From an optimization exercise on the open Yosys and OpenROAD flow, aimed at small area and a short achievable clock period; shortcuts taken in it are not production practice. Function was checked by simulation only, so behaviour that the tests miss may differ from the original. Some runs may be left out. An edit can pass the tests and still lose a function that they never use. The flow treats the clock pin as an ideal source, which a real chip does not have. Power figures rest on the tool's default switching activity, not on a simulated workload.

==> flow/design.v <==
module fairArb (
	input logic [15:0] bids,
	output logic [15:0] wins,
	input logic get_next_win,
	input logic clk,
	input logic rst
		);
	parameter SIZE = 3;
	parameter S0=3'b000, S1=3'b001, S2=3'b010, S3=3'b011, S4=3'b100, S5=3'b101, S6=3'b110;
	logic [SIZE-1:0] state;
	logic [SIZE-1:0] next_state;
	logic [3:0] dec1;
	logic [3:0] dec2;
	logic [15:0] bid1;
	logic [15:0] bid2;
	logic [15:0] b [15:0];
	logic [15:0] d [15:0];
	logic [15:0] out_check;
	logic [3:0] new_priority;
	logic [3:0] pr_in;
	logic [15:0] bids_cycle_f;
	logic [3:0] priority_f;
	logic [3:0] priority_d;
	logic [15:0] wins_d;
	logic sB, sD;
	logic [1:0] sC;
	always @ (*) begin
		case (sC)
			2'b00: priority_d = dec2;
			2'b01: priority_d = priority_f;
			2'b10: priority_d = pr_in;
			2'b11: priority_d = 0;
		endcase
	end
	always @ (*) begin
		case (sB)
			1'b0: wins_d = bid1;
			1'b1: wins_d = bid2;
		endcase
	end
	always @ (*) begin
		case (sD)
			1'b0: begin
				bid2 = out_check;
				pr_in = new_priority + 1;
			end
			1'b1: begin
				bid2 = d[priority_f];
				pr_in = priority_f + 1;
			end
		endcase
	end
	always @ (*) begin
		bids_cycle_f = bids;
		next_state = S0;
		new_priority = 4'd0;
		out_check = 16'd0;
		if ((bids_cycle_f & 16'd1) != 16'b0) begin
			bid1 = 16'd1;
		end
		else if ((bids_cycle_f & 16'd2) != 16'b0) begin
			bid1 = 16'd2;
		end
		else if ((bids_cycle_f & 16'd4) != 16'b0) begin
			bid1 = 16'd4;
		end
		else if ((bids_cycle_f & 16'd8) != 16'b0) begin
			bid1 = 16'd8;
		end
		else if ((bids_cycle_f & 16'd16) != 16'b0) begin
			bid1 = 16'd16;
		end
		else if ((bids_cycle_f & 16'd32) != 16'b0) begin
			bid1 = 16'd32;
		end
		else if ((bids_cycle_f & 16'd64) != 16'b0) begin
			bid1 = 16'd64;
		end
		else if ((bids_cycle_f & 16'd128) != 16'b0) begin
			bid1 = 16'd128;
		end
		else if ((bids_cycle_f & 16'd256) != 16'b0) begin
			bid1 = 16'd256;
		end
		else if ((bids_cycle_f & 16'd512) != 16'b0) begin
			bid1 = 16'd512;
		end
		else if ((bids_cycle_f & 16'd1024) != 16'b0) begin
			bid1 = 16'd1024;
		end
		else if ((bids_cycle_f & 16'd2048) != 16'b0) begin
			bid1 = 16'd2048;
		end
		else if ((bids_cycle_f & 16'd4096) != 16'b0) begin
			bid1 = 16'd4096;
		end
		else if ((bids_cycle_f & 16'd8192) != 16'b0) begin
			bid1 = 16'd8192;
		end
		else if ((bids_cycle_f & 16'd16384) != 16'b0) begin
			bid1 = 16'd16384;
		end
		else if ((bids_cycle_f & 16'd32768) != 16'b0) begin
			bid1 = 16'd32768;
		end
		else begin
			bid1 = 0;
		end
		d[0] = bids_cycle_f & 16'd1;
		b[0] = (bids_cycle_f & 16'd1) >> 0;
		d[1] = bids_cycle_f & 16'd2;
		b[1] = (bids_cycle_f & 16'd2) >> 1;
		d[2] = bids_cycle_f & 16'd4;
		b[2] = (bids_cycle_f & 16'd4) >> 2;
		d[3] = bids_cycle_f & 16'd8;
		b[3] = (bids_cycle_f & 16'd8) >> 3;
		d[4] = bids_cycle_f & 16'd16;
		b[4] = (bids_cycle_f & 16'd16) >> 4;
		d[5] = bids_cycle_f & 16'd32;
		b[5] = (bids_cycle_f & 16'd32) >> 5;
		d[6] = bids_cycle_f & 16'd64;
		b[6] = (bids_cycle_f & 16'd64) >> 6;
		d[7] = bids_cycle_f & 16'd128;
		b[7] = (bids_cycle_f & 16'd128) >> 7;
		d[8] = bids_cycle_f & 16'd256;
		b[8] = (bids_cycle_f & 16'd256) >> 8;
		d[9] = bids_cycle_f & 16'd512;
		b[9] = (bids_cycle_f & 16'd512) >> 9;
		d[10] = bids_cycle_f & 16'd1024;
		b[10] = (bids_cycle_f & 16'd1024) >> 10;
		d[11] = bids_cycle_f & 16'd2048;
		b[11] = (bids_cycle_f & 16'd2048) >> 11;
		d[12] = bids_cycle_f & 16'd4096;
		b[12] = (bids_cycle_f & 16'd4096) >> 12;
		d[13] = bids_cycle_f & 16'd8192;
		b[13] = (bids_cycle_f & 16'd8192) >> 13;
		d[14] = bids_cycle_f & 16'd16384;
		b[14] = (bids_cycle_f & 16'd16384) >> 14;
		d[15] = bids_cycle_f & 16'd32768;
		b[15] = (bids_cycle_f & 16'd32768) >> 15;
                case (wins_d)
                16'd1: begin
                        dec1 = 0;
                end
                16'd2: begin
                        dec1 = 1;
                end
                16'd4: begin
                        dec1 = 2;
                end
                16'd8: begin
                        dec1 = 3;
                end
                16'd16: begin
                        dec1 = 4;
                end
                16'd32: begin
                        dec1 = 5;
                end
                16'd64: begin
                        dec1 = 6;
                end
                16'd128: begin
                        dec1 = 7;
                end
                16'd256: begin
                        dec1 = 8;
                end
                16'd512: begin
                        dec1 = 9;
                end
                16'd1024: begin
                        dec1 = 10;
                end
                16'd2048: begin
                        dec1 = 11;
                end
                16'd4096: begin
                        dec1 = 12;
                end
                16'd8192: begin
                        dec1 = 13;
                end
                16'd16384: begin
                        dec1 = 14;
                end
                16'd32768: begin
                        dec1 = 15;
                end
                default: begin
                        dec1 = 0;
                end
                endcase
		dec2 = dec1 + 1'b1;
		sD = b[priority_f] & 1'b1;
		if (bids_cycle_f == 16'b0) begin
			out_check = 16'b0;
			new_priority = new_priority;
		end
		else begin
			case (priority_f)
			5'd0: begin
			case (1'b1)
			b[1]: begin
			  new_priority = 1;
			  out_check = d[1];
			end
			b[2]: begin
			  new_priority = 2;
			  out_check = d[2];
			end
			b[3]: begin
			  new_priority = 3;
			  out_check = d[3];
			end
			b[4]: begin
			  new_priority = 4;
			  out_check = d[4];
			end
			b[5]: begin
			  new_priority = 5;
			  out_check = d[5];
			end
			b[6]: begin
			  new_priority = 6;
			  out_check = d[6];
			end
			b[7]: begin
			  new_priority = 7;
			  out_check = d[7];
			end
			b[8]: begin
			  new_priority = 8;
			  out_check = d[8];
			end
			b[9]: begin
			  new_priority = 9;
			  out_check = d[9];
			end
			b[10]: begin
			  new_priority = 10;
			  out_check = d[10];
			end
			b[11]: begin
			  new_priority = 11;
			  out_check = d[11];
			end
			b[12]: begin
			  new_priority = 12;
			  out_check = d[12];
			end
			b[13]: begin
			  new_priority = 13;
			  out_check = d[13];
			end
			b[14]: begin
			  new_priority = 14;
			  out_check = d[14];
			end
			b[15]: begin
			  new_priority = 15;
			  out_check = d[15];
			end
			endcase
			end
			5'd1: begin
			case (1'b1)
			b[2]: begin
			  new_priority = 2;
			  out_check = d[2];
			end
			b[3]: begin
			  new_priority = 3;
			  out_check = d[3];
			end
			b[4]: begin
			  new_priority = 4;
			  out_check = d[4];
			end
			b[5]: begin
			  new_priority = 5;
			  out_check = d[5];
			end
			b[6]: begin
			  new_priority = 6;
			  out_check = d[6];
			end
			b[7]: begin
			  new_priority = 7;
			  out_check = d[7];
			end
			b[8]: begin
			  new_priority = 8;
			  out_check = d[8];
			end
			b[9]: begin
			  new_priority = 9;
			  out_check = d[9];
			end
			b[10]: begin
			  new_priority = 10;
			  out_check = d[10];
			end
			b[11]: begin
			  new_priority = 11;
			  out_check = d[11];
			end
			b[12]: begin
			  new_priority = 12;
			  out_check = d[12];
			end
			b[13]: begin
			  new_priority = 13;
			  out_check = d[13];
			end
			b[14]: begin
			  new_priority = 14;
			  out_check = d[14];
			end
			b[15]: begin
			  new_priority = 15;
			  out_check = d[15];
			end
			b[0]: begin
			  new_priority = 0;
			  out_check = d[0];
			end
			endcase
			end
			5'd2: begin
			case (1'b1)
			b[3]: begin
			  new_priority = 3;
			  out_check = d[3];
			end
			b[4]: begin
			  new_priority = 4;
			  out_check = d[4];
			end
			b[5]: begin
			  new_priority = 5;
			  out_check = d[5];
			end
			b[6]: begin
			  new_priority = 6;
			  out_check = d[6];
			end
			b[7]: begin
			  new_priority = 7;
			  out_check = d[7];
			end
			b[8]: begin
			  new_priority = 8;
			  out_check = d[8];
			end
			b[9]: begin
			  new_priority = 9;
			  out_check = d[9];
			end
			b[10]: begin
			  new_priority = 10;
			  out_check = d[10];
			end
			b[11]: begin
			  new_priority = 11;
			  out_check = d[11];
			end
			b[12]: begin
			  new_priority = 12;
			  out_check = d[12];
			end
			b[13]: begin
			  new_priority = 13;
			  out_check = d[13];
			end
			b[14]: begin
			  new_priority = 14;
			  out_check = d[14];
			end
			b[15]: begin
			  new_priority = 15;
			  out_check = d[15];
			end
			b[0]: begin
			  new_priority = 0;
			  out_check = d[0];
			end
			b[1]: begin
			  new_priority = 1;
			  out_check = d[1];
			end
			endcase
			end
			5'd3: begin
			case (1'b1)
			b[4]: begin
			  new_priority = 4;
			  out_check = d[4];
			end
			b[5]: begin
			  new_priority = 5;
			  out_check = d[5];
			end
			b[6]: begin
			  new_priority = 6;
			  out_check = d[6];
			end
			b[7]: begin
			  new_priority = 7;
			  out_check = d[7];
			end
			b[8]: begin
			  new_priority = 8;
			  out_check = d[8];
			end
			b[9]: begin
			  new_priority = 9;
			  out_check = d[9];
			end
			b[10]: begin
			  new_priority = 10;
			  out_check = d[10];
			end
			b[11]: begin
			  new_priority = 11;
			  out_check = d[11];
			end
			b[12]: begin
			  new_priority = 12;
			  out_check = d[12];
			end
			b[13]: begin
			  new_priority = 13;
			  out_check = d[13];
			end
			b[14]: begin
			  new_priority = 14;
			  out_check = d[14];
			end
			b[15]: begin
			  new_priority = 15;
			  out_check = d[15];
			end
			b[0]: begin
			  new_priority = 0;
			  out_check = d[0];
			end
			b[1]: begin
			  new_priority = 1;
			  out_check = d[1];
			end
			b[2]: begin
			  new_priority = 2;
			  out_check = d[2];
			end
			endcase
			end
			5'd4: begin
			case (1'b1)
			b[5]: begin
			  new_priority = 5;
			  out_check = d[5];
			end
			b[6]: begin
			  new_priority = 6;
			  out_check = d[6];
			end
			b[7]: begin
			  new_priority = 7;
			  out_check = d[7];
			end
			b[8]: begin
			  new_priority = 8;
			  out_check = d[8];
			end
			b[9]: begin
			  new_priority = 9;
			  out_check = d[9];
			end
			b[10]: begin
			  new_priority = 10;
			  out_check = d[10];
			end
			b[11]: begin
			  new_priority = 11;
			  out_check = d[11];
			end
			b[12]: begin
			  new_priority = 12;
			  out_check = d[12];
			end
			b[13]: begin
			  new_priority = 13;
			  out_check = d[13];
			end
			b[14]: begin
			  new_priority = 14;
			  out_check = d[14];
			end
			b[15]: begin
			  new_priority = 15;
			  out_check = d[15];
			end
			b[0]: begin
			  new_priority = 0;
			  out_check = d[0];
			end
			b[1]: begin
			  new_priority = 1;
			  out_check = d[1];
			end
			b[2]: begin
			  new_priority = 2;
			  out_check = d[2];
			end
			b[3]: begin
			  new_priority = 3;
			  out_check = d[3];
			end
			endcase
			end
			5'd5: begin
			case (1'b1)
			b[6]: begin
			  new_priority = 6;
			  out_check = d[6];
			end
			b[7]: begin
			  new_priority = 7;
			  out_check = d[7];
			end
			b[8]: begin
			  new_priority = 8;
			  out_check = d[8];
			end
			b[9]: begin
			  new_priority = 9;
			  out_check = d[9];
			end
			b[10]: begin
			  new_priority = 10;
			  out_check = d[10];
			end
			b[11]: begin
			  new_priority = 11;
			  out_check = d[11];
			end
			b[12]: begin
			  new_priority = 12;
			  out_check = d[12];
			end
			b[13]: begin
			  new_priority = 13;
			  out_check = d[13];
			end
			b[14]: begin
			  new_priority = 14;
			  out_check = d[14];
			end
			b[15]: begin
			  new_priority = 15;
			  out_check = d[15];
			end
			b[0]: begin
			  new_priority = 0;
			  out_check = d[0];
			end
			b[1]: begin
			  new_priority = 1;
			  out_check = d[1];
			end
			b[2]: begin
			  new_priority = 2;
			  out_check = d[2];
			end
			b[3]: begin
			  new_priority = 3;
			  out_check = d[3];
			end
			b[4]: begin
			  new_priority = 4;
			  out_check = d[4];
			end
			endcase
			end
			5'd6: begin
			case (1'b1)
			b[7]: begin
			  new_priority = 7;
			  out_check = d[7];
			end
			b[8]: begin
			  new_priority = 8;
			  out_check = d[8];
			end
			b[9]: begin
			  new_priority = 9;
			  out_check = d[9];
			end
			b[10]: begin
			  new_priority = 10;
			  out_check = d[10];
			end
			b[11]: begin
			  new_priority = 11;
			  out_check = d[11];
			end
			b[12]: begin
			  new_priority = 12;
			  out_check = d[12];
			end
			b[13]: begin
			  new_priority = 13;
			  out_check = d[13];
			end
			b[14]: begin
			  new_priority = 14;
			  out_check = d[14];
			end
			b[15]: begin
			  new_priority = 15;
			  out_check = d[15];
			end
			b[0]: begin
			  new_priority = 0;
			  out_check = d[0];
			end
			b[1]: begin
			  new_priority = 1;
			  out_check = d[1];
			end
			b[2]: begin
			  new_priority = 2;
			  out_check = d[2];
			end
			b[3]: begin
			  new_priority = 3;
			  out_check = d[3];
			end
			b[4]: begin
			  new_priority = 4;
			  out_check = d[4];
			end
			b[5]: begin
			  new_priority = 5;
			  out_check = d[5];
			end
			endcase
			end
			5'd7: begin
			case (1'b1)
			b[8]: begin
			  new_priority = 8;
			  out_check = d[8];
			end
			b[9]: begin
			  new_priority = 9;
			  out_check = d[9];
			end
			b[10]: begin
			  new_priority = 10;
			  out_check = d[10];
			end
			b[11]: begin
			  new_priority = 11;
			  out_check = d[11];
			end
			b[12]: begin
			  new_priority = 12;
			  out_check = d[12];
			end
			b[13]: begin
			  new_priority = 13;
			  out_check = d[13];
			end
			b[14]: begin
			  new_priority = 14;
			  out_check = d[14];
			end
			b[15]: begin
			  new_priority = 15;
			  out_check = d[15];
			end
			b[0]: begin
			  new_priority = 0;
			  out_check = d[0];
			end
			b[1]: begin
			  new_priority = 1;
			  out_check = d[1];
			end
			b[2]: begin
			  new_priority = 2;
			  out_check = d[2];
			end
			b[3]: begin
			  new_priority = 3;
			  out_check = d[3];
			end
			b[4]: begin
			  new_priority = 4;
			  out_check = d[4];
			end
			b[5]: begin
			  new_priority = 5;
			  out_check = d[5];
			end
			b[6]: begin
			  new_priority = 6;
			  out_check = d[6];
			end
			endcase
			end
			5'd8: begin
			case (1'b1)
			b[9]: begin
			  new_priority = 9;
			  out_check = d[9];
			end
			b[10]: begin
			  new_priority = 10;
			  out_check = d[10];
			end
			b[11]: begin
			  new_priority = 11;
			  out_check = d[11];
			end
			b[12]: begin
			  new_priority = 12;
			  out_check = d[12];
			end
			b[13]: begin
			  new_priority = 13;
			  out_check = d[13];
			end
			b[14]: begin
			  new_priority = 14;
			  out_check = d[14];
			end
			b[15]: begin
			  new_priority = 15;
			  out_check = d[15];
			end
			b[0]: begin
			  new_priority = 0;
			  out_check = d[0];
			end
			b[1]: begin
			  new_priority = 1;
			  out_check = d[1];
			end
			b[2]: begin
			  new_priority = 2;
			  out_check = d[2];
			end
			b[3]: begin
			  new_priority = 3;
			  out_check = d[3];
			end
			b[4]: begin
			  new_priority = 4;
			  out_check = d[4];
			end
			b[5]: begin
			  new_priority = 5;
			  out_check = d[5];
			end
			b[6]: begin
			  new_priority = 6;
			  out_check = d[6];
			end
			b[7]: begin
			  new_priority = 7;
			  out_check = d[7];
			end
			endcase
			end
			5'd9: begin
			case (1'b1)
			b[10]: begin
			  new_priority = 10;
			  out_check = d[10];
			end
			b[11]: begin
			  new_priority = 11;
			  out_check = d[11];
			end
			b[12]: begin
			  new_priority = 12;
			  out_check = d[12];
			end
			b[13]: begin
			  new_priority = 13;
			  out_check = d[13];
			end
			b[14]: begin
			  new_priority = 14;
			  out_check = d[14];
			end
			b[15]: begin
			  new_priority = 15;
			  out_check = d[15];
			end
			b[0]: begin
			  new_priority = 0;
			  out_check = d[0];
			end
			b[1]: begin
			  new_priority = 1;
			  out_check = d[1];
			end
			b[2]: begin
			  new_priority = 2;
			  out_check = d[2];
			end
			b[3]: begin
			  new_priority = 3;
			  out_check = d[3];
			end
			b[4]: begin
			  new_priority = 4;
			  out_check = d[4];
			end
			b[5]: begin
			  new_priority = 5;
			  out_check = d[5];
			end
			b[6]: begin
			  new_priority = 6;
			  out_check = d[6];
			end
			b[7]: begin
			  new_priority = 7;
			  out_check = d[7];
			end
			b[8]: begin
			  new_priority = 8;
			  out_check = d[8];
			end
			endcase
			end
			5'd10: begin
			case (1'b1)
			b[11]: begin
			  new_priority = 11;
			  out_check = d[11];
			end
			b[12]: begin
			  new_priority = 12;
			  out_check = d[12];
			end
			b[13]: begin
			  new_priority = 13;
			  out_check = d[13];
			end
			b[14]: begin
			  new_priority = 14;
			  out_check = d[14];
			end
			b[15]: begin
			  new_priority = 15;
			  out_check = d[15];
			end
			b[0]: begin
			  new_priority = 0;
			  out_check = d[0];
			end
			b[1]: begin
			  new_priority = 1;
			  out_check = d[1];
			end
			b[2]: begin
			  new_priority = 2;
			  out_check = d[2];
			end
			b[3]: begin
			  new_priority = 3;
			  out_check = d[3];
			end
			b[4]: begin
			  new_priority = 4;
			  out_check = d[4];
			end
			b[5]: begin
			  new_priority = 5;
			  out_check = d[5];
			end
			b[6]: begin
			  new_priority = 6;
			  out_check = d[6];
			end
			b[7]: begin
			  new_priority = 7;
			  out_check = d[7];
			end
			b[8]: begin
			  new_priority = 8;
			  out_check = d[8];
			end
			b[9]: begin
			  new_priority = 9;
			  out_check = d[9];
			end
			endcase
			end
			5'd11: begin
			case (1'b1)
			b[12]: begin
			  new_priority = 12;
			  out_check = d[12];
			end
			b[13]: begin
			  new_priority = 13;
			  out_check = d[13];
			end
			b[14]: begin
			  new_priority = 14;
			  out_check = d[14];
			end
			b[15]: begin
			  new_priority = 15;
			  out_check = d[15];
			end
			b[0]: begin
			  new_priority = 0;
			  out_check = d[0];
			end
			b[1]: begin
			  new_priority = 1;
			  out_check = d[1];
			end
			b[2]: begin
			  new_priority = 2;
			  out_check = d[2];
			end
			b[3]: begin
			  new_priority = 3;
			  out_check = d[3];
			end
			b[4]: begin
			  new_priority = 4;
			  out_check = d[4];
			end
			b[5]: begin
			  new_priority = 5;
			  out_check = d[5];
			end
			b[6]: begin
			  new_priority = 6;
			  out_check = d[6];
			end
			b[7]: begin
			  new_priority = 7;
			  out_check = d[7];
			end
			b[8]: begin
			  new_priority = 8;
			  out_check = d[8];
			end
			b[9]: begin
			  new_priority = 9;
			  out_check = d[9];
			end
			b[10]: begin
			  new_priority = 10;
			  out_check = d[10];
			end
			endcase
			end
			5'd12: begin
			case (1'b1)
			b[13]: begin
			  new_priority = 13;
			  out_check = d[13];
			end
			b[14]: begin
			  new_priority = 14;
			  out_check = d[14];
			end
			b[15]: begin
			  new_priority = 15;
			  out_check = d[15];
			end
			b[0]: begin
			  new_priority = 0;
			  out_check = d[0];
			end
			b[1]: begin
			  new_priority = 1;
			  out_check = d[1];
			end
			b[2]: begin
			  new_priority = 2;
			  out_check = d[2];
			end
			b[3]: begin
			  new_priority = 3;
			  out_check = d[3];
			end
			b[4]: begin
			  new_priority = 4;
			  out_check = d[4];
			end
			b[5]: begin
			  new_priority = 5;
			  out_check = d[5];
			end
			b[6]: begin
			  new_priority = 6;
			  out_check = d[6];
			end
			b[7]: begin
			  new_priority = 7;
			  out_check = d[7];
			end
			b[8]: begin
			  new_priority = 8;
			  out_check = d[8];
			end
			b[9]: begin
			  new_priority = 9;
			  out_check = d[9];
			end
			b[10]: begin
			  new_priority = 10;
			  out_check = d[10];
			end
			b[11]: begin
			  new_priority = 11;
			  out_check = d[11];
			end
			endcase
			end
			5'd13: begin
			case (1'b1)
			b[14]: begin
			  new_priority = 14;
			  out_check = d[14];
			end
			b[15]: begin
			  new_priority = 15;
			  out_check = d[15];
			end
			b[0]: begin
			  new_priority = 0;
			  out_check = d[0];
			end
			b[1]: begin
			  new_priority = 1;
			  out_check = d[1];
			end
			b[2]: begin
			  new_priority = 2;
			  out_check = d[2];
			end
			b[3]: begin
			  new_priority = 3;
			  out_check = d[3];
			end
			b[4]: begin
			  new_priority = 4;
			  out_check = d[4];
			end
			b[5]: begin
			  new_priority = 5;
			  out_check = d[5];
			end
			b[6]: begin
			  new_priority = 6;
			  out_check = d[6];
			end
			b[7]: begin
			  new_priority = 7;
			  out_check = d[7];
			end
			b[8]: begin
			  new_priority = 8;
			  out_check = d[8];
			end
			b[9]: begin
			  new_priority = 9;
			  out_check = d[9];
			end
			b[10]: begin
			  new_priority = 10;
			  out_check = d[10];
			end
			b[11]: begin
			  new_priority = 11;
			  out_check = d[11];
			end
			b[12]: begin
			  new_priority = 12;
			  out_check = d[12];
			end
			endcase
			end
			5'd14: begin
			case (1'b1)
			b[15]: begin
			  new_priority = 15;
			  out_check = d[15];
			end
			b[0]: begin
			  new_priority = 0;
			  out_check = d[0];
			end
			b[1]: begin
			  new_priority = 1;
			  out_check = d[1];
			end
			b[2]: begin
			  new_priority = 2;
			  out_check = d[2];
			end
			b[3]: begin
			  new_priority = 3;
			  out_check = d[3];
			end
			b[4]: begin
			  new_priority = 4;
			  out_check = d[4];
			end
			b[5]: begin
			  new_priority = 5;
			  out_check = d[5];
			end
			b[6]: begin
			  new_priority = 6;
			  out_check = d[6];
			end
			b[7]: begin
			  new_priority = 7;
			  out_check = d[7];
			end
			b[8]: begin
			  new_priority = 8;
			  out_check = d[8];
			end
			b[9]: begin
			  new_priority = 9;
			  out_check = d[9];
			end
			b[10]: begin
			  new_priority = 10;
			  out_check = d[10];
			end
			b[11]: begin
			  new_priority = 11;
			  out_check = d[11];
			end
			b[12]: begin
			  new_priority = 12;
			  out_check = d[12];
			end
			b[13]: begin
			  new_priority = 13;
			  out_check = d[13];
			end
			endcase
			end
			5'd15: begin
			case (1'b1)
			b[0]: begin
			  new_priority = 0;
			  out_check = d[0];
			end
			b[1]: begin
			  new_priority = 1;
			  out_check = d[1];
			end
			b[2]: begin
			  new_priority = 2;
			  out_check = d[2];
			end
			b[3]: begin
			  new_priority = 3;
			  out_check = d[3];
			end
			b[4]: begin
			  new_priority = 4;
			  out_check = d[4];
			end
			b[5]: begin
			  new_priority = 5;
			  out_check = d[5];
			end
			b[6]: begin
			  new_priority = 6;
			  out_check = d[6];
			end
			b[7]: begin
			  new_priority = 7;
			  out_check = d[7];
			end
			b[8]: begin
			  new_priority = 8;
			  out_check = d[8];
			end
			b[9]: begin
			  new_priority = 9;
			  out_check = d[9];
			end
			b[10]: begin
			  new_priority = 10;
			  out_check = d[10];
			end
			b[11]: begin
			  new_priority = 11;
			  out_check = d[11];
			end
			b[12]: begin
			  new_priority = 12;
			  out_check = d[12];
			end
			b[13]: begin
			  new_priority = 13;
			  out_check = d[13];
			end
			b[14]: begin
			  new_priority = 14;
			  out_check = d[14];
			end
			endcase
			end
			endcase
		end
        case (state)
        S0: begin
			sB = 0;
			sC = 2'b11;
			next_state = S1;
        end
        S1: begin
			sB = 0;
			sC = 2'b00;
			next_state = S2;
		end
		S2: begin
			sB = 1;
			if (get_next_win == 1)  begin
				if (bids_cycle_f == 16'b0) begin
					sC = 2'b01;
				end
				else begin
					sC = 2'b10;
				end
			end
			else begin
				sC = 2'b01;
			end
			next_state = S2;
		end
		default: begin
			sC = 2'b11;
			sB = 0;
		end
		endcase
	end
	always @ (posedge clk) begin
		if (~rst) begin
			wins <= 0;
		end
		else begin
			wins <= wins_d;
		end
	end
	always @ (posedge clk) begin
		if (~rst) begin
			priority_f <= 0;
		end
		else begin
			priority_f <= priority_d;
		end
	end
	always @ (posedge clk) begin
		if (~rst) begin
			state <= S0;
		end
		else begin
			state <= next_state;
		end
	end
endmodule
==> flow/run.sh <==
#!/bin/bash
# synth_recipe.tcl (not shown) runs the flow's synth.tcl, then flattens the netlist and writes it again
# the make line also repeats each setting of config.mk as NAME=value (left out here)
make -C /OpenROAD-flow-scripts/flow DESIGN_CONFIG=/design/flow/config.mk WORK_HOME=/design/flow/orfs CLKGATE_MAP_FILE= SYNTH_SCRIPT=/design/flow/synth_recipe.tcl finish
==> flow/config.mk <==
export PLATFORM = sky130hd
export DESIGN_NAME = fairArb
export DESIGN_NICKNAME = fairArb
export VERILOG_FILES = /design/flow/design.v
export SDC_FILE = /design/flow/constraint.sdc
export NUM_CORES = 4
export LEC_CHECK = 0
export CAP_MARGIN = 20
export CORE_MARGIN = 2
export CORE_UTILIZATION = 40
export SLEW_MARGIN = 20
==> flow/constraint.sdc <==
create_clock -name core_clock -period 4.0 [get_ports {clk}]
set_input_delay 0.8000 -clock core_clock [delete_from_list [all_inputs] [get_ports {clk}]]
set_output_delay 0.8000 -clock core_clock [all_outputs]
set_load 0.01 [all_outputs]
**Run 1: sequential cells colored by netlist name**

Other cells in gray.
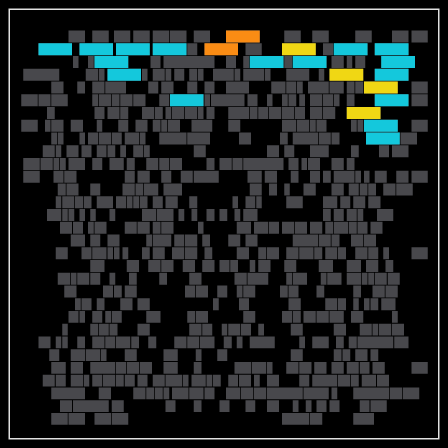
| signal | color | flops |
|---|---|---|
| wins | cyan | 16 |
| state | orange | 2 |
| priority_f | yellow | 4 |

**Run 1: signal wires on met1**

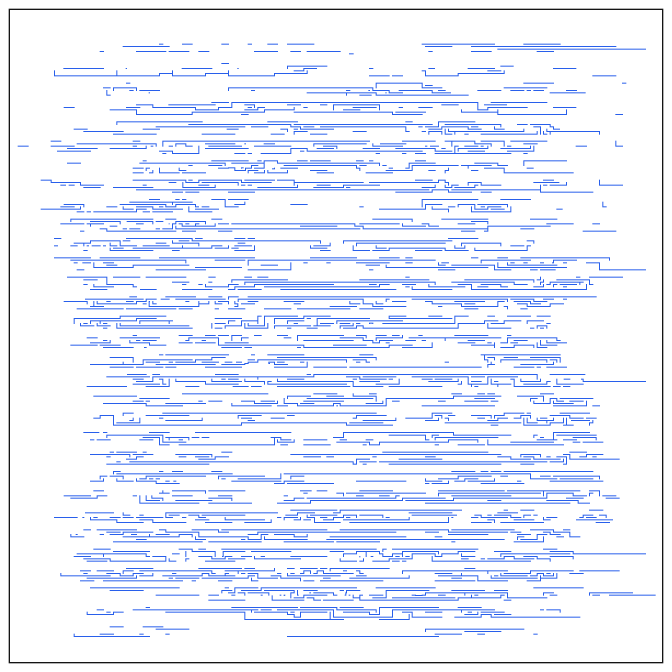
nets with wire on the layer: 523
main direction: horizontal
share of all routed wire: 40%
longest straight run: 48.8 um
wire length on this layer: 5740 um

==> notes.md, run 1 <==
main combinational cell family by area after synthesis simple AND/OR/NAND/NOR gates; post-synthesis cell count 427; Slew Limit Fails 0; met2 wire length 6.291 mm; hold-fix buffers at CTS 0; Primary FF master, synth dfxtp_1; RSZ-0062 raised after global routing false; FFs w/ async S/R, synth 0%; Sequential Power Share 23.3%; row count 31; port bufs 34; most common cell in the netlist nor2_1; R2R cell count 11; Non-CTS buffers 142; core area 0.007331 mm^2; Area Overhead vs Synth 38.02%; global-route wire length before repair 22.76 mm; status finished clean; antenna-violating nets left 0; Max Freq 258.6 MHz; Seq/Total Area, Yosys 14.44%; Resized Gates After CTS 0; synthesis warning total 3; Cell variety after synth 84; R2R Path End priority_f[1]; kind of critical path in2reg; Hold Slack 661.4 ps; clock slew at reported path FFs 80 ps; CTS max path bufs 2; met1 usage 45.40%; Worst Skew 0.7895 ps; sequential cell power 0.000268 W; DR vias/cell 6.587; crit-path cells clkdlybuf4s50_1 -> buf_4 -> or4_1 -> or3_4 -> o22ai_1 -> nor2_1 -> and3_1 -> a22oi_1 -> or3_1 -> ha_1 -> a22oi_1 -> nor2_1; Sequential cell area 440.4 um^2; via count 4183; logic gate share of total power 59.0%; met3 Usage GRT 8.465%; worst path bufs/invs 2; crit path from bids[7]; layout cells sized above 1 25.75%; Overall Global Routing Usage 34.95%; Setup-failing EPs final 0; Worst slew margin 28.78%; top cell category multi-input gates; proportion of netlist area held by the largest area contributor 14.44%; vias in the first global route 4077
**Run 1: cells colored by class**

Scale bar: 20 um. Fill, decap, tap and diode cells in gray.
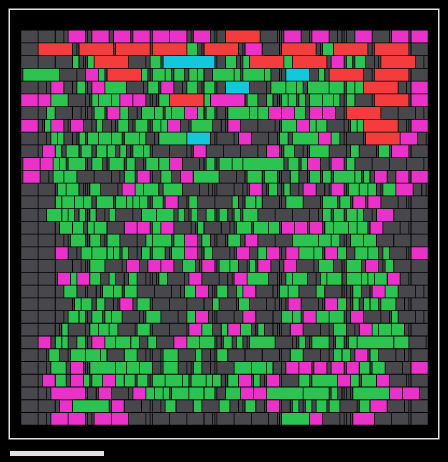
| class | color | cells | share of their area |
|---|---|---|---|
| clock drivers and dummy loads | cyan | 4 | 1.7% |
| all other logic | green | 368 | 59% |
| other buffers and delay cells | magenta | 142 | 29% |
| flip-flops | red | 22 | 11% |

**Run 1: placed standard cells**

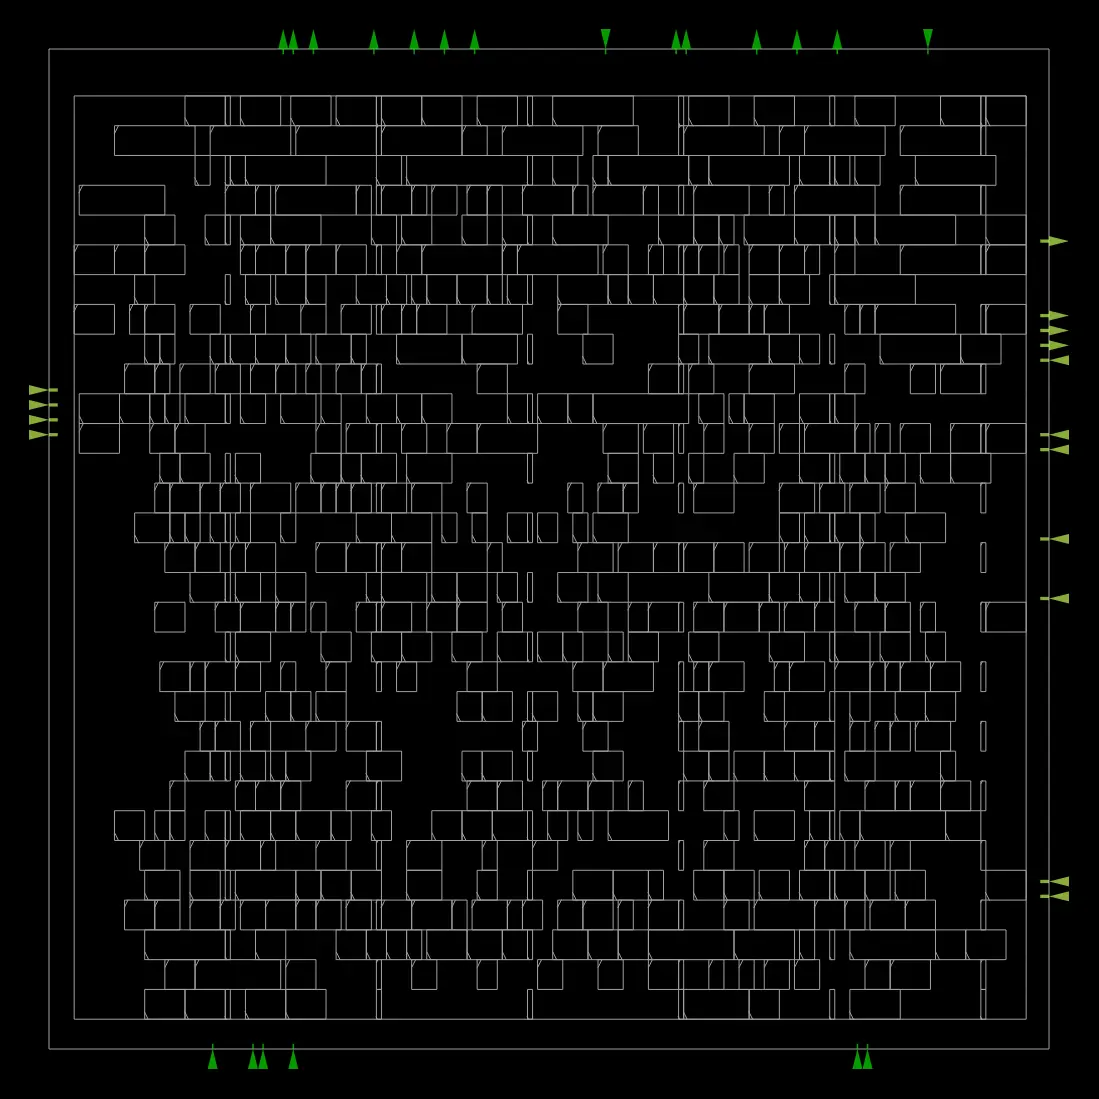
n_taps: 99
Non-Filler Instances: 635

## Run 2: what changed since run 1
==> flow/design.v (replaced) <==
module fairArb (
	input  logic [15:0] bids,
	output logic [15:0] wins,
	input  logic        get_next_win,
	input  logic        clk,
	input  logic        rst
);
	logic [3:0]  p;
	logic        a, b;
	logic [15:0] m;       
	logic [15:0] bm;      
	logic [15:0] g;       
	logic [3:0]  pn;      
	always_comb begin
		for (int i = 0; i < 16; i++)
			m[i] = (i[3:0] >= p);
	end
	assign bm = bids & m;
	assign g  = (|bm) ? (bm & (~bm + 16'd1)) : (bids & (~bids + 16'd1));
	always_comb begin
		pn = 4'd0;
		for (int i = 0; i < 16; i++)
			if (g[i]) pn = pn | (i[3:0] + 4'd1);
		if (g == 16'd0) pn = 4'd1;
	end
	always_ff @(posedge clk) begin
		if (~rst) begin
			wins <= 16'd0;
			p    <= 4'd0;
			a    <= 1'b0;
			b    <= 1'b0;
		end else begin
			wins <= g;
			a    <= 1'b1;
			b    <= a;
			if ((a & ~b) | (b & get_next_win & (|bids)))
				p <= pn;
		end
	end
endmodule
--- a/flow/config.mk
+++ b/flow/config.mk
@@ -5,7 +5,9 @@
 export SDC_FILE = /design/flow/constraint.sdc
 export NUM_CORES = 4
 export LEC_CHECK = 0
+export ABC_CLOCK_PERIOD_IN_PS = 1500
 export CAP_MARGIN = 20
 export CORE_MARGIN = 2
 export CORE_UTILIZATION = 40
+export SETUP_SLACK_MARGIN = 2.2
 export SLEW_MARGIN = 20
==> run 2 against run 1 <==
Maximum frequency rose by 59%. Clock-buffer cell count unchanged. Area after synthesis decreased by 50%. Design area down 35%. Largest power group is now registers. Still clean. Critical endpoint is now p[1]. Cell count is 51% lower. Sequential cell count unchanged. Non-clock buffer count decreased by 65. Via count fell by 53%.
==> notes.md, run 2 <==
status finished clean; Worst slew margin 67.39% (+39 points); Area Overhead vs Synth 79.11%; FFs w/ async S/R, synth 0% (unchanged); Cell variety after synth 53 (-37%); Sequential cell area 445.4 um^2 (+1.1%); global-route wire length before repair 9.480 mm (-58%); hold-fix buffers at CTS 0 (unchanged); Sequential Power Share 35.8% (+12 points); DR vias/cell 6.306 (-4.3%); Seq/Total Area, Yosys 28.95% (+15 points); clock slew at reported path FFs 80 ps (about the same); Non-CTS buffers 77 (-46%); R2R Path End p[1]; RSZ-0062 raised after global routing true; logic gate share of total power 35.8% (-23 points); Max Freq 410.1 MHz (+59%); proportion of netlist area held by the largest area contributor 28.95% (+15 points); post-synthesis cell count 190 (-56%); crit-path cells buf_8 -> buf_4 -> buf_6 -> nor2b_4 -> o211ai_4 -> nand4_1 -> buf_4 -> buf_4 -> buf_6 -> o31ai_4 -> nor2_1 -> a31oi_1; kind of critical path in2reg; Worst Skew 2.291 ps (+1.501 ps); Resized Gates After CTS 151 (+151); vias in the first global route 1929 (-53%); core area 0.003661 mm^2 (-50%); synthesis warning total 1 (-2); sequential cell power 0.000261 W (-3%); Hold Slack 470.4 ps (-190.9 ps); Setup-failing EPs final 0 (unchanged); CTS max path bufs 2 (unchanged)
**Run 2: IR drop map**

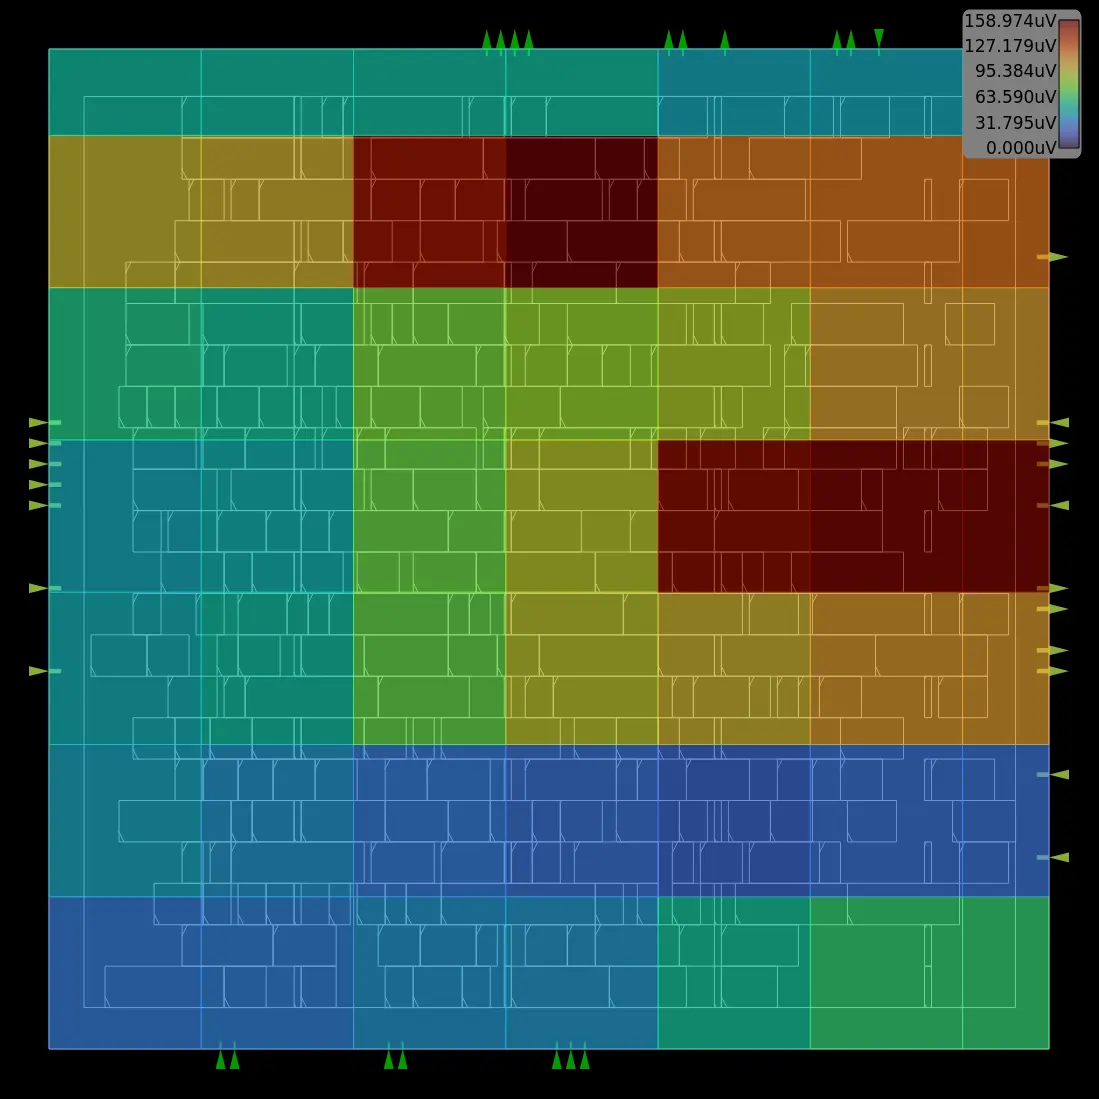
Total Power: 0.0007293 W
Int Pwr: 0.0004855 W

**Run 2: placed standard cells**

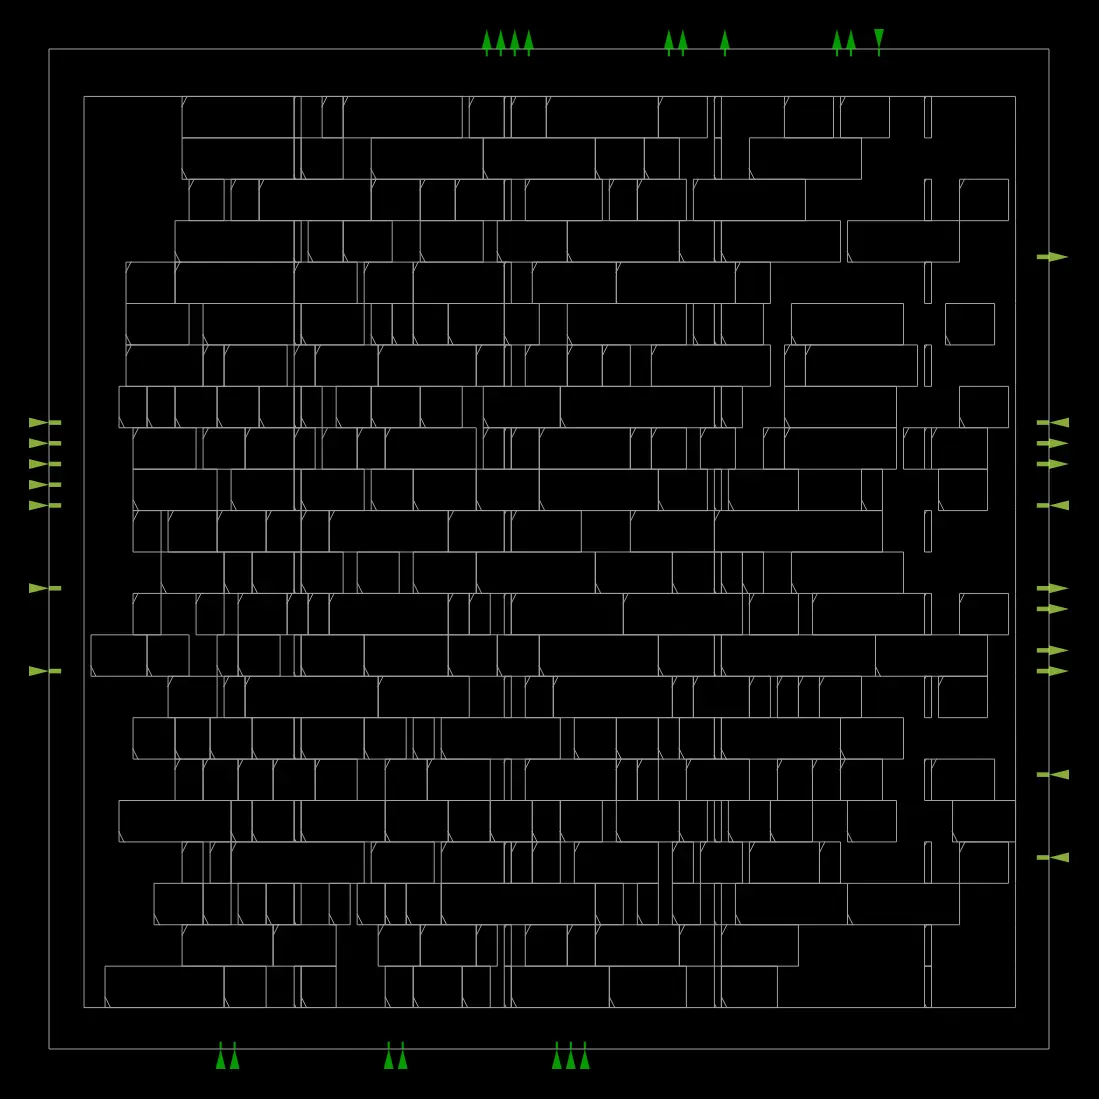
FILL cells: 233
Seq Cell Count: 22
n_taps: 48
Post-Route Utilization: 74.44%
Non-Filler Instances: 310

**Run 2: signal wires on met1**

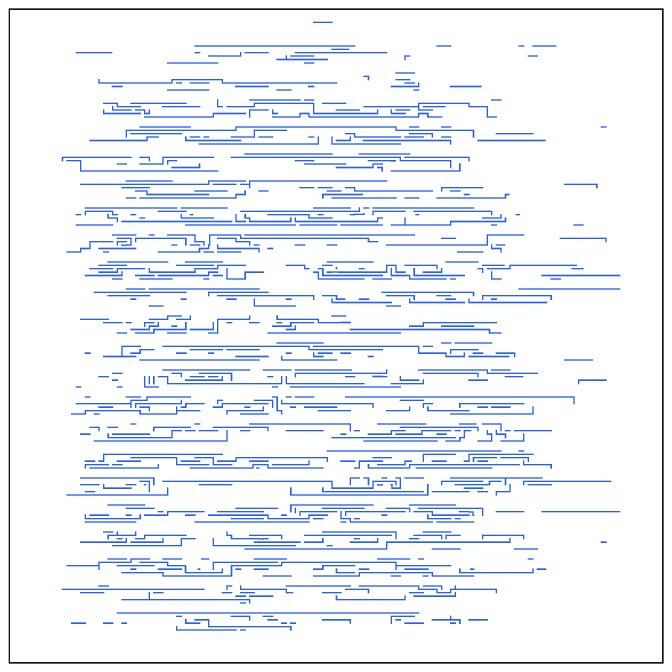
longest straight run: 30.4 um
nets with wire on the layer: 249

**Run 2: sequential cells colored by netlist name**

Other sequential cells in the stronger gray, the rest of the logic in the fainter gray.
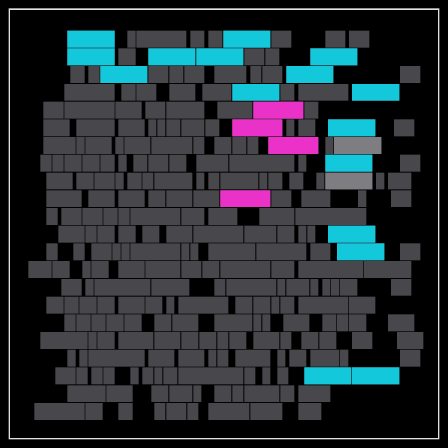
| signal | color | flops |
|---|---|---|
| wins | cyan | 16 |
| p | magenta | 4 |
not colored: 2

## Run 3: what changed since run 2
--- a/flow/config.mk
+++ b/flow/config.mk
@@ -5,7 +5,6 @@
 export SDC_FILE = /design/flow/constraint.sdc
 export NUM_CORES = 4
 export LEC_CHECK = 0
-export ABC_CLOCK_PERIOD_IN_PS = 1500
 export CAP_MARGIN = 20
 export CORE_MARGIN = 2
 export CORE_UTILIZATION = 40
==> run 3 against run 2 <==
Clock skew stayed put. Design area did not move. Critical path depth did not move. Sequential cell count did not move. Combinational power barely moved. Area after synthesis did not move. Non-clock buffer count unchanged. Sequential share of layout area stayed put. Critical path type unchanged. Critical endpoint unchanged.
==> notes.md, run 3 <==
fin crit share 60.96%; Int Pwr 0.0004855 W (unchanged); DR vias/cell 6.306 (unchanged); status finished clean; Sequential Power Share 35.8% (about the same); met2 wire length 3.142 mm; n_taps 48 (unchanged); core area 0.003661 mm^2 (unchanged); crit-path cells buf_8 -> buf_4 -> buf_6 -> nor2b_4 -> o211ai_4 -> nand4_1 -> buf_4 -> buf_4 -> buf_6 -> o31ai_4 -> nor2_1 -> a31oi_1; global-route wire length before repair 9.480 mm (unchanged); FF-to-FF Start p[0]; commonest non-fill, non-tap cell in the layout buf_4; Clock-cell share 2.617%; top cell category multi-input gates; clock slew at reported path FFs 80 ps (about the same); met3 Usage GRT 4.281%; DRC viols 0; sequential cell power 0.000261 W (about the same); Max Freq 410.1 MHz (unchanged); vias in the first global route 1929 (unchanged); Worst slew margin 67.39% (unchanged); Setup-failing EPs final 0 (unchanged); simple-gate share of the synthesized area 39.23%; kind of critical path in2reg; synthesis warning total 1 (unchanged); RSZ-0062 raised after global routing true; Sequential cell area 445.4 um^2 (unchanged); Non-CTS buffers 77 (unchanged); Worst Skew 2.291 ps (unchanged); R2R Path End p[1]; Compound-Gate Fraction of Synth Area 25.33%; Resized Gates After CTS 151 (unchanged); proportion of netlist area held by the largest area contributor 28.95% (unchanged); Synth area leader dfxtp_1; row count 22; Slowest Stage Delay on Critical Path 260 ps; Post-Route Utilization 74.44% (unchanged); post-synthesis cell count 190 (unchanged); top power group registers; FILL cells 233 (unchanged); Total Power 0.0007293 W (unchanged); FFs w/ async S/R, synth 0% (unchanged); antenna-violating nets left 0; dpl cell area 0.001964 mm^2; hold path depth 2; hold-fix buffers at CTS 0 (unchanged); met1 usage 34.63%; CTS max path bufs 2 (unchanged); logic gate share of total power 35.8% (about the same); Seq/Total Area, Yosys 28.95% (unchanged); Cell variety after synth 53 (unchanged); Area Overhead vs Synth 79.11% (unchanged); global route hottest layer met2; Hold Slack 470.4 ps (unchanged); Seq Cell Count 22 (unchanged); Non-Filler Instances 310 (unchanged); Power Combinational 0.000261 W
**Run 3: cell area per tile**

The die is cut into 7 by 7 equal tiles; dark purple is low, yellow is high, 0 to 100% covered.
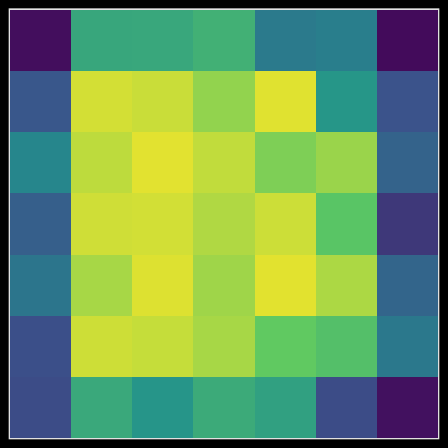
densest ninth of the die: center
tiles over 75% full: 45%
fullest tile: 96%
mean over tiles: 62%

**Run 3: cells colored by class**

Scale bar: 20 um. Fill, decap, tap and diode cells in gray.
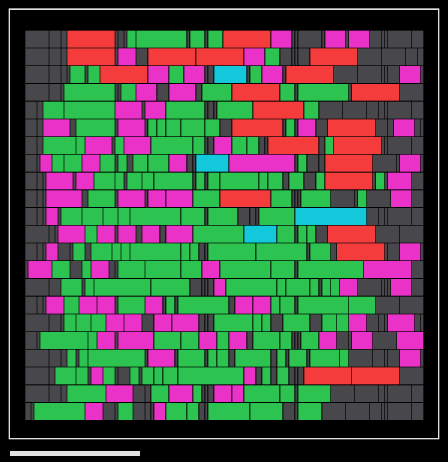
| class | color | cells | share of their area |
|---|---|---|---|
| clock drivers and dummy loads | cyan | 4 | 2.7% |
| flip-flops | red | 22 | 17% |
| all other logic | green | 159 | 55% |
| other buffers and delay cells | magenta | 77 | 26% |

## Run 4: what changed since run 3
--- a/flow/config.mk
+++ b/flow/config.mk
@@ -8,5 +8,4 @@
 export CAP_MARGIN = 20
 export CORE_MARGIN = 2
 export CORE_UTILIZATION = 40
-export SETUP_SLACK_MARGIN = 2.2
 export SLEW_MARGIN = 20
**Run 4: placed standard cells**

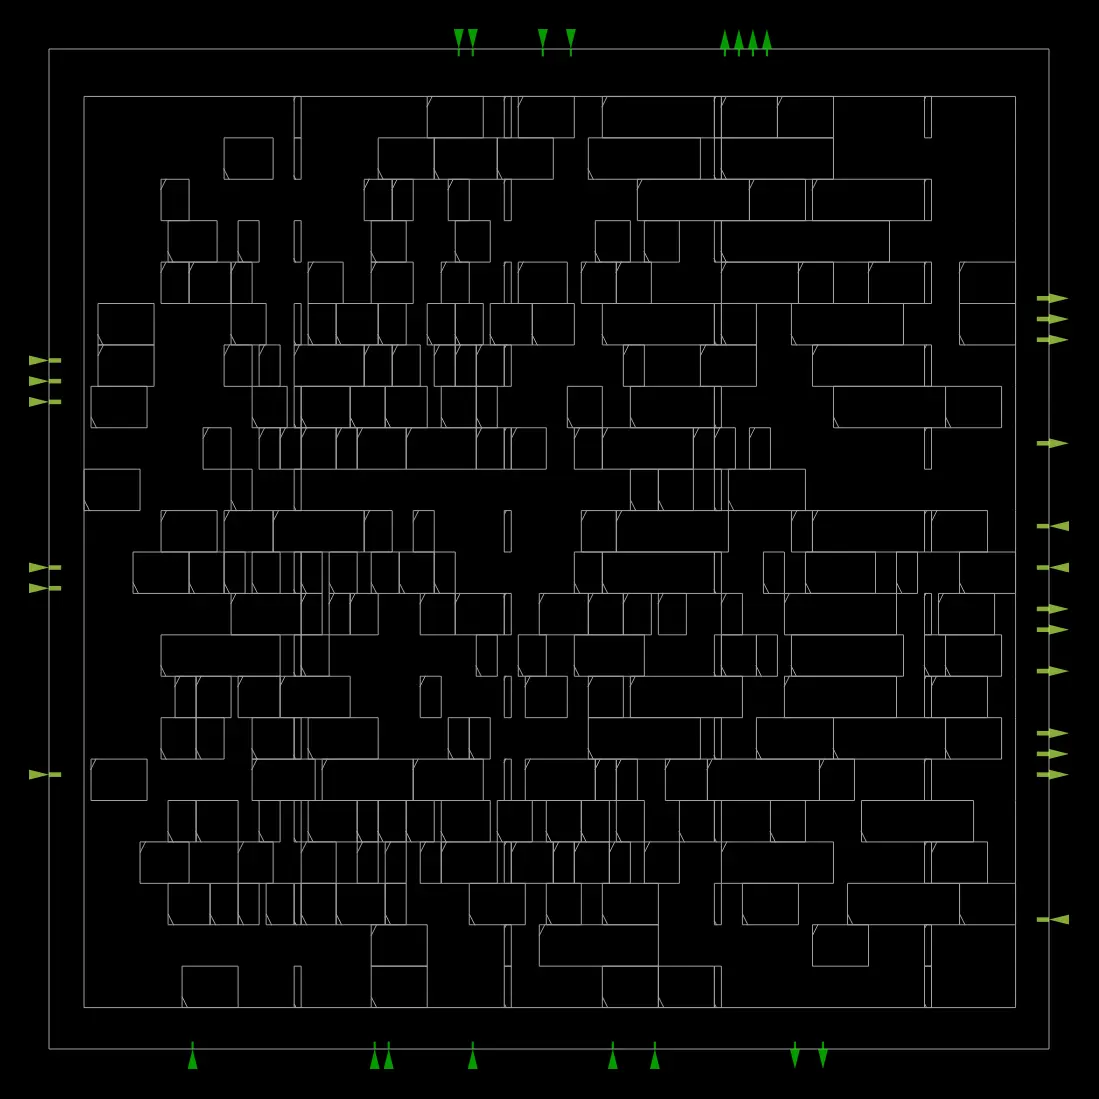
core area: 0.003661 mm^2
register share of the cell area: 22.55%
Non-Filler Instances: 268
FILL cells: 351

**Run 4: cells colored by class**

Scale bar: 20 um. Fill, decap, tap and diode cells in gray.
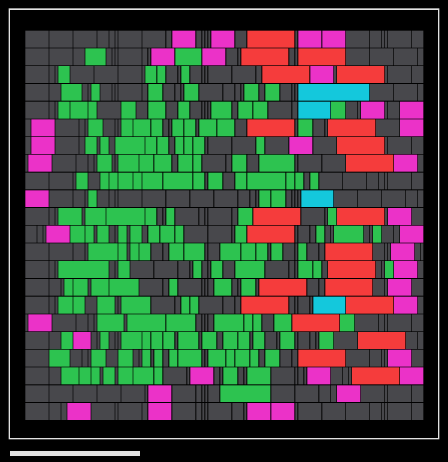
| class | color | cells | share of their area |
|---|---|---|---|
| flip-flops | red | 22 | 23% |
| all other logic | green | 159 | 55% |
| clock drivers and dummy loads | cyan | 4 | 3.8% |
| other buffers and delay cells | magenta | 35 | 18% |

**Run 4: cell area per tile**

The die is cut into 7 by 7 equal tiles; dark purple is low, yellow is high, 0 to 100% covered.
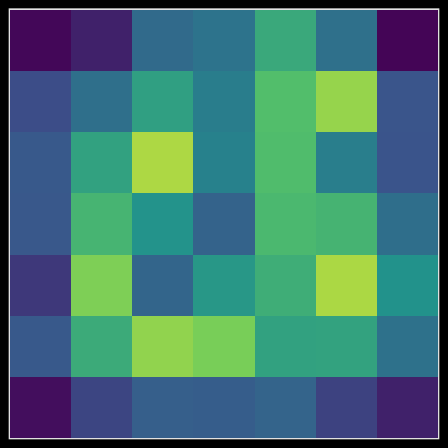
tiles over 75% full: 12%
fullest tile: 87%
nearly empty tiles: 4.1%
mean over tiles: 44%
emptiest ninth of the die: north-west

**Run 4: sequential cells colored by netlist name**

Other sequential cells in the stronger gray, the rest of the logic in the fainter gray.
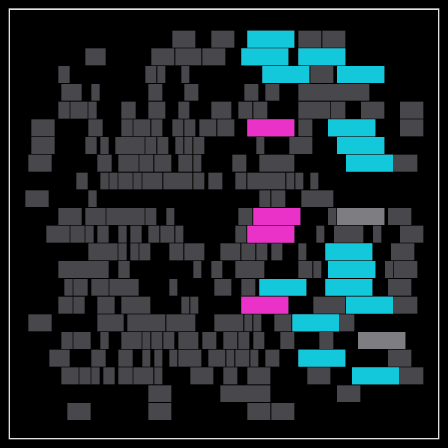
| signal | color | flops |
|---|---|---|
| p | magenta | 4 |
| wins | cyan | 16 |

==> run 4 against run 3 <==
Register-to-register slack got worse by 490 ps. Utilization down 21 points. Power shrank 17%. Clock-buffer cell count unchanged. Largest cell class unchanged. Clock skew rose by 3.0 ps. Die area stayed put. Sequential cell count stayed put. Via count decreased by 18%. Critical endpoint is now p[0]. Critical path type unchanged. Sequential share of layout area up 6.2 points.
==> notes.md, run 4 <==
FFs w/ async S/R, synth 0% (unchanged); Total Power 0.0006037 W (-17%); Worst slew margin 54.72% (-13 points); Power Combinational 0.000149 W (-43%); Cell variety after synth 53 (unchanged); Area Overhead vs Synth 28.37%; dpl cell area 0.001882 mm^2 (-4.2%); top cell category multi-input gates; met1 usage 27.42% (-7.2 points); Max Freq 328.8 MHz (-20%); simple-gate share of the synthesized area 39.23% (unchanged); Clock-cell share 3.652% (+1.0 points); Seq Cell Count 22 (unchanged); met2 wire length 1.995 mm (-37%); FF-to-FF Start p[1]; Sequential cell area 440.4 um^2 (-1.1%); n_taps 48 (unchanged); fin crit share 76.03% (+15 points); CTS max path bufs 2 (unchanged); logic gate share of total power 24.6% (-11 points); Sequential Power Share 42.0% (+6.2 points); Slowest Stage Delay on Critical Path 590 ps (+330 ps); Seq/Total Area, Yosys 28.95% (unchanged); synthesis warning total 1 (unchanged); DRC viols 0 (unchanged); top power group registers; crit-path cells clkdlybuf4s50_1 -> a21boi_1 -> o21ai_1 -> nand4_1 -> o31ai_1 -> nor2_1 -> a41oi_2; met3 Usage GRT 1.541% (-2.7 points); Non-CTS buffers 35 (-55%); post-synthesis cell count 190 (unchanged); vias in the first global route 1408 (-27%); kind of critical path in2reg; Compound-Gate Fraction of Synth Area 25.33% (unchanged); hold-fix buffers at CTS 0 (unchanged); global route hottest layer met2; hold path depth 2 (unchanged); antenna-violating nets left 0 (unchanged); status finished clean; commonest non-fill, non-tap cell in the layout clkdlybuf4s50_1; clock slew at reported path FFs 80 ps (about the same)
## Run 5: what changed since run 4
==> flow/flow/run.sh (new file) <==
#!/bin/bash
# Layout flow: the standard synthesis unchanged, then the standard ORFS
# steps with buf_2 port buffers and the timing-repair settings in vars.sh.
set -euo pipefail
here=$(cd "$(dirname "$0")" && pwd)
source "$here/vars.sh"
bash standard.sh synth > synth.log 2>&1
bash standard.sh "${EXTRA[@]}" finish > layout.log 2>&1
==> flow/flow/vars.sh (new file) <==
EXTRA=(BUFFER_PORTS_ARGS="-buffer_cell sky130_fd_sc_hd__buf_2")
==> flow/standard.sh (new file) <==
#!/bin/bash
# synth_recipe.tcl (not shown) runs the flow's synth.tcl, then flattens the netlist and writes it again
# the make line also repeats each setting of config.mk as NAME=value (left out here)
make -C /OpenROAD-flow-scripts/flow DESIGN_CONFIG=/design/flow/config.mk WORK_HOME=/design/flow/orfs CLKGATE_MAP_FILE= SYNTH_SCRIPT=/design/flow/synth_recipe.tcl "${@:-finish}"
removed: flow/run.sh
==> run 5 against run 4 <==
Non-clock buffer count is the same. Worst hold slack got worse by 26 ps. Die area stayed put. Register-to-register slack worse by 130 ps. Via count fell by 3.6%. Global-route usage shrank 1.6 points. Maximum frequency grew 5.2%.
==> notes.md, run 5 <==
FF-to-FF Start p[1]; met2 wire length 1.746 mm (-12%); met1 usage 27.60% (+0.18 points); logic gate share of total power 24.7% (about the same); Clock-cell share 3.116% (-0.54 points); antenna-violating nets left 0 (unchanged); Sequential Power Share 46.6% (+4.6 points); simple-gate share of the synthesized area 39.23% (unchanged); Power Combinational 0.000134 W (-10%); CTS max path bufs 2 (unchanged); Seq Cell Count 22 (unchanged); Worst slew margin 53.88% (-0.84 points); met3 Usage GRT 1.370% (-0.17 points); status finished clean; dpl cell area 0.001712 mm^2 (-9.0%); top power group registers; Sequential cell area 440.4 um^2 (unchanged); kind of critical path reg2reg; post-synthesis cell count 190 (unchanged); hold path depth 2 (unchanged); global route hottest layer met1; fin crit share 72.25% (-3.8 points); n_taps 48 (unchanged); Slowest Stage Delay on Critical Path 770 ps (+180 ps); Max Freq 346.0 MHz (+5.2%); register share of the cell area 24.93% (+2.4 points); FILL cells 392 (+12%); synthesis warning total 1 (unchanged); Cell variety after synth 53 (unchanged); Area Overhead vs Synth 16.12%; commonest non-fill, non-tap cell in the layout buf_2; Non-Filler Instances 268 (unchanged); Non-CTS buffers 35 (unchanged); clock slew at reported path FFs 70 ps (about the same); Compound-Gate Fraction of Synth Area 25.33% (unchanged); crit-path cells a21boi_1 -> o21ai_1 -> nand4_1 -> o31ai_1 -> nor2_1 -> a41oi_2
**Run 5: sequential cells colored by netlist name**

Other sequential cells in the stronger gray, the rest of the logic in the fainter gray.
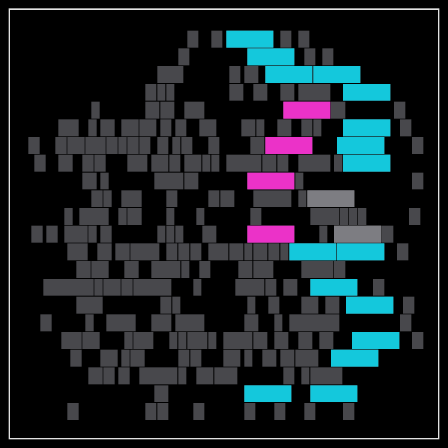
| signal | color | flops |
|---|---|---|
| p | magenta | 4 |
| wins | cyan | 16 |

**Run 5: cell area per tile**

The die is cut into 7 by 7 equal tiles; dark purple is low, yellow is high, 0 to 100% covered.
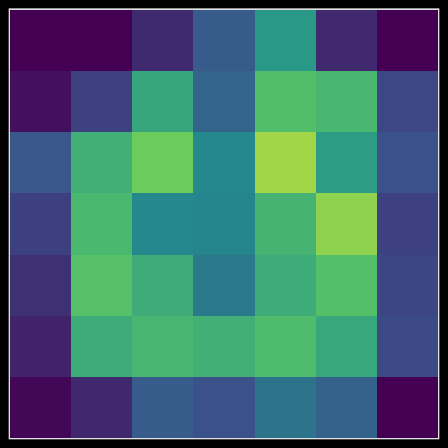
nearly empty tiles: 10%
fullest tile: 86%
mean over tiles: 40%
emptiest ninth of the die: north-west
tiles over 75% full: 6.1%
densest ninth of the die: center

**Run 5: IR drop map**

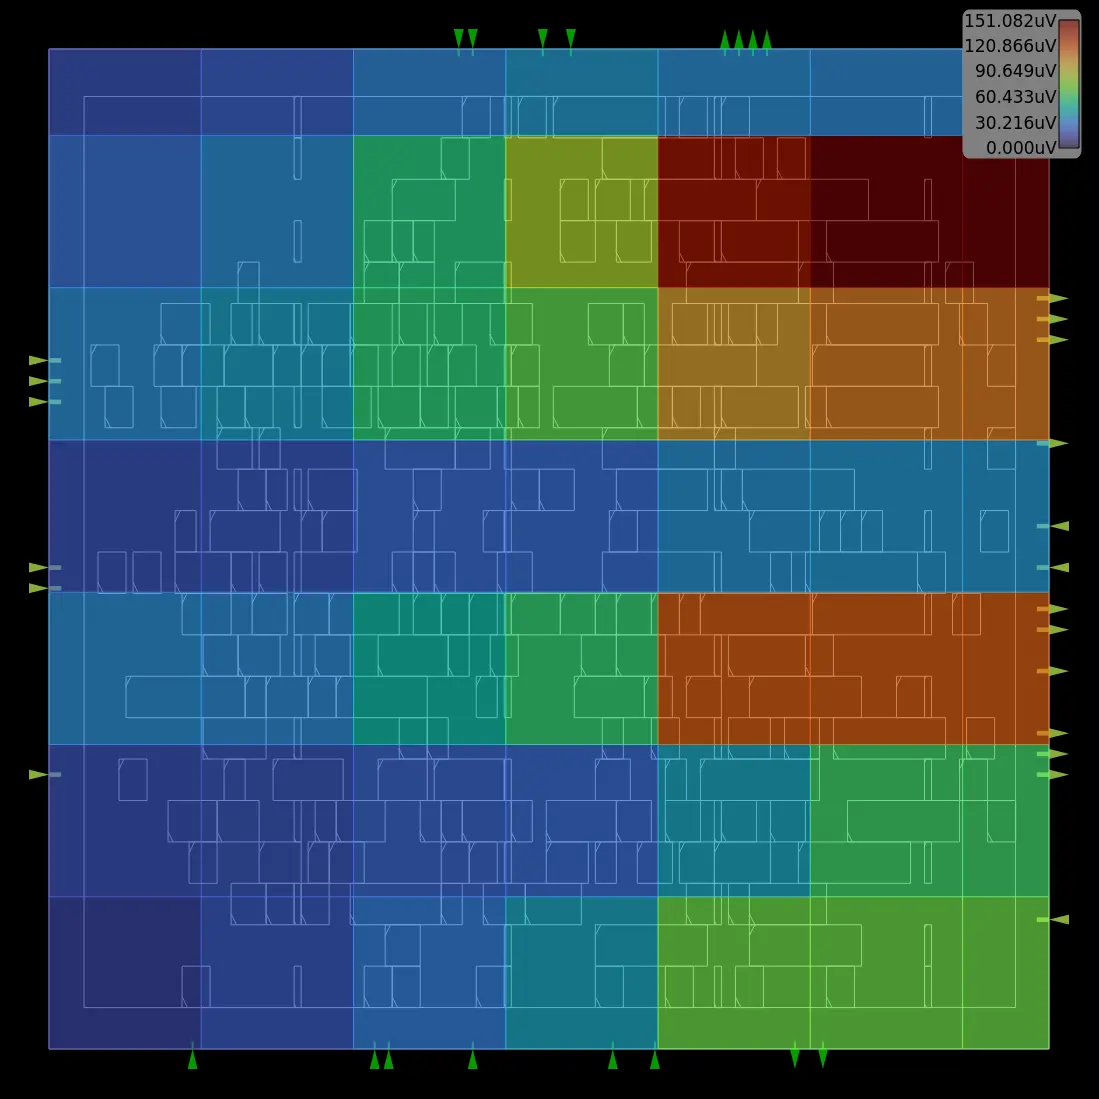
Total Power: 0.0005428 W
Int Pwr: 0.0003693 W

**Run 5: signal wires on met1**

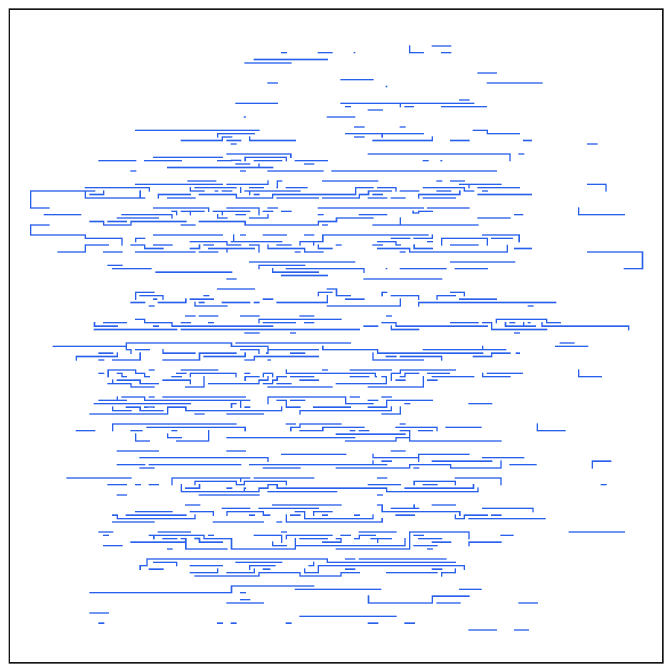
longest straight run: 18.2 um
nets with wire on the layer: 212
main direction: horizontal
wire length on this layer: 1920 um
share of all routed wire: 48%

## Run 6: what changed since run 5
--- a/flow/config.mk
+++ b/flow/config.mk
@@ -5,6 +5,7 @@
 export SDC_FILE = /design/flow/constraint.sdc
 export NUM_CORES = 4
 export LEC_CHECK = 0
+export ABC_AREA = 1
 export CAP_MARGIN = 20
 export CORE_MARGIN = 2
 export CORE_UTILIZATION = 40
**Run 6: sequential cells colored by netlist name**

Other sequential cells in the stronger gray, the rest of the logic in the fainter gray.
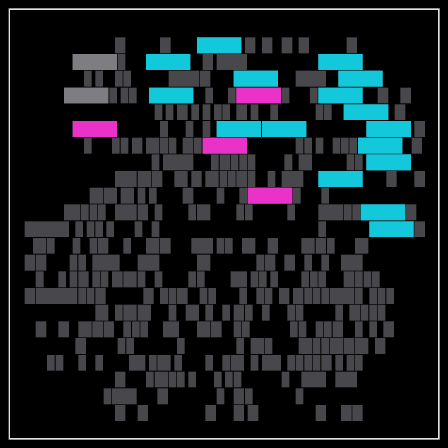
| signal | color | flops |
|---|---|---|
| wins | cyan | 16 |
| p | magenta | 4 |
not colored: 2

**Run 6: IR drop map**

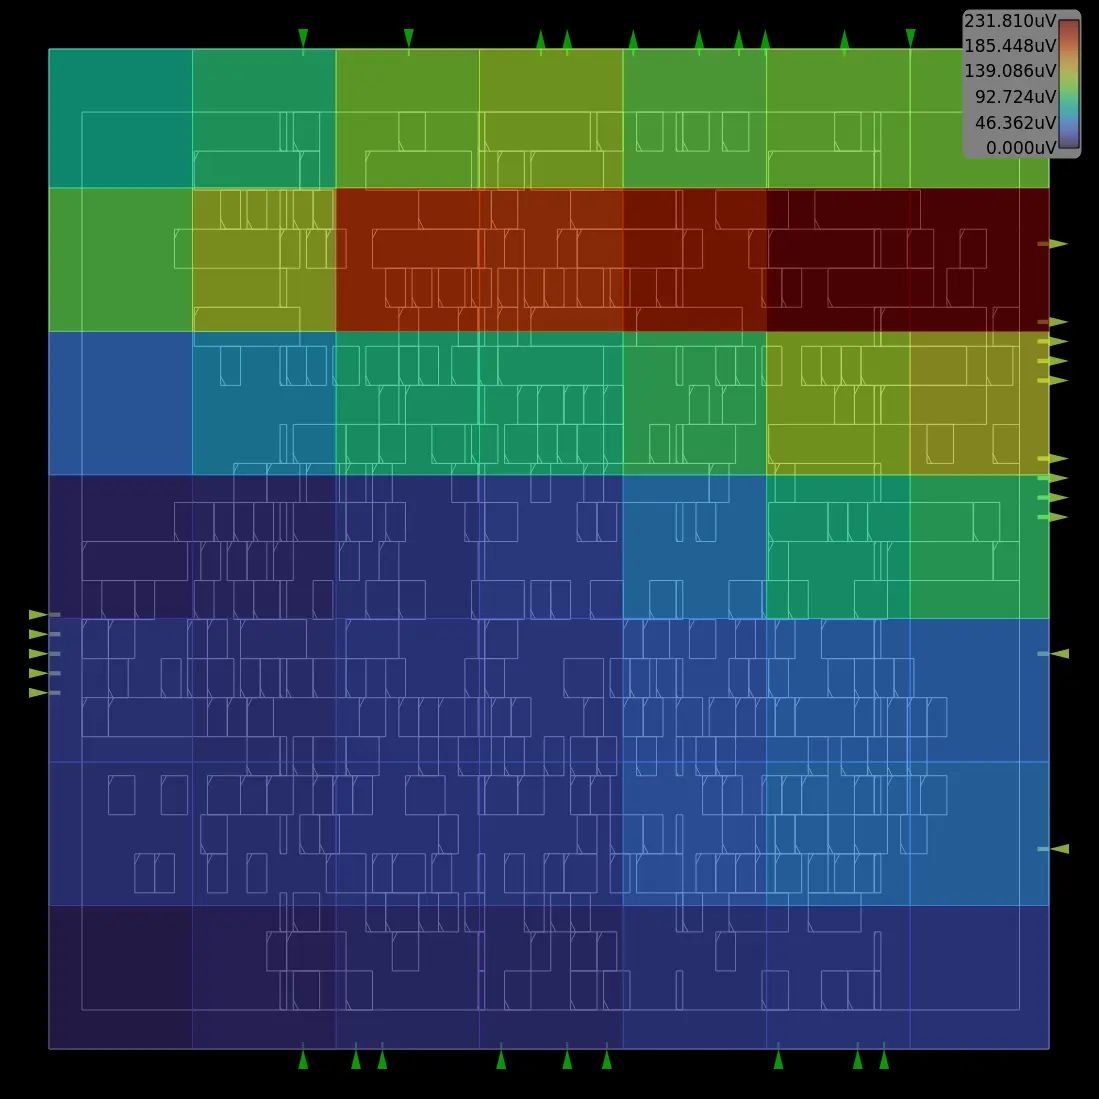
Total Power: 0.0005492 W
pwr/cell area: 281.6 mW/mm^2
Sw Pwr: 0.0001815 W

**Run 6: placed standard cells**

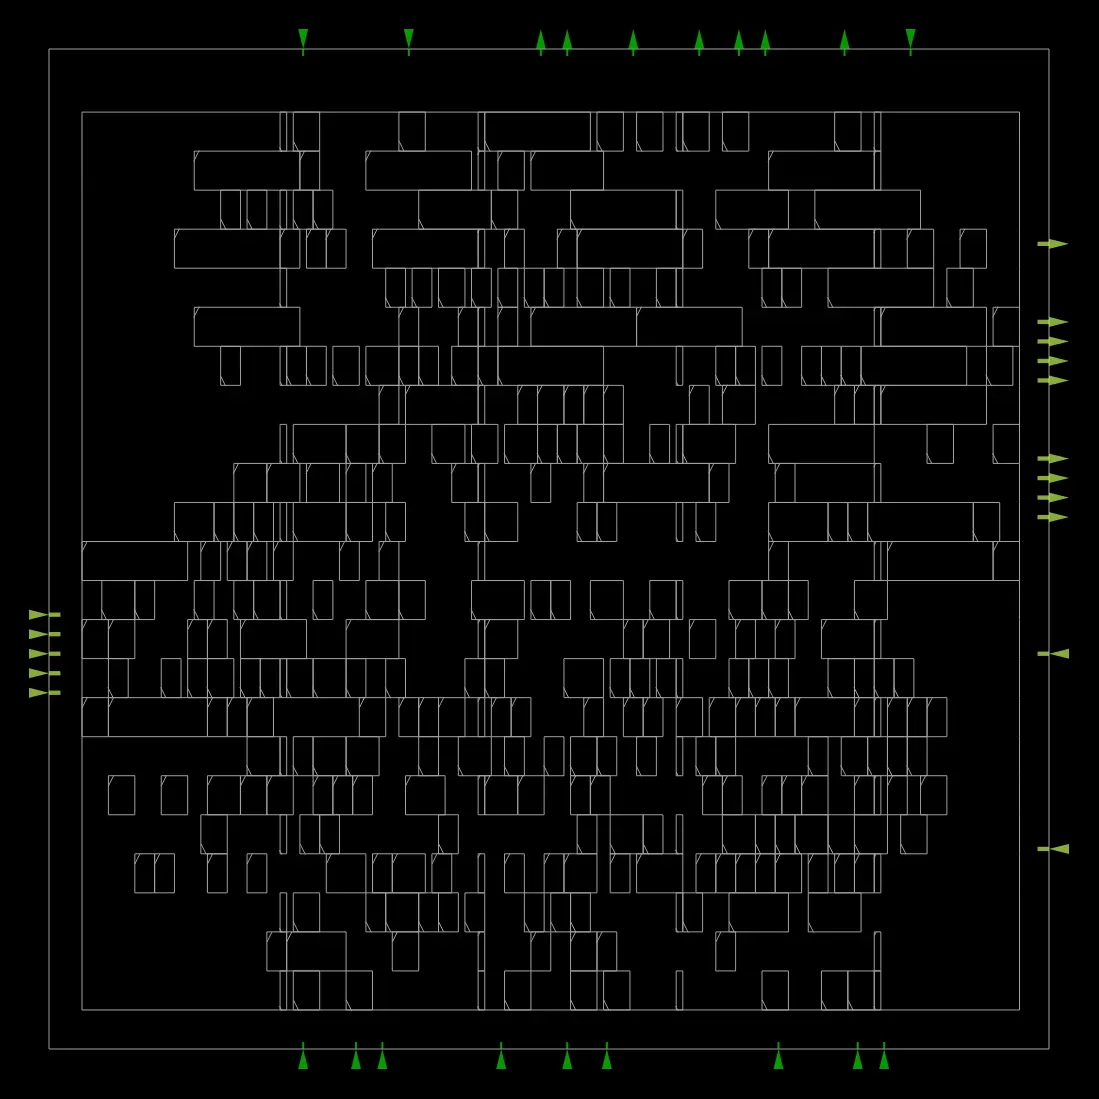
Post-Route Utilization: 47.73%
n_taps: 50
core area: 0.004086 mm^2
Non-Filler Instances: 369
FILL cells: 467

**Run 6: cells colored by class**

Scale bar: 20 um. Fill, decap, tap and diode cells in gray.
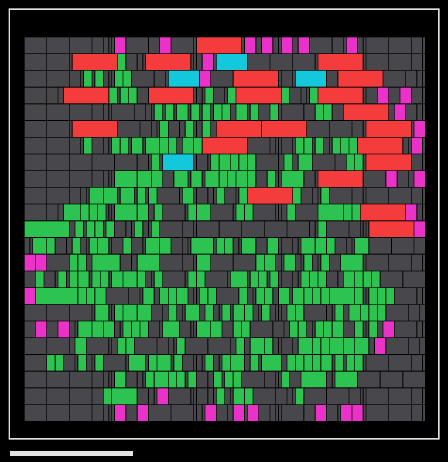
| class | color | cells | share of their area |
|---|---|---|---|
| clock drivers and dummy loads | cyan | 4 | 2.9% |
| other buffers and delay cells | magenta | 34 | 9.0% |
| flip-flops | red | 22 | 23% |
| all other logic | green | 259 | 65% |

==> run 6 against run 5 <==
Still clean. Register-to-register slack improved by 310 ps. Maximum frequency rose by 12%. Sequential power fell by 3%. Critical path depth rose by 7. Utilization fell by 0.52 points. Sequential share of layout area fell by 2.4 points. Die area rose by 13%. Power rose by 1.2%. Via count rose by 17%. Clock skew rose by 2.2 ps. Clock power fell by 3%. Synthesized cell count rose by 51%.
==> notes.md, run 6 <==
top power group registers; Non-CTS buffers 34 (-2.9%); worst path bufs/invs 2; Resized Gates After CTS 0; dpl cell area 0.001896 mm^2 (+11%); clock power share 27.7%; antenna-violating nets left 0 (unchanged); Int Pwr 0.0003677 W (-0.43%); Signal inverters 42; Slowest Stage Delay on Critical Path 570 ps (-200 ps); Compound-Gate Fraction of Synth Area 4.859% (-20 points); commonest non-fill, non-tap cell in the layout nand2_1; clock slew at reported path FFs 70 ps (about the same); logic gate share of total power 27.6% (+2.9 points); Sequential Power Share 44.7% (-1.9 points); crit-path cells nand2_1 -> o21ai_2 -> nand2_1 -> clkinv_1 -> nand2_1 -> nor2_4 -> nand2_4 -> o21ai_1 -> nand2_1 -> nor2_1 -> nand3_1 -> nand2_1 -> inv_1; Initial Util 42.22%; most frequent cells in the layout 81 x nand2_1, 53 x nor2_1, 39 x inv_1, 34 x buf_2, 22 x dfxtp_1; GPL Wtd Cong 0.8903; Avg Cell Area, Syn 6.012 um^2; global route hottest layer met2; FF-to-FF Start p[1]; fin crit share 64.41% (-7.8 points); kind of critical path reg2reg; Slew Limit Fails 0; Synth Area in XOR/XNOR 0%; most common cell in the netlist nand2_1; simple-gate share of the synthesized area 56.85% (+18 points); Setup-failing EPs final 0; status finished clean; Seq Cell Count 22 (unchanged); met2 wire length 2.082 mm (+19%); port bufs 34; Clock-cell share 2.822% (-0.29 points); vias in the first global route 1665; Cell variety after synth 31 (-42%); met3 Usage GRT 3.779% (+2.4 points); met1 usage 27.16% (-0.44 points); Area Overhead vs Synth 13.05%; hold path depth 2 (unchanged); synthesis warning total 1 (unchanged); Signal buf overhead 8.724%; synthesized net count 306; Max Freq 388.1 MHz (+12%); root buffer cell clkbuf_8; register share of the cell area 22.58% (-2.4 points); Worst slew margin 64.14% (+10 points); Sequential cell area 440.4 um^2 (unchanged); worst slew pin tran 537.1 ps; post-synthesis cell count 287 (+51%); Power Combinational 0.000151 W (+13%); WHS Endpoint b; Req. time, crit path 4160 ps; CTS max path bufs 2 (unchanged); DR vias/cell 4.913
## Run 7: what changed since run 6
==> flow/flow/vars.sh (replaced) <==
EXTRA=(BUFFER_PORTS_ARGS="-buffer_cell sky130_fd_sc_hd__buf_2" SETUP_SLACK_MARGIN=2.4 SETUP_MOVE_SEQUENCE=sizeup,swap SKIP_GATE_CLONING=1)
--- a/flow/config.mk
+++ b/flow/config.mk
@@ -5,7 +5,6 @@
 export SDC_FILE = /design/flow/constraint.sdc
 export NUM_CORES = 4
 export LEC_CHECK = 0
-export ABC_AREA = 1
 export CAP_MARGIN = 20
 export CORE_MARGIN = 2
 export CORE_UTILIZATION = 40
**Run 7: cells colored by class**

Scale bar: 20 um. Fill, decap, tap and diode cells in gray.
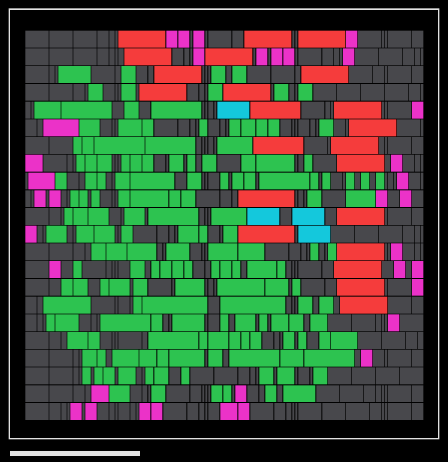
| class | color | cells | share of their area |
|---|---|---|---|
| flip-flops | red | 22 | 23% |
| other buffers and delay cells | magenta | 35 | 10% |
| all other logic | green | 159 | 64% |
| clock drivers and dummy loads | cyan | 4 | 2.8% |

**Run 7: IR drop map**

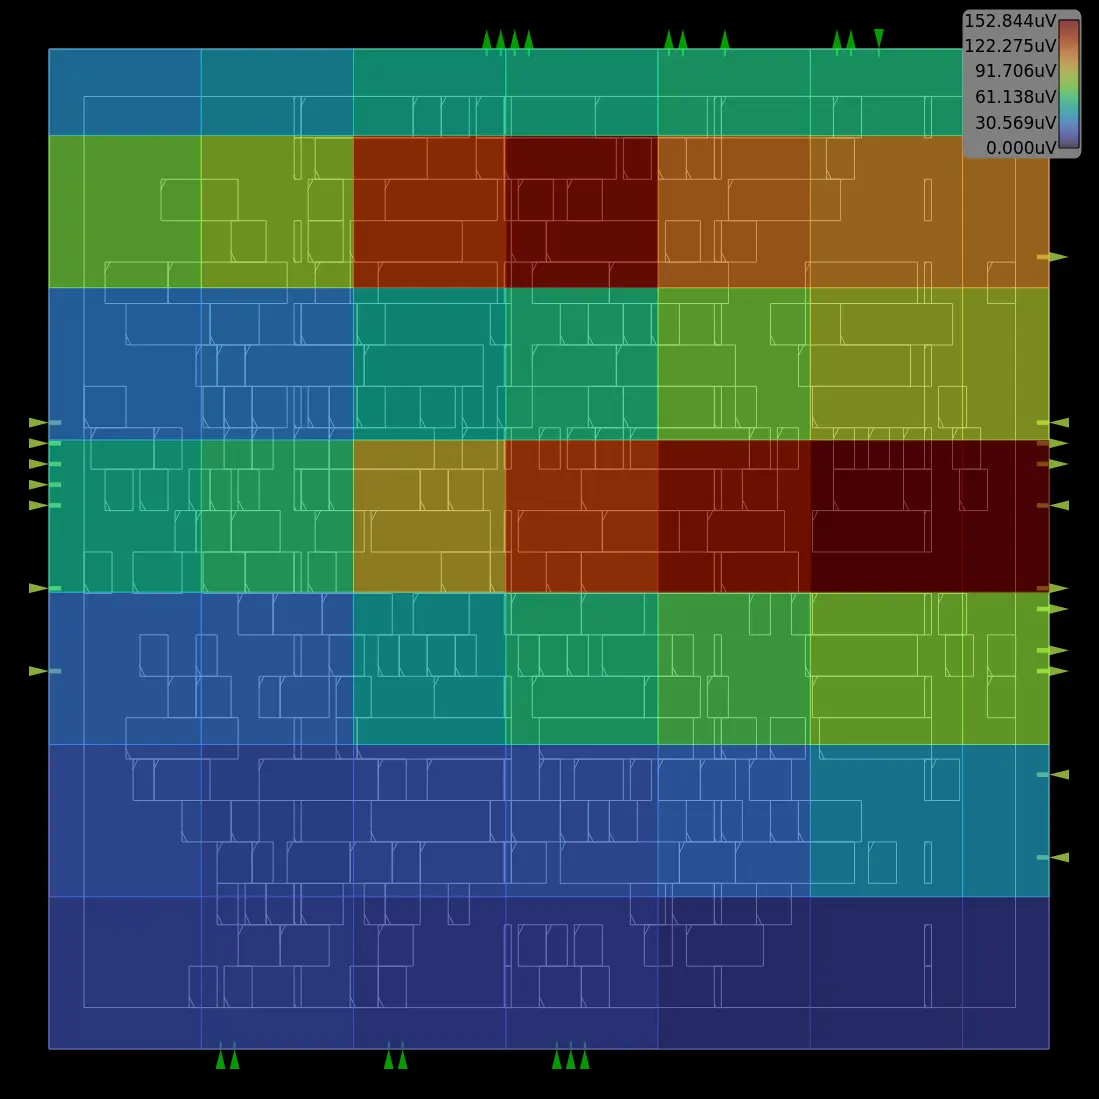
Int Pwr: 0.0003853 W
Total Power: 0.0005786 W

==> run 7 against run 6 <==
Global-route usage grew 2.5 points. Via count decreased by 12%. Clock skew grew 1.0 ps. Routed wire length shrank 0.55%. Sequential share of layout area fell by 0.38 points. Power up 5.3%. First-iteration DRC count decreased by 49%. Sequential cell count stayed put. Sequential power up 6%. Critical path depth decreased by 7. Register-to-register slack worse by 70 ps. Critical path type is now in2reg.
==> notes.md, run 7 <==
kind of critical path in2reg; status finished clean; Area Overhead vs Synth 33.39%; simple-gate share of the synthesized area 39.23% (-18 points); Initial Util 41.56% (-0.66 points); fin crit share 67.86% (+3.4 points); synthesis warning total 1 (unchanged); Compound-Gate Fraction of Synth Area 25.33% (+20 points); top power group registers; antenna-violating nets left 0 (unchanged); FILL cells 359 (-23%); Max Freq 368.4 MHz (-5.1%); dpl cell area 0.001787 mm^2 (-5.7%); Sequential Power Share 44.8% (about the same); hold path depth 2 (unchanged); Slew Limit Fails 0 (unchanged); CTS max path bufs 2 (unchanged); vias in the first global route 1537 (-7.7%); port bufs 34 (unchanged); register share of the cell area 22.19% (-0.38 points); Signal inverters 8 (-81%); core area 0.003661 mm^2 (-10%); root buffer cell clkbuf_8; synthesized net count 209 (-32%); crit-path cells buf_8 -> nor2b_4 -> o211ai_4 -> nand4_1 -> or3_4 -> nor3b_2; Clock-cell share 2.713% (-0.11 points); Avg Cell Area, Syn 8.008 um^2 (+33%); logic gate share of total power 29.1% (+1.5 points); clock slew at reported path FFs 70 ps (about the same)
**Run 7: signal wires on met1**

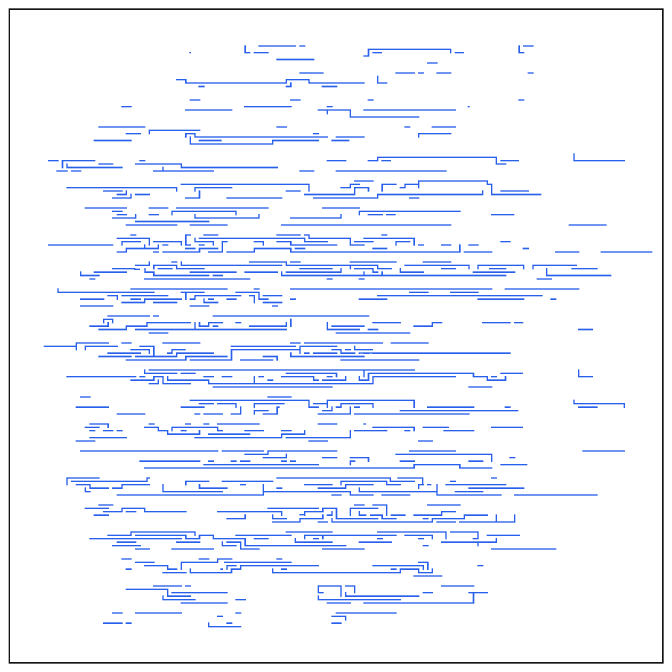
longest straight run: 27.1 um
share of all routed wire: 43%
wire length on this layer: 1950 um

**Run 7: cell area per tile**

The die is cut into 7 by 7 equal tiles; dark purple is low, yellow is high, 0 to 100% covered.
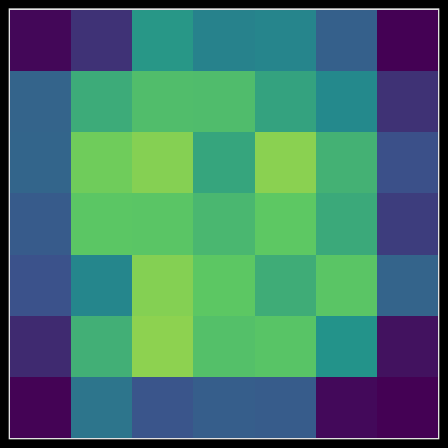
emptiest ninth of the die: south-east
mean over tiles: 46%
densest ninth of the die: center
nearly empty tiles: 8.2%
tiles over 75% full: 10%
fullest tile: 82%

## Run 8: what changed since run 7
==> flow/flow/vars.sh (replaced) <==
EXTRA=(BUFFER_PORTS_ARGS="-buffer_cell sky130_fd_sc_hd__buf_2" MATCH_CELL_FOOTPRINT=0 SETUP_SLACK_MARGIN=2.3)
**Run 8: sequential cells colored by netlist name**

Other sequential cells in the stronger gray, the rest of the logic in the fainter gray.
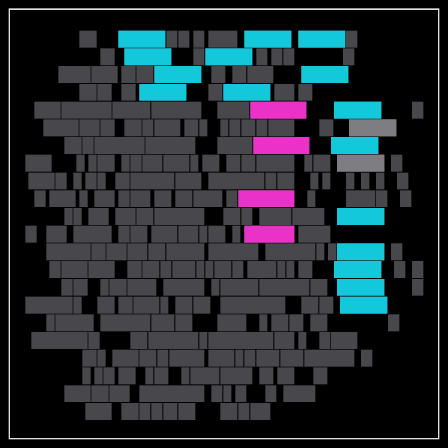
| signal | color | flops |
|---|---|---|
| p | magenta | 4 |
| wins | cyan | 16 |
not colored: 2

**Run 8: IR drop map**

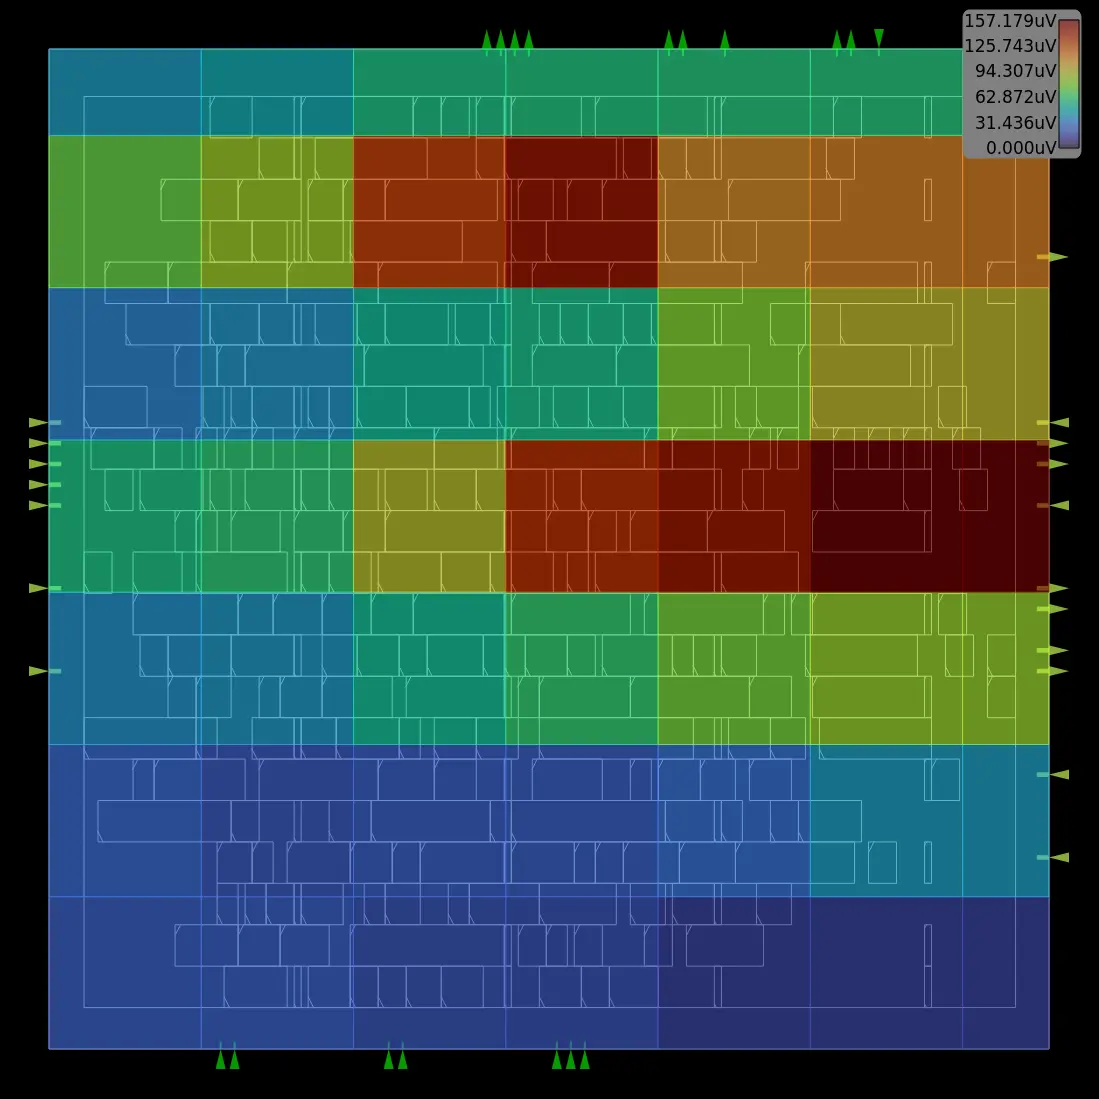
Sw Pwr: 0.0002202 W
Total Power: 0.0006466 W
pwr/cell area: 260.1 mW/mm^2
Int Pwr: 0.0004264 W

**Run 8: cell area per tile**

The die is cut into 7 by 7 equal tiles; dark purple is low, yellow is high, 0 to 100% covered.
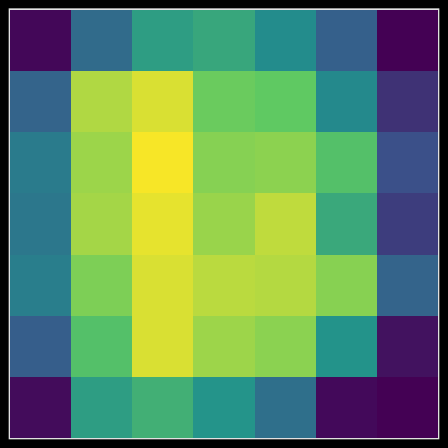
mean over tiles: 56%
densest ninth of the die: center
tiles over 75% full: 41%

**Run 8: placed standard cells**

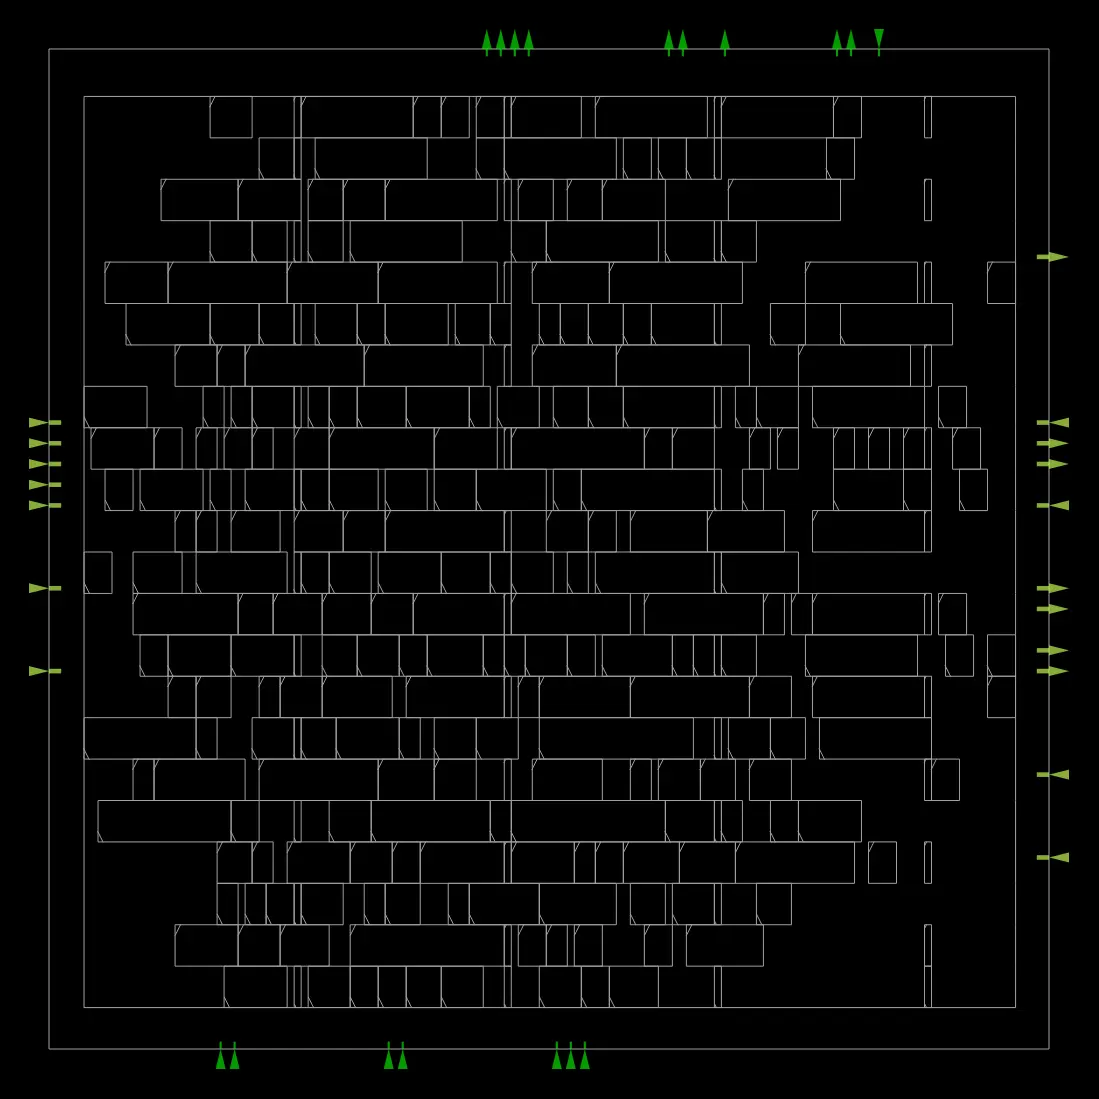
core area: 0.003661 mm^2
Non-Filler Instances: 302
register share of the cell area: 18.22%
row count: 22

==> run 8 against run 7 <==
Clock power barely moved. Design area rose by 23%. Critical path depth grew 1. Clock skew up 1.6 ps. Sequential share of layout area is 4.0 points lower. Largest power group unchanged.
==> notes.md, run 8 <==
status finished clean; root buffer cell clkbuf_8; antenna-violating nets left 0 (unchanged); via count 1794; footprint of the multi-input gates 0.001389 mm^2; Avg Cell Area, Syn 8.008 um^2 (unchanged); Initial Util 41.56% (unchanged); FILL cells 279 (-22%); Slew Limit Fails 0 (unchanged); Arr. time, crit path 2590 ps; DIE AREA 0.004313 mm^2; synthesis warning total 1 (unchanged); hold path depth 2 (unchanged); Max Freq 413.9 MHz (+12%); #MultiIn Comb 151; R2R Path End p[3]; Lkg Pwr 0.9919 nW; DR vias/cell 5.940; n_taps 48; fin crit share 60.40% (-7.5 points); multi-input combinational area share 55.86%; dpl cell area 0.001787 mm^2 (unchanged); vias in the first global route 1724 (+12%); Clock-cell share 2.214% (-0.50 points); port bufs 34 (unchanged); commonest cells in the netlist 25 x nor2_1, 22 x dfxtp_1, 11 x nand2_1, 10 x and2_1, 10 x o21ai_0; Sequential Power Share 40.5% (-4.3 points); clock slew at reported path FFs 70 ps (about the same); CTS H-tree depth 1; CTS max path bufs 2 (unchanged); synthesized net count 209 (unchanged); met1 WL 2.091 mm; kind of critical path in2reg; final wirelength 5.240 mm; simple-gate share of the synthesized area 39.23% (unchanged); GR Util met2 40.66%; Mapped Area 0.001521 mm^2; Area Overhead vs Synth 63.40%; crit-path cells buf_8 -> or4_4 -> nor4_4 -> nand4_2 -> a211oi_2 -> a311oi_1 -> a31oi_1; Req. time, crit path 4180 ps; logic gate share of total power 35.6% (+6.5 points); initial antenna violation count 0; top power group registers; Signal inverters 8 (unchanged)
**Run 8: cells colored by class**

Scale bar: 20 um. Fill, decap, tap and diode cells in gray.
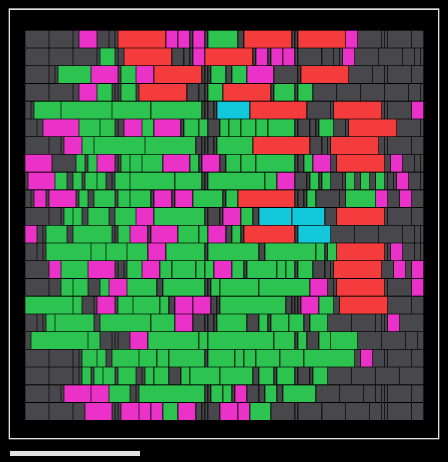

## Run 9: what changed since run 8
--- a/flow/design.v
+++ b/flow/design.v
@@ -16,7 +16,10 @@
 			m[i] = (i[3:0] >= p);
 	end
 	assign bm = bids & m;
-	assign g  = (|bm) ? (bm & (~bm + 16'd1)) : (bids & (~bids + 16'd1));
+	logic [31:0] dv, dg;
+	assign dv = {bids, bm};
+	assign dg = dv & (~dv + 32'd1);
+	assign g  = dg[15:0] | dg[31:16];
 	always_comb begin
 		pn = 4'd0;
 		for (int i = 0; i < 16; i++)
==> flow/flow/run.sh (replaced) <==
#!/bin/bash
set -euo pipefail
here=$(cd "$(dirname "$0")" && pwd)
source "$here/vars.sh"
bash standard.sh synth > synth.log 2>&1
bash standard.sh "${EXTRA[@]}" PRE_DETAIL_PLACE_TCL="$here/size.tcl" POST_CTS_TCL="$here/size_cts.tcl" finish > layout.log 2>&1
==> flow/flow/size.tcl (new file) <==
source $::env(PLATFORM_DIR)/setRC.tcl
set ::size_stage [expr {[info exists ::env(SIZE_STAGE)] ? $::env(SIZE_STAGE) : "place"}]
set ::size_per [get_property [get_clocks core_clock] period]
set ::size_in [delete_from_list [all_inputs] [get_ports clk]]
set ::size_dly [expr {0.2 * $::size_per}]
if {$::size_stage eq "cts"} {
  set_propagated_clock [all_clocks]
} else {
  set ::size_lat [expr {[info exists ::env(SIZE_CLK_LATENCY)] ? $::env(SIZE_CLK_LATENCY) : 0.26}]
  set_input_delay [expr {$::size_dly - $::size_lat}] -clock core_clock $::size_in
  set_output_delay [expr {$::size_dly + $::size_lat}] -clock core_clock [all_outputs]
}
estimate_parasitics -placement
sta::make_equiv_cells [get_libs *]

# the period is a soft maximum over all endpoints, so that paths close to the
# worst one also count and ties between near-critical paths do not stall it
proc size_obj {} {
  estimate_parasitics -placement
  set k $::size_k
  set sum 0.0
  foreach p $::size_eps {
    set d [expr {$::size_per - [get_property $p slack_max]}]
    set sum [expr {$sum + exp($k * ($d - 2.0))}]
  }
  set ps [expr {2.0 + log($sum) / $k}]
  return [expr {log([rsz::design_area]) + log($ps)}]
}
set ::size_k [expr {[info exists ::env(SIZE_K)] ? $::env(SIZE_K) : 25.0}]
set ::size_eps [concat [all_registers -data_pins] [all_outputs]]

set cands {}
foreach inst [get_cells *] {
  set ref [get_property $inst ref_name]
  set name [get_full_name $inst]
  if {[string match "*tapvpwrvgnd*" $ref] || [string match "*fill*" $ref] || [string match "*conb*" $ref]} { continue }
  if {[string match "clkbuf_*" $name] || [string match "clkload*" $name] || [string match "clkinv*" $name]} { continue }
  set lc [get_lib_cells $ref]
  set alts {}
  foreach c [sta::find_equiv_cells $lc] {
    set n [get_name $c]
    if {[string match "*lpflow*" $n] || [string match "*probe*" $n]} { continue }
    lappend alts $n
  }
  if {[llength $alts] > 1} { lappend cands [list $inst $alts] }
}
set best [size_obj]
puts "size($::size_stage): start obj [format %.5f $best] ws [worst_slack -max] area [expr {[rsz::design_area]*1e12}] cands [llength $cands]"
set maxpass [expr {[info exists ::env(SIZE_PASSES)] ? $::env(SIZE_PASSES) : 10}]
for {set pass 0} {$pass < $maxpass} {incr pass} {
  set changed 0
  foreach c $cands {
    lassign $c inst alts
    set cur [get_property $inst ref_name]
    set pick $cur
    foreach n $alts {
      if {$n eq $cur} { continue }
      replace_cell $inst $n
      set o [size_obj]
      if {$o < $best - 1e-7} { set best $o; set pick $n }
    }
    if {[get_property $inst ref_name] ne $pick} { replace_cell $inst $pick }
    if {$pick ne $cur} { incr changed }
  }
  set best [size_obj]
  puts "size($::size_stage): pass $pass changed $changed obj [format %.5f $best] ws [worst_slack -max] area [expr {[rsz::design_area]*1e12}]"
  if {$changed == 0} { break }
}
if {$::size_stage eq "cts"} {
  detailed_placement
  check_placement -verbose
  estimate_parasitics -placement
  puts "size($::size_stage): legalised ws [worst_slack -max] hold [worst_slack -min]"
} else {
  set_input_delay $::size_dly -clock core_clock $::size_in
  set_output_delay $::size_dly -clock core_clock [all_outputs]
  estimate_parasitics -placement
}
==> flow/flow/size_cts.tcl (new file) <==
# second sizing pass, after clock tree synthesis (see size.tcl)
set ::env(SIZE_STAGE) cts
source [file join [file dirname [info script]] size.tcl]
==> flow/flow/vars.sh (replaced) <==
EXTRA=(BUFFER_PORTS_ARGS="-buffer_cell sky130_fd_sc_hd__buf_2" CTS_ARGS="-sink_clustering_enable -repair_clock_nets -dont_use_dummy_load")
--- a/flow/config.mk
+++ b/flow/config.mk
@@ -5,7 +5,9 @@
 export SDC_FILE = /design/flow/constraint.sdc
 export NUM_CORES = 4
 export LEC_CHECK = 0
+export ABC_AREA = 1
 export CAP_MARGIN = 20
 export CORE_MARGIN = 2
-export CORE_UTILIZATION = 40
+export CORE_UTILIZATION = 65
+export PLACE_DENSITY = 0.8
 export SLEW_MARGIN = 20
**Run 9: cells colored by class**

Scale bar: 20 um. Fill, decap, tap and diode cells in gray.
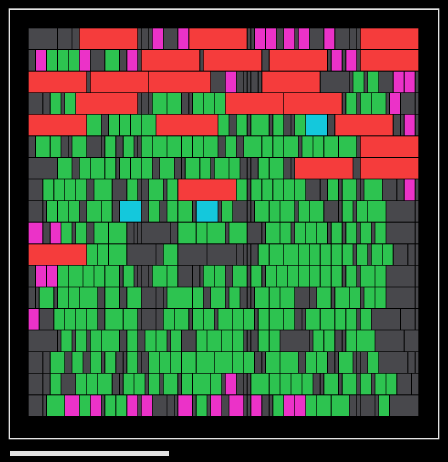
| class | color | cells | share of their area |
|---|---|---|---|
| flip-flops | red | 22 | 26% |
| cells driving clock nets | cyan | 3 | 1.3% |
| all other logic | green | 255 | 65% |
| other buffers and delay cells | magenta | 34 | 7.8% |

**Run 9: IR drop map**

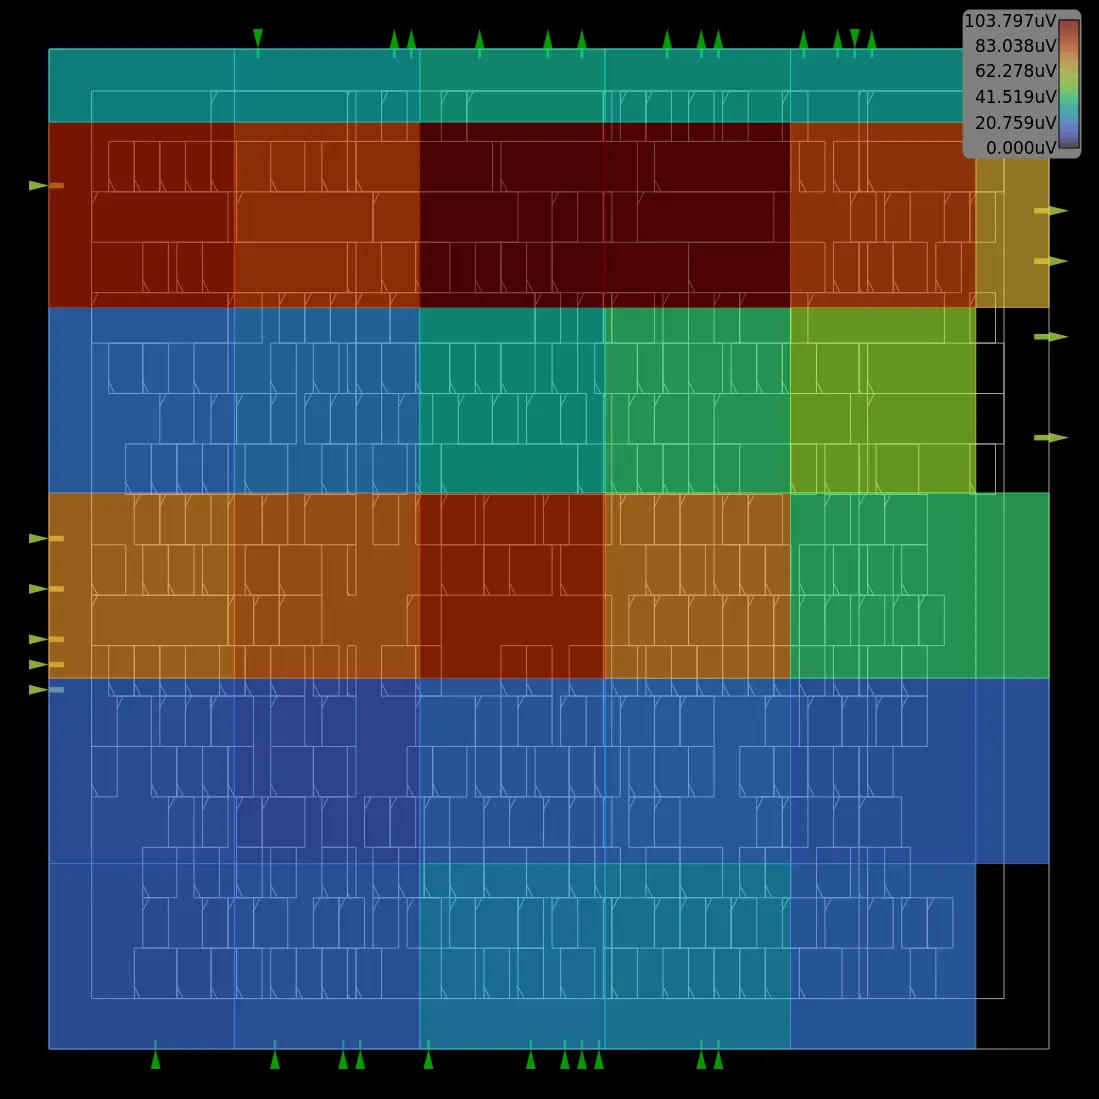
Int Pwr: 0.0003081 W
Total Power: 0.0004881 W
pwr/cell area: 282.2 mW/mm^2
Sw Pwr: 0.0001800 W

==> run 9 against run 8 <==
Critical path depth up 5. Design area down 30%. Sequential share of layout area up 7.5 points. Combinational power down 37%. Die area down 33%. Clock skew up 0.52 ps. Synthesized cell count up 48%. Critical path type is now reg2reg. Critical endpoint is now p[0]. Highest routed layer unchanged.
==> notes.md, run 9 <==
status finished clean; port bufs 34 (unchanged); dpl cell area 0.001708 mm^2 (-4.4%); met1 WL 1.941 mm (-7.2%); Mapped Area 0.001622 mm^2 (+6.6%); GR Util met2 57.72% (+17 points); fin crit share 50.25% (-10 points); commonest cells in the netlist 64 x nor2_1, 57 x nand2_1, 36 x inv_1, 30 x nand3_1, 22 x dfxtp_1; row count 18 (-18%); Clock-cell share 1.302% (-0.91 points); Sequential Power Share 50.4% (+9.9 points); multi-input combinational area share 54.49% (-1.4 points); core area 0.002410 mm^2 (-34%); simple-gate share of the synthesized area 53.16% (+14 points); Req. time, crit path 4210 ps (+30 ps); antenna-violating nets left 0 (unchanged); Avg Cell Area, Syn 5.771 um^2 (-28%); Max Freq 497.5 MHz (+20%); synthesized net count 300 (+44%); Lkg Pwr 0.8349 nW (-16%); Non-Filler Instances 344 (+14%); final wirelength 4.843 mm (-7.6%); synthesis warning total 1 (unchanged); Area Overhead vs Synth 6.636%; vias in the first global route 1679 (-2.6%); Signal inverters 40 (+32)
**Run 9: placed standard cells**

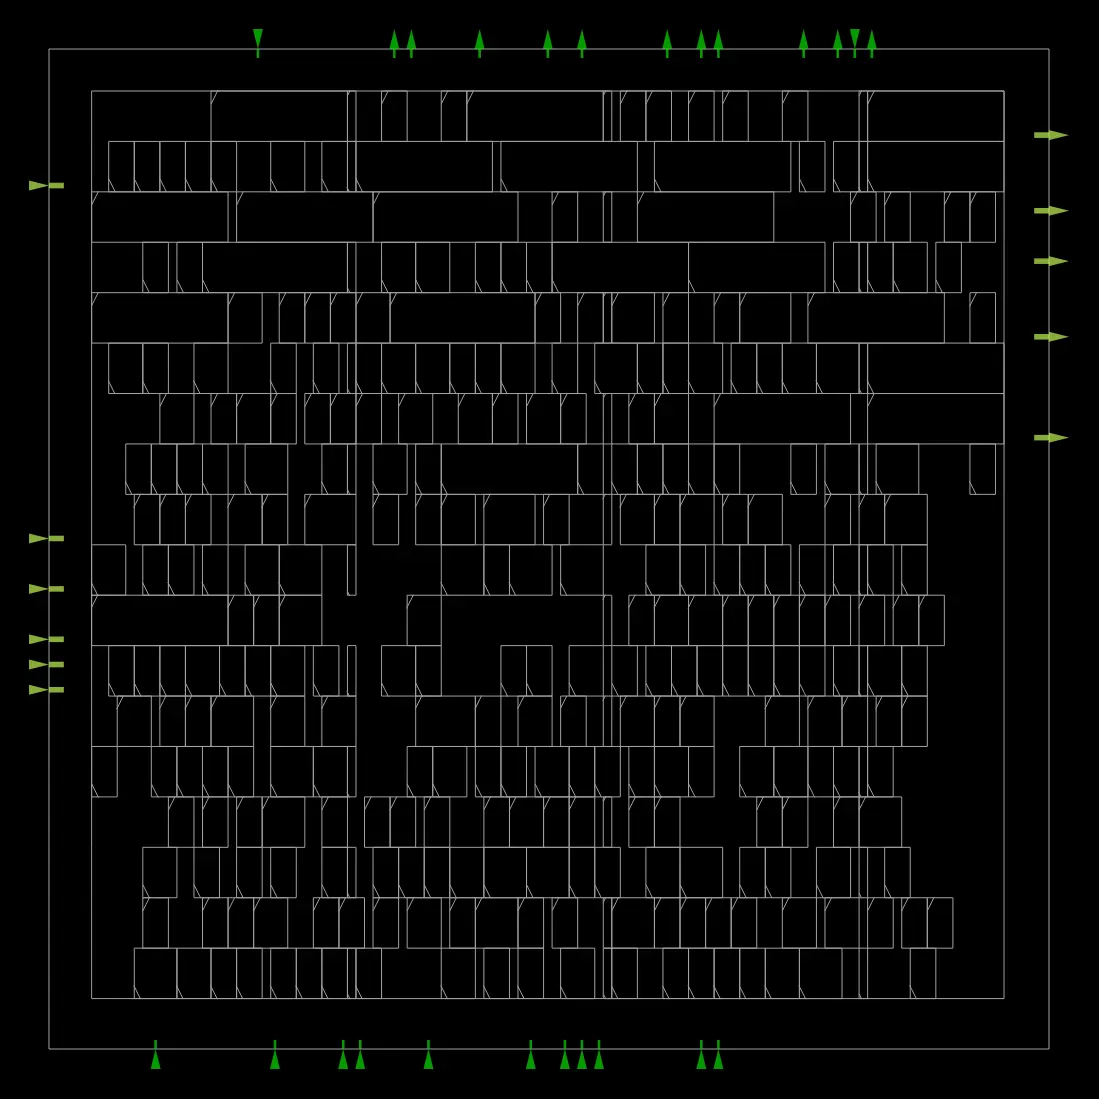
FILL cells: 241
Post-Route Utilization: 71.75%
register share of the cell area: 25.69%
n_taps: 30

**Run 9: signal wires on met1**

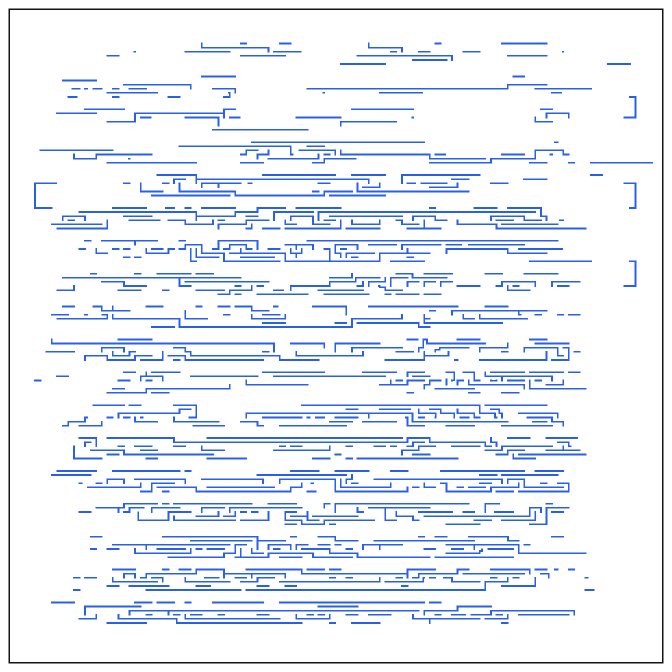
main direction: horizontal
share of all routed wire: 40%
longest straight run: 23.9 um
wire length on this layer: 1940 um
nets with wire on the layer: 313

## Run 10: what changed since run 9
--- a/flow/flow/size.tcl
+++ b/flow/flow/size.tcl
@@ -11,6 +11,11 @@
   set_output_delay [expr {$::size_dly + $::size_lat}] -clock core_clock [all_outputs]
 }
 estimate_parasitics -placement
+if {[info exists ::env(SIZE_REPAIR_MARGIN)] && $::size_stage ne "cts"} {
+  set_dont_use $::env(DONT_USE_CELLS)
+  repair_timing -setup -setup_margin $::env(SIZE_REPAIR_MARGIN) -repair_tns 100 -verbose
+  estimate_parasitics -placement
+}
 sta::make_equiv_cells [get_libs *]
 
 # the period is a soft maximum over all endpoints, so that paths close to the
==> flow/flow/vars.sh (replaced) <==
EXTRA=(BUFFER_PORTS_ARGS="-buffer_cell sky130_fd_sc_hd__buf_2" CTS_ARGS="-sink_clustering_enable -repair_clock_nets -dont_use_dummy_load")
export SIZE_REPAIR_MARGIN=2.1
**Run 10: cells colored by class**

Scale bar: 20 um. Fill, decap, tap and diode cells in gray.
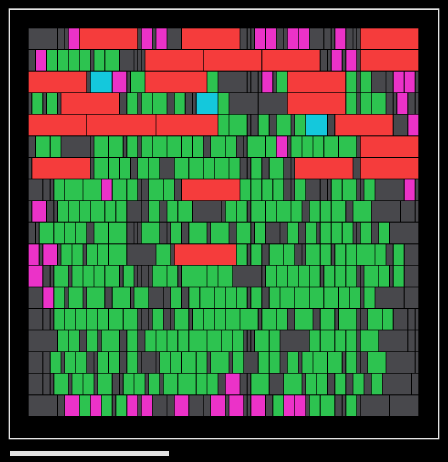
| class | color | cells | share of their area |
|---|---|---|---|
| all other logic | green | 255 | 64% |
| cells driving clock nets | cyan | 3 | 1.3% |
| other buffers and delay cells | magenta | 36 | 8.6% |
| flip-flops | red | 22 | 26% |

**Run 10: signal wires on met1**

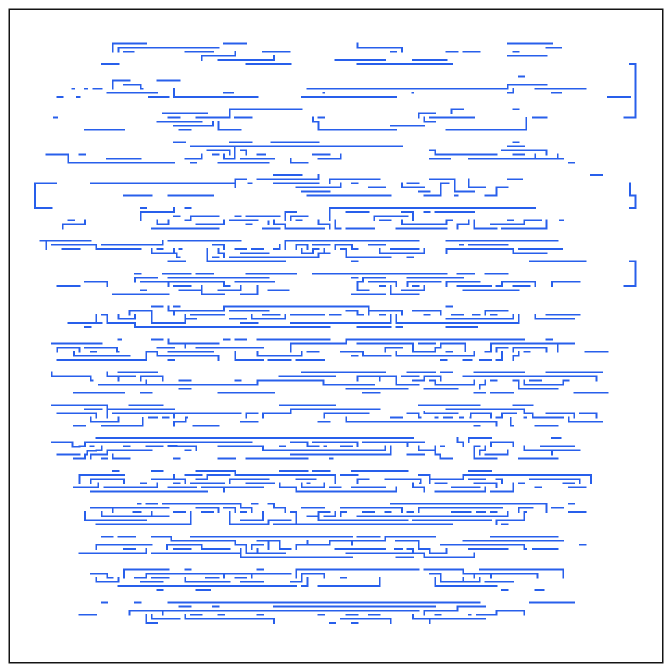
share of all routed wire: 40%
longest straight run: 26.2 um

**Run 10: cell area per tile**

The die is cut into 11 by 11 equal tiles; dark purple is low, yellow is high, 0 to 100% covered.
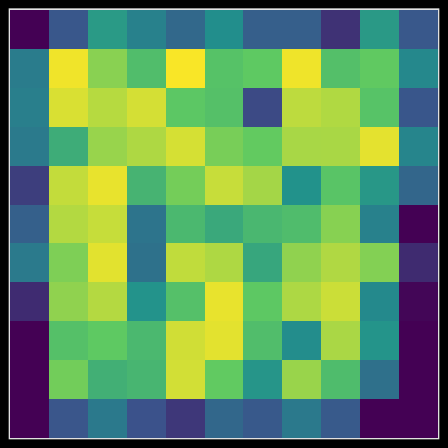
nearly empty tiles: 8.3%
densest ninth of the die: center
fullest tile: 99%
mean over tiles: 59%
tiles over 75% full: 38%
emptiest ninth of the die: south-east

**Run 10: placed standard cells**

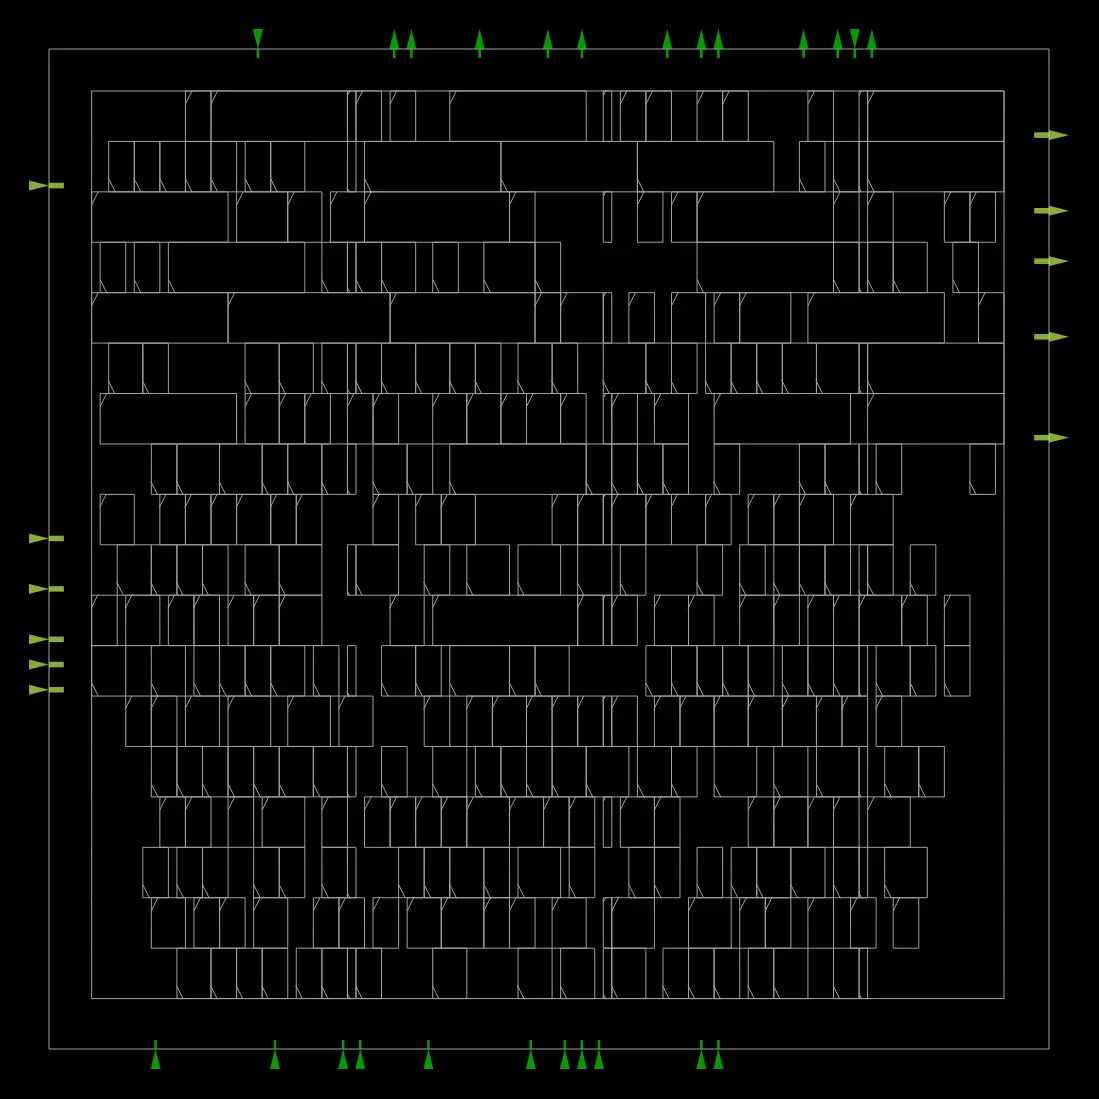
register share of the cell area: 25.52%
row count: 18
FILL cells: 226

==> run 10 against run 9 <==
Clock skew increased by 0.80 ps. Critical endpoint is now p[1]. Sequential cell count unchanged. Critical path depth unchanged. Highest routed layer unchanged.
==> notes.md, run 10 <==
antenna-violating nets left 0 (unchanged); Worst path top cell family by delay simple AND/OR/NAND/NOR gates; n_taps 30 (unchanged); Mapped Area 0.001622 mm^2 (unchanged); core area 0.002410 mm^2 (unchanged); met1 WL 1.931 mm (-0.52%); Synth Area in XOR/XNOR 0%; Avg Cell Area, Syn 5.771 um^2 (unchanged); Post-Route Utilization 72.85% (+1.1 points); Compound-Gate Fraction of Synth Area 8.565%; Int Pwr 0.0003098 W (+0.57%); synthesized net count 300 (unchanged); Sw Pwr 0.0001822 W (+1.2%); met1 usage 51.36%; CP most frequent cell nor2_1; final wirelength 4.832 mm (-0.23%); top cell category multi-input gates; CTS tree built; dpl cell area 0.001748 mm^2 (+2.3%); simple-gate share of the synthesized area 53.16% (unchanged); GR Util met2 56.10% (-1.6 points); vias in the first global route 1615 (-3.8%); Lkg Pwr 0.8678 nW (+3.9%); Non-Filler Instances 346 (+0.58%); status finished clean; commonest cells in the netlist 64 x nor2_1, 57 x nand2_1, 36 x inv_1, 30 x nand3_1, 22 x dfxtp_1; Req. time, crit path 4240 ps (+30 ps); Max Freq 503.8 MHz (+1.3%); Area Overhead vs Synth 8.256%; Signal inverters 40 (unchanged); Total Power 0.0004920 W (+0.81%); Sequential Power Share 49.8% (-0.6 points); top power group registers; fin crit share 49.62% (-0.63 points); synthesis warning total 1 (unchanged); Clock-cell share 1.283% (-0.019 points); multi-input combinational area share 54.10% (-0.39 points)

[separate check: timing with driven ports]
Ports are ideal in the flow. The routed layouts listed here were re-timed in OpenROAD.
Step 1 (the two cells are an assumption about what drives the block):
set clk [get_ports {clk}]
set_driving_cell -lib_cell sky130_fd_sc_hd__clkbuf_16 $clk
set_driving_cell -lib_cell sky130_fd_sc_hd__buf_2 [delete_from_list [all_inputs] $clk]
Step 2 times the ports against the registers' clock, not the clock port: input delays grow and output delays shrink by t, the midpoint of the rising clock arrivals with the driver on.
Slacks: ideal / step 1 / step 2; pairs: ideal / step 1.
run	t (ns)	setup slack, ns	worst setup path after step 2	worst slew at a driven data input, ns
run 1	0.285	0.133 / 0.139 / -0.147	input to register	0.03
run 2	0.289	1.561 / 1.547 / 1.258	input to register	0.05
run 3	0.289	1.561 / 1.547 / 1.258	input to register	0.05
run 4	0.282	0.959 / 0.962 / 0.680	input to register	0.03
run 5	0.283	1.110 / 1.110 / 0.975	input to register	0.03
run 6	0.275	1.423 / 1.423 / 1.290	input to register	0.03
run 7	0.278	1.286 / 1.265 / 0.987	input to register	0.06
run 8	0.284	1.584 / 1.565 / 1.281	input to register	0.06
run 9	0.328	1.990 / 1.990 / 1.690	input to register	0.03
run 10	0.322	2.015 / 2.015 / 1.719	input to register	0.03
Met with ideal ports but missed after step 2: setup timing in run 1.
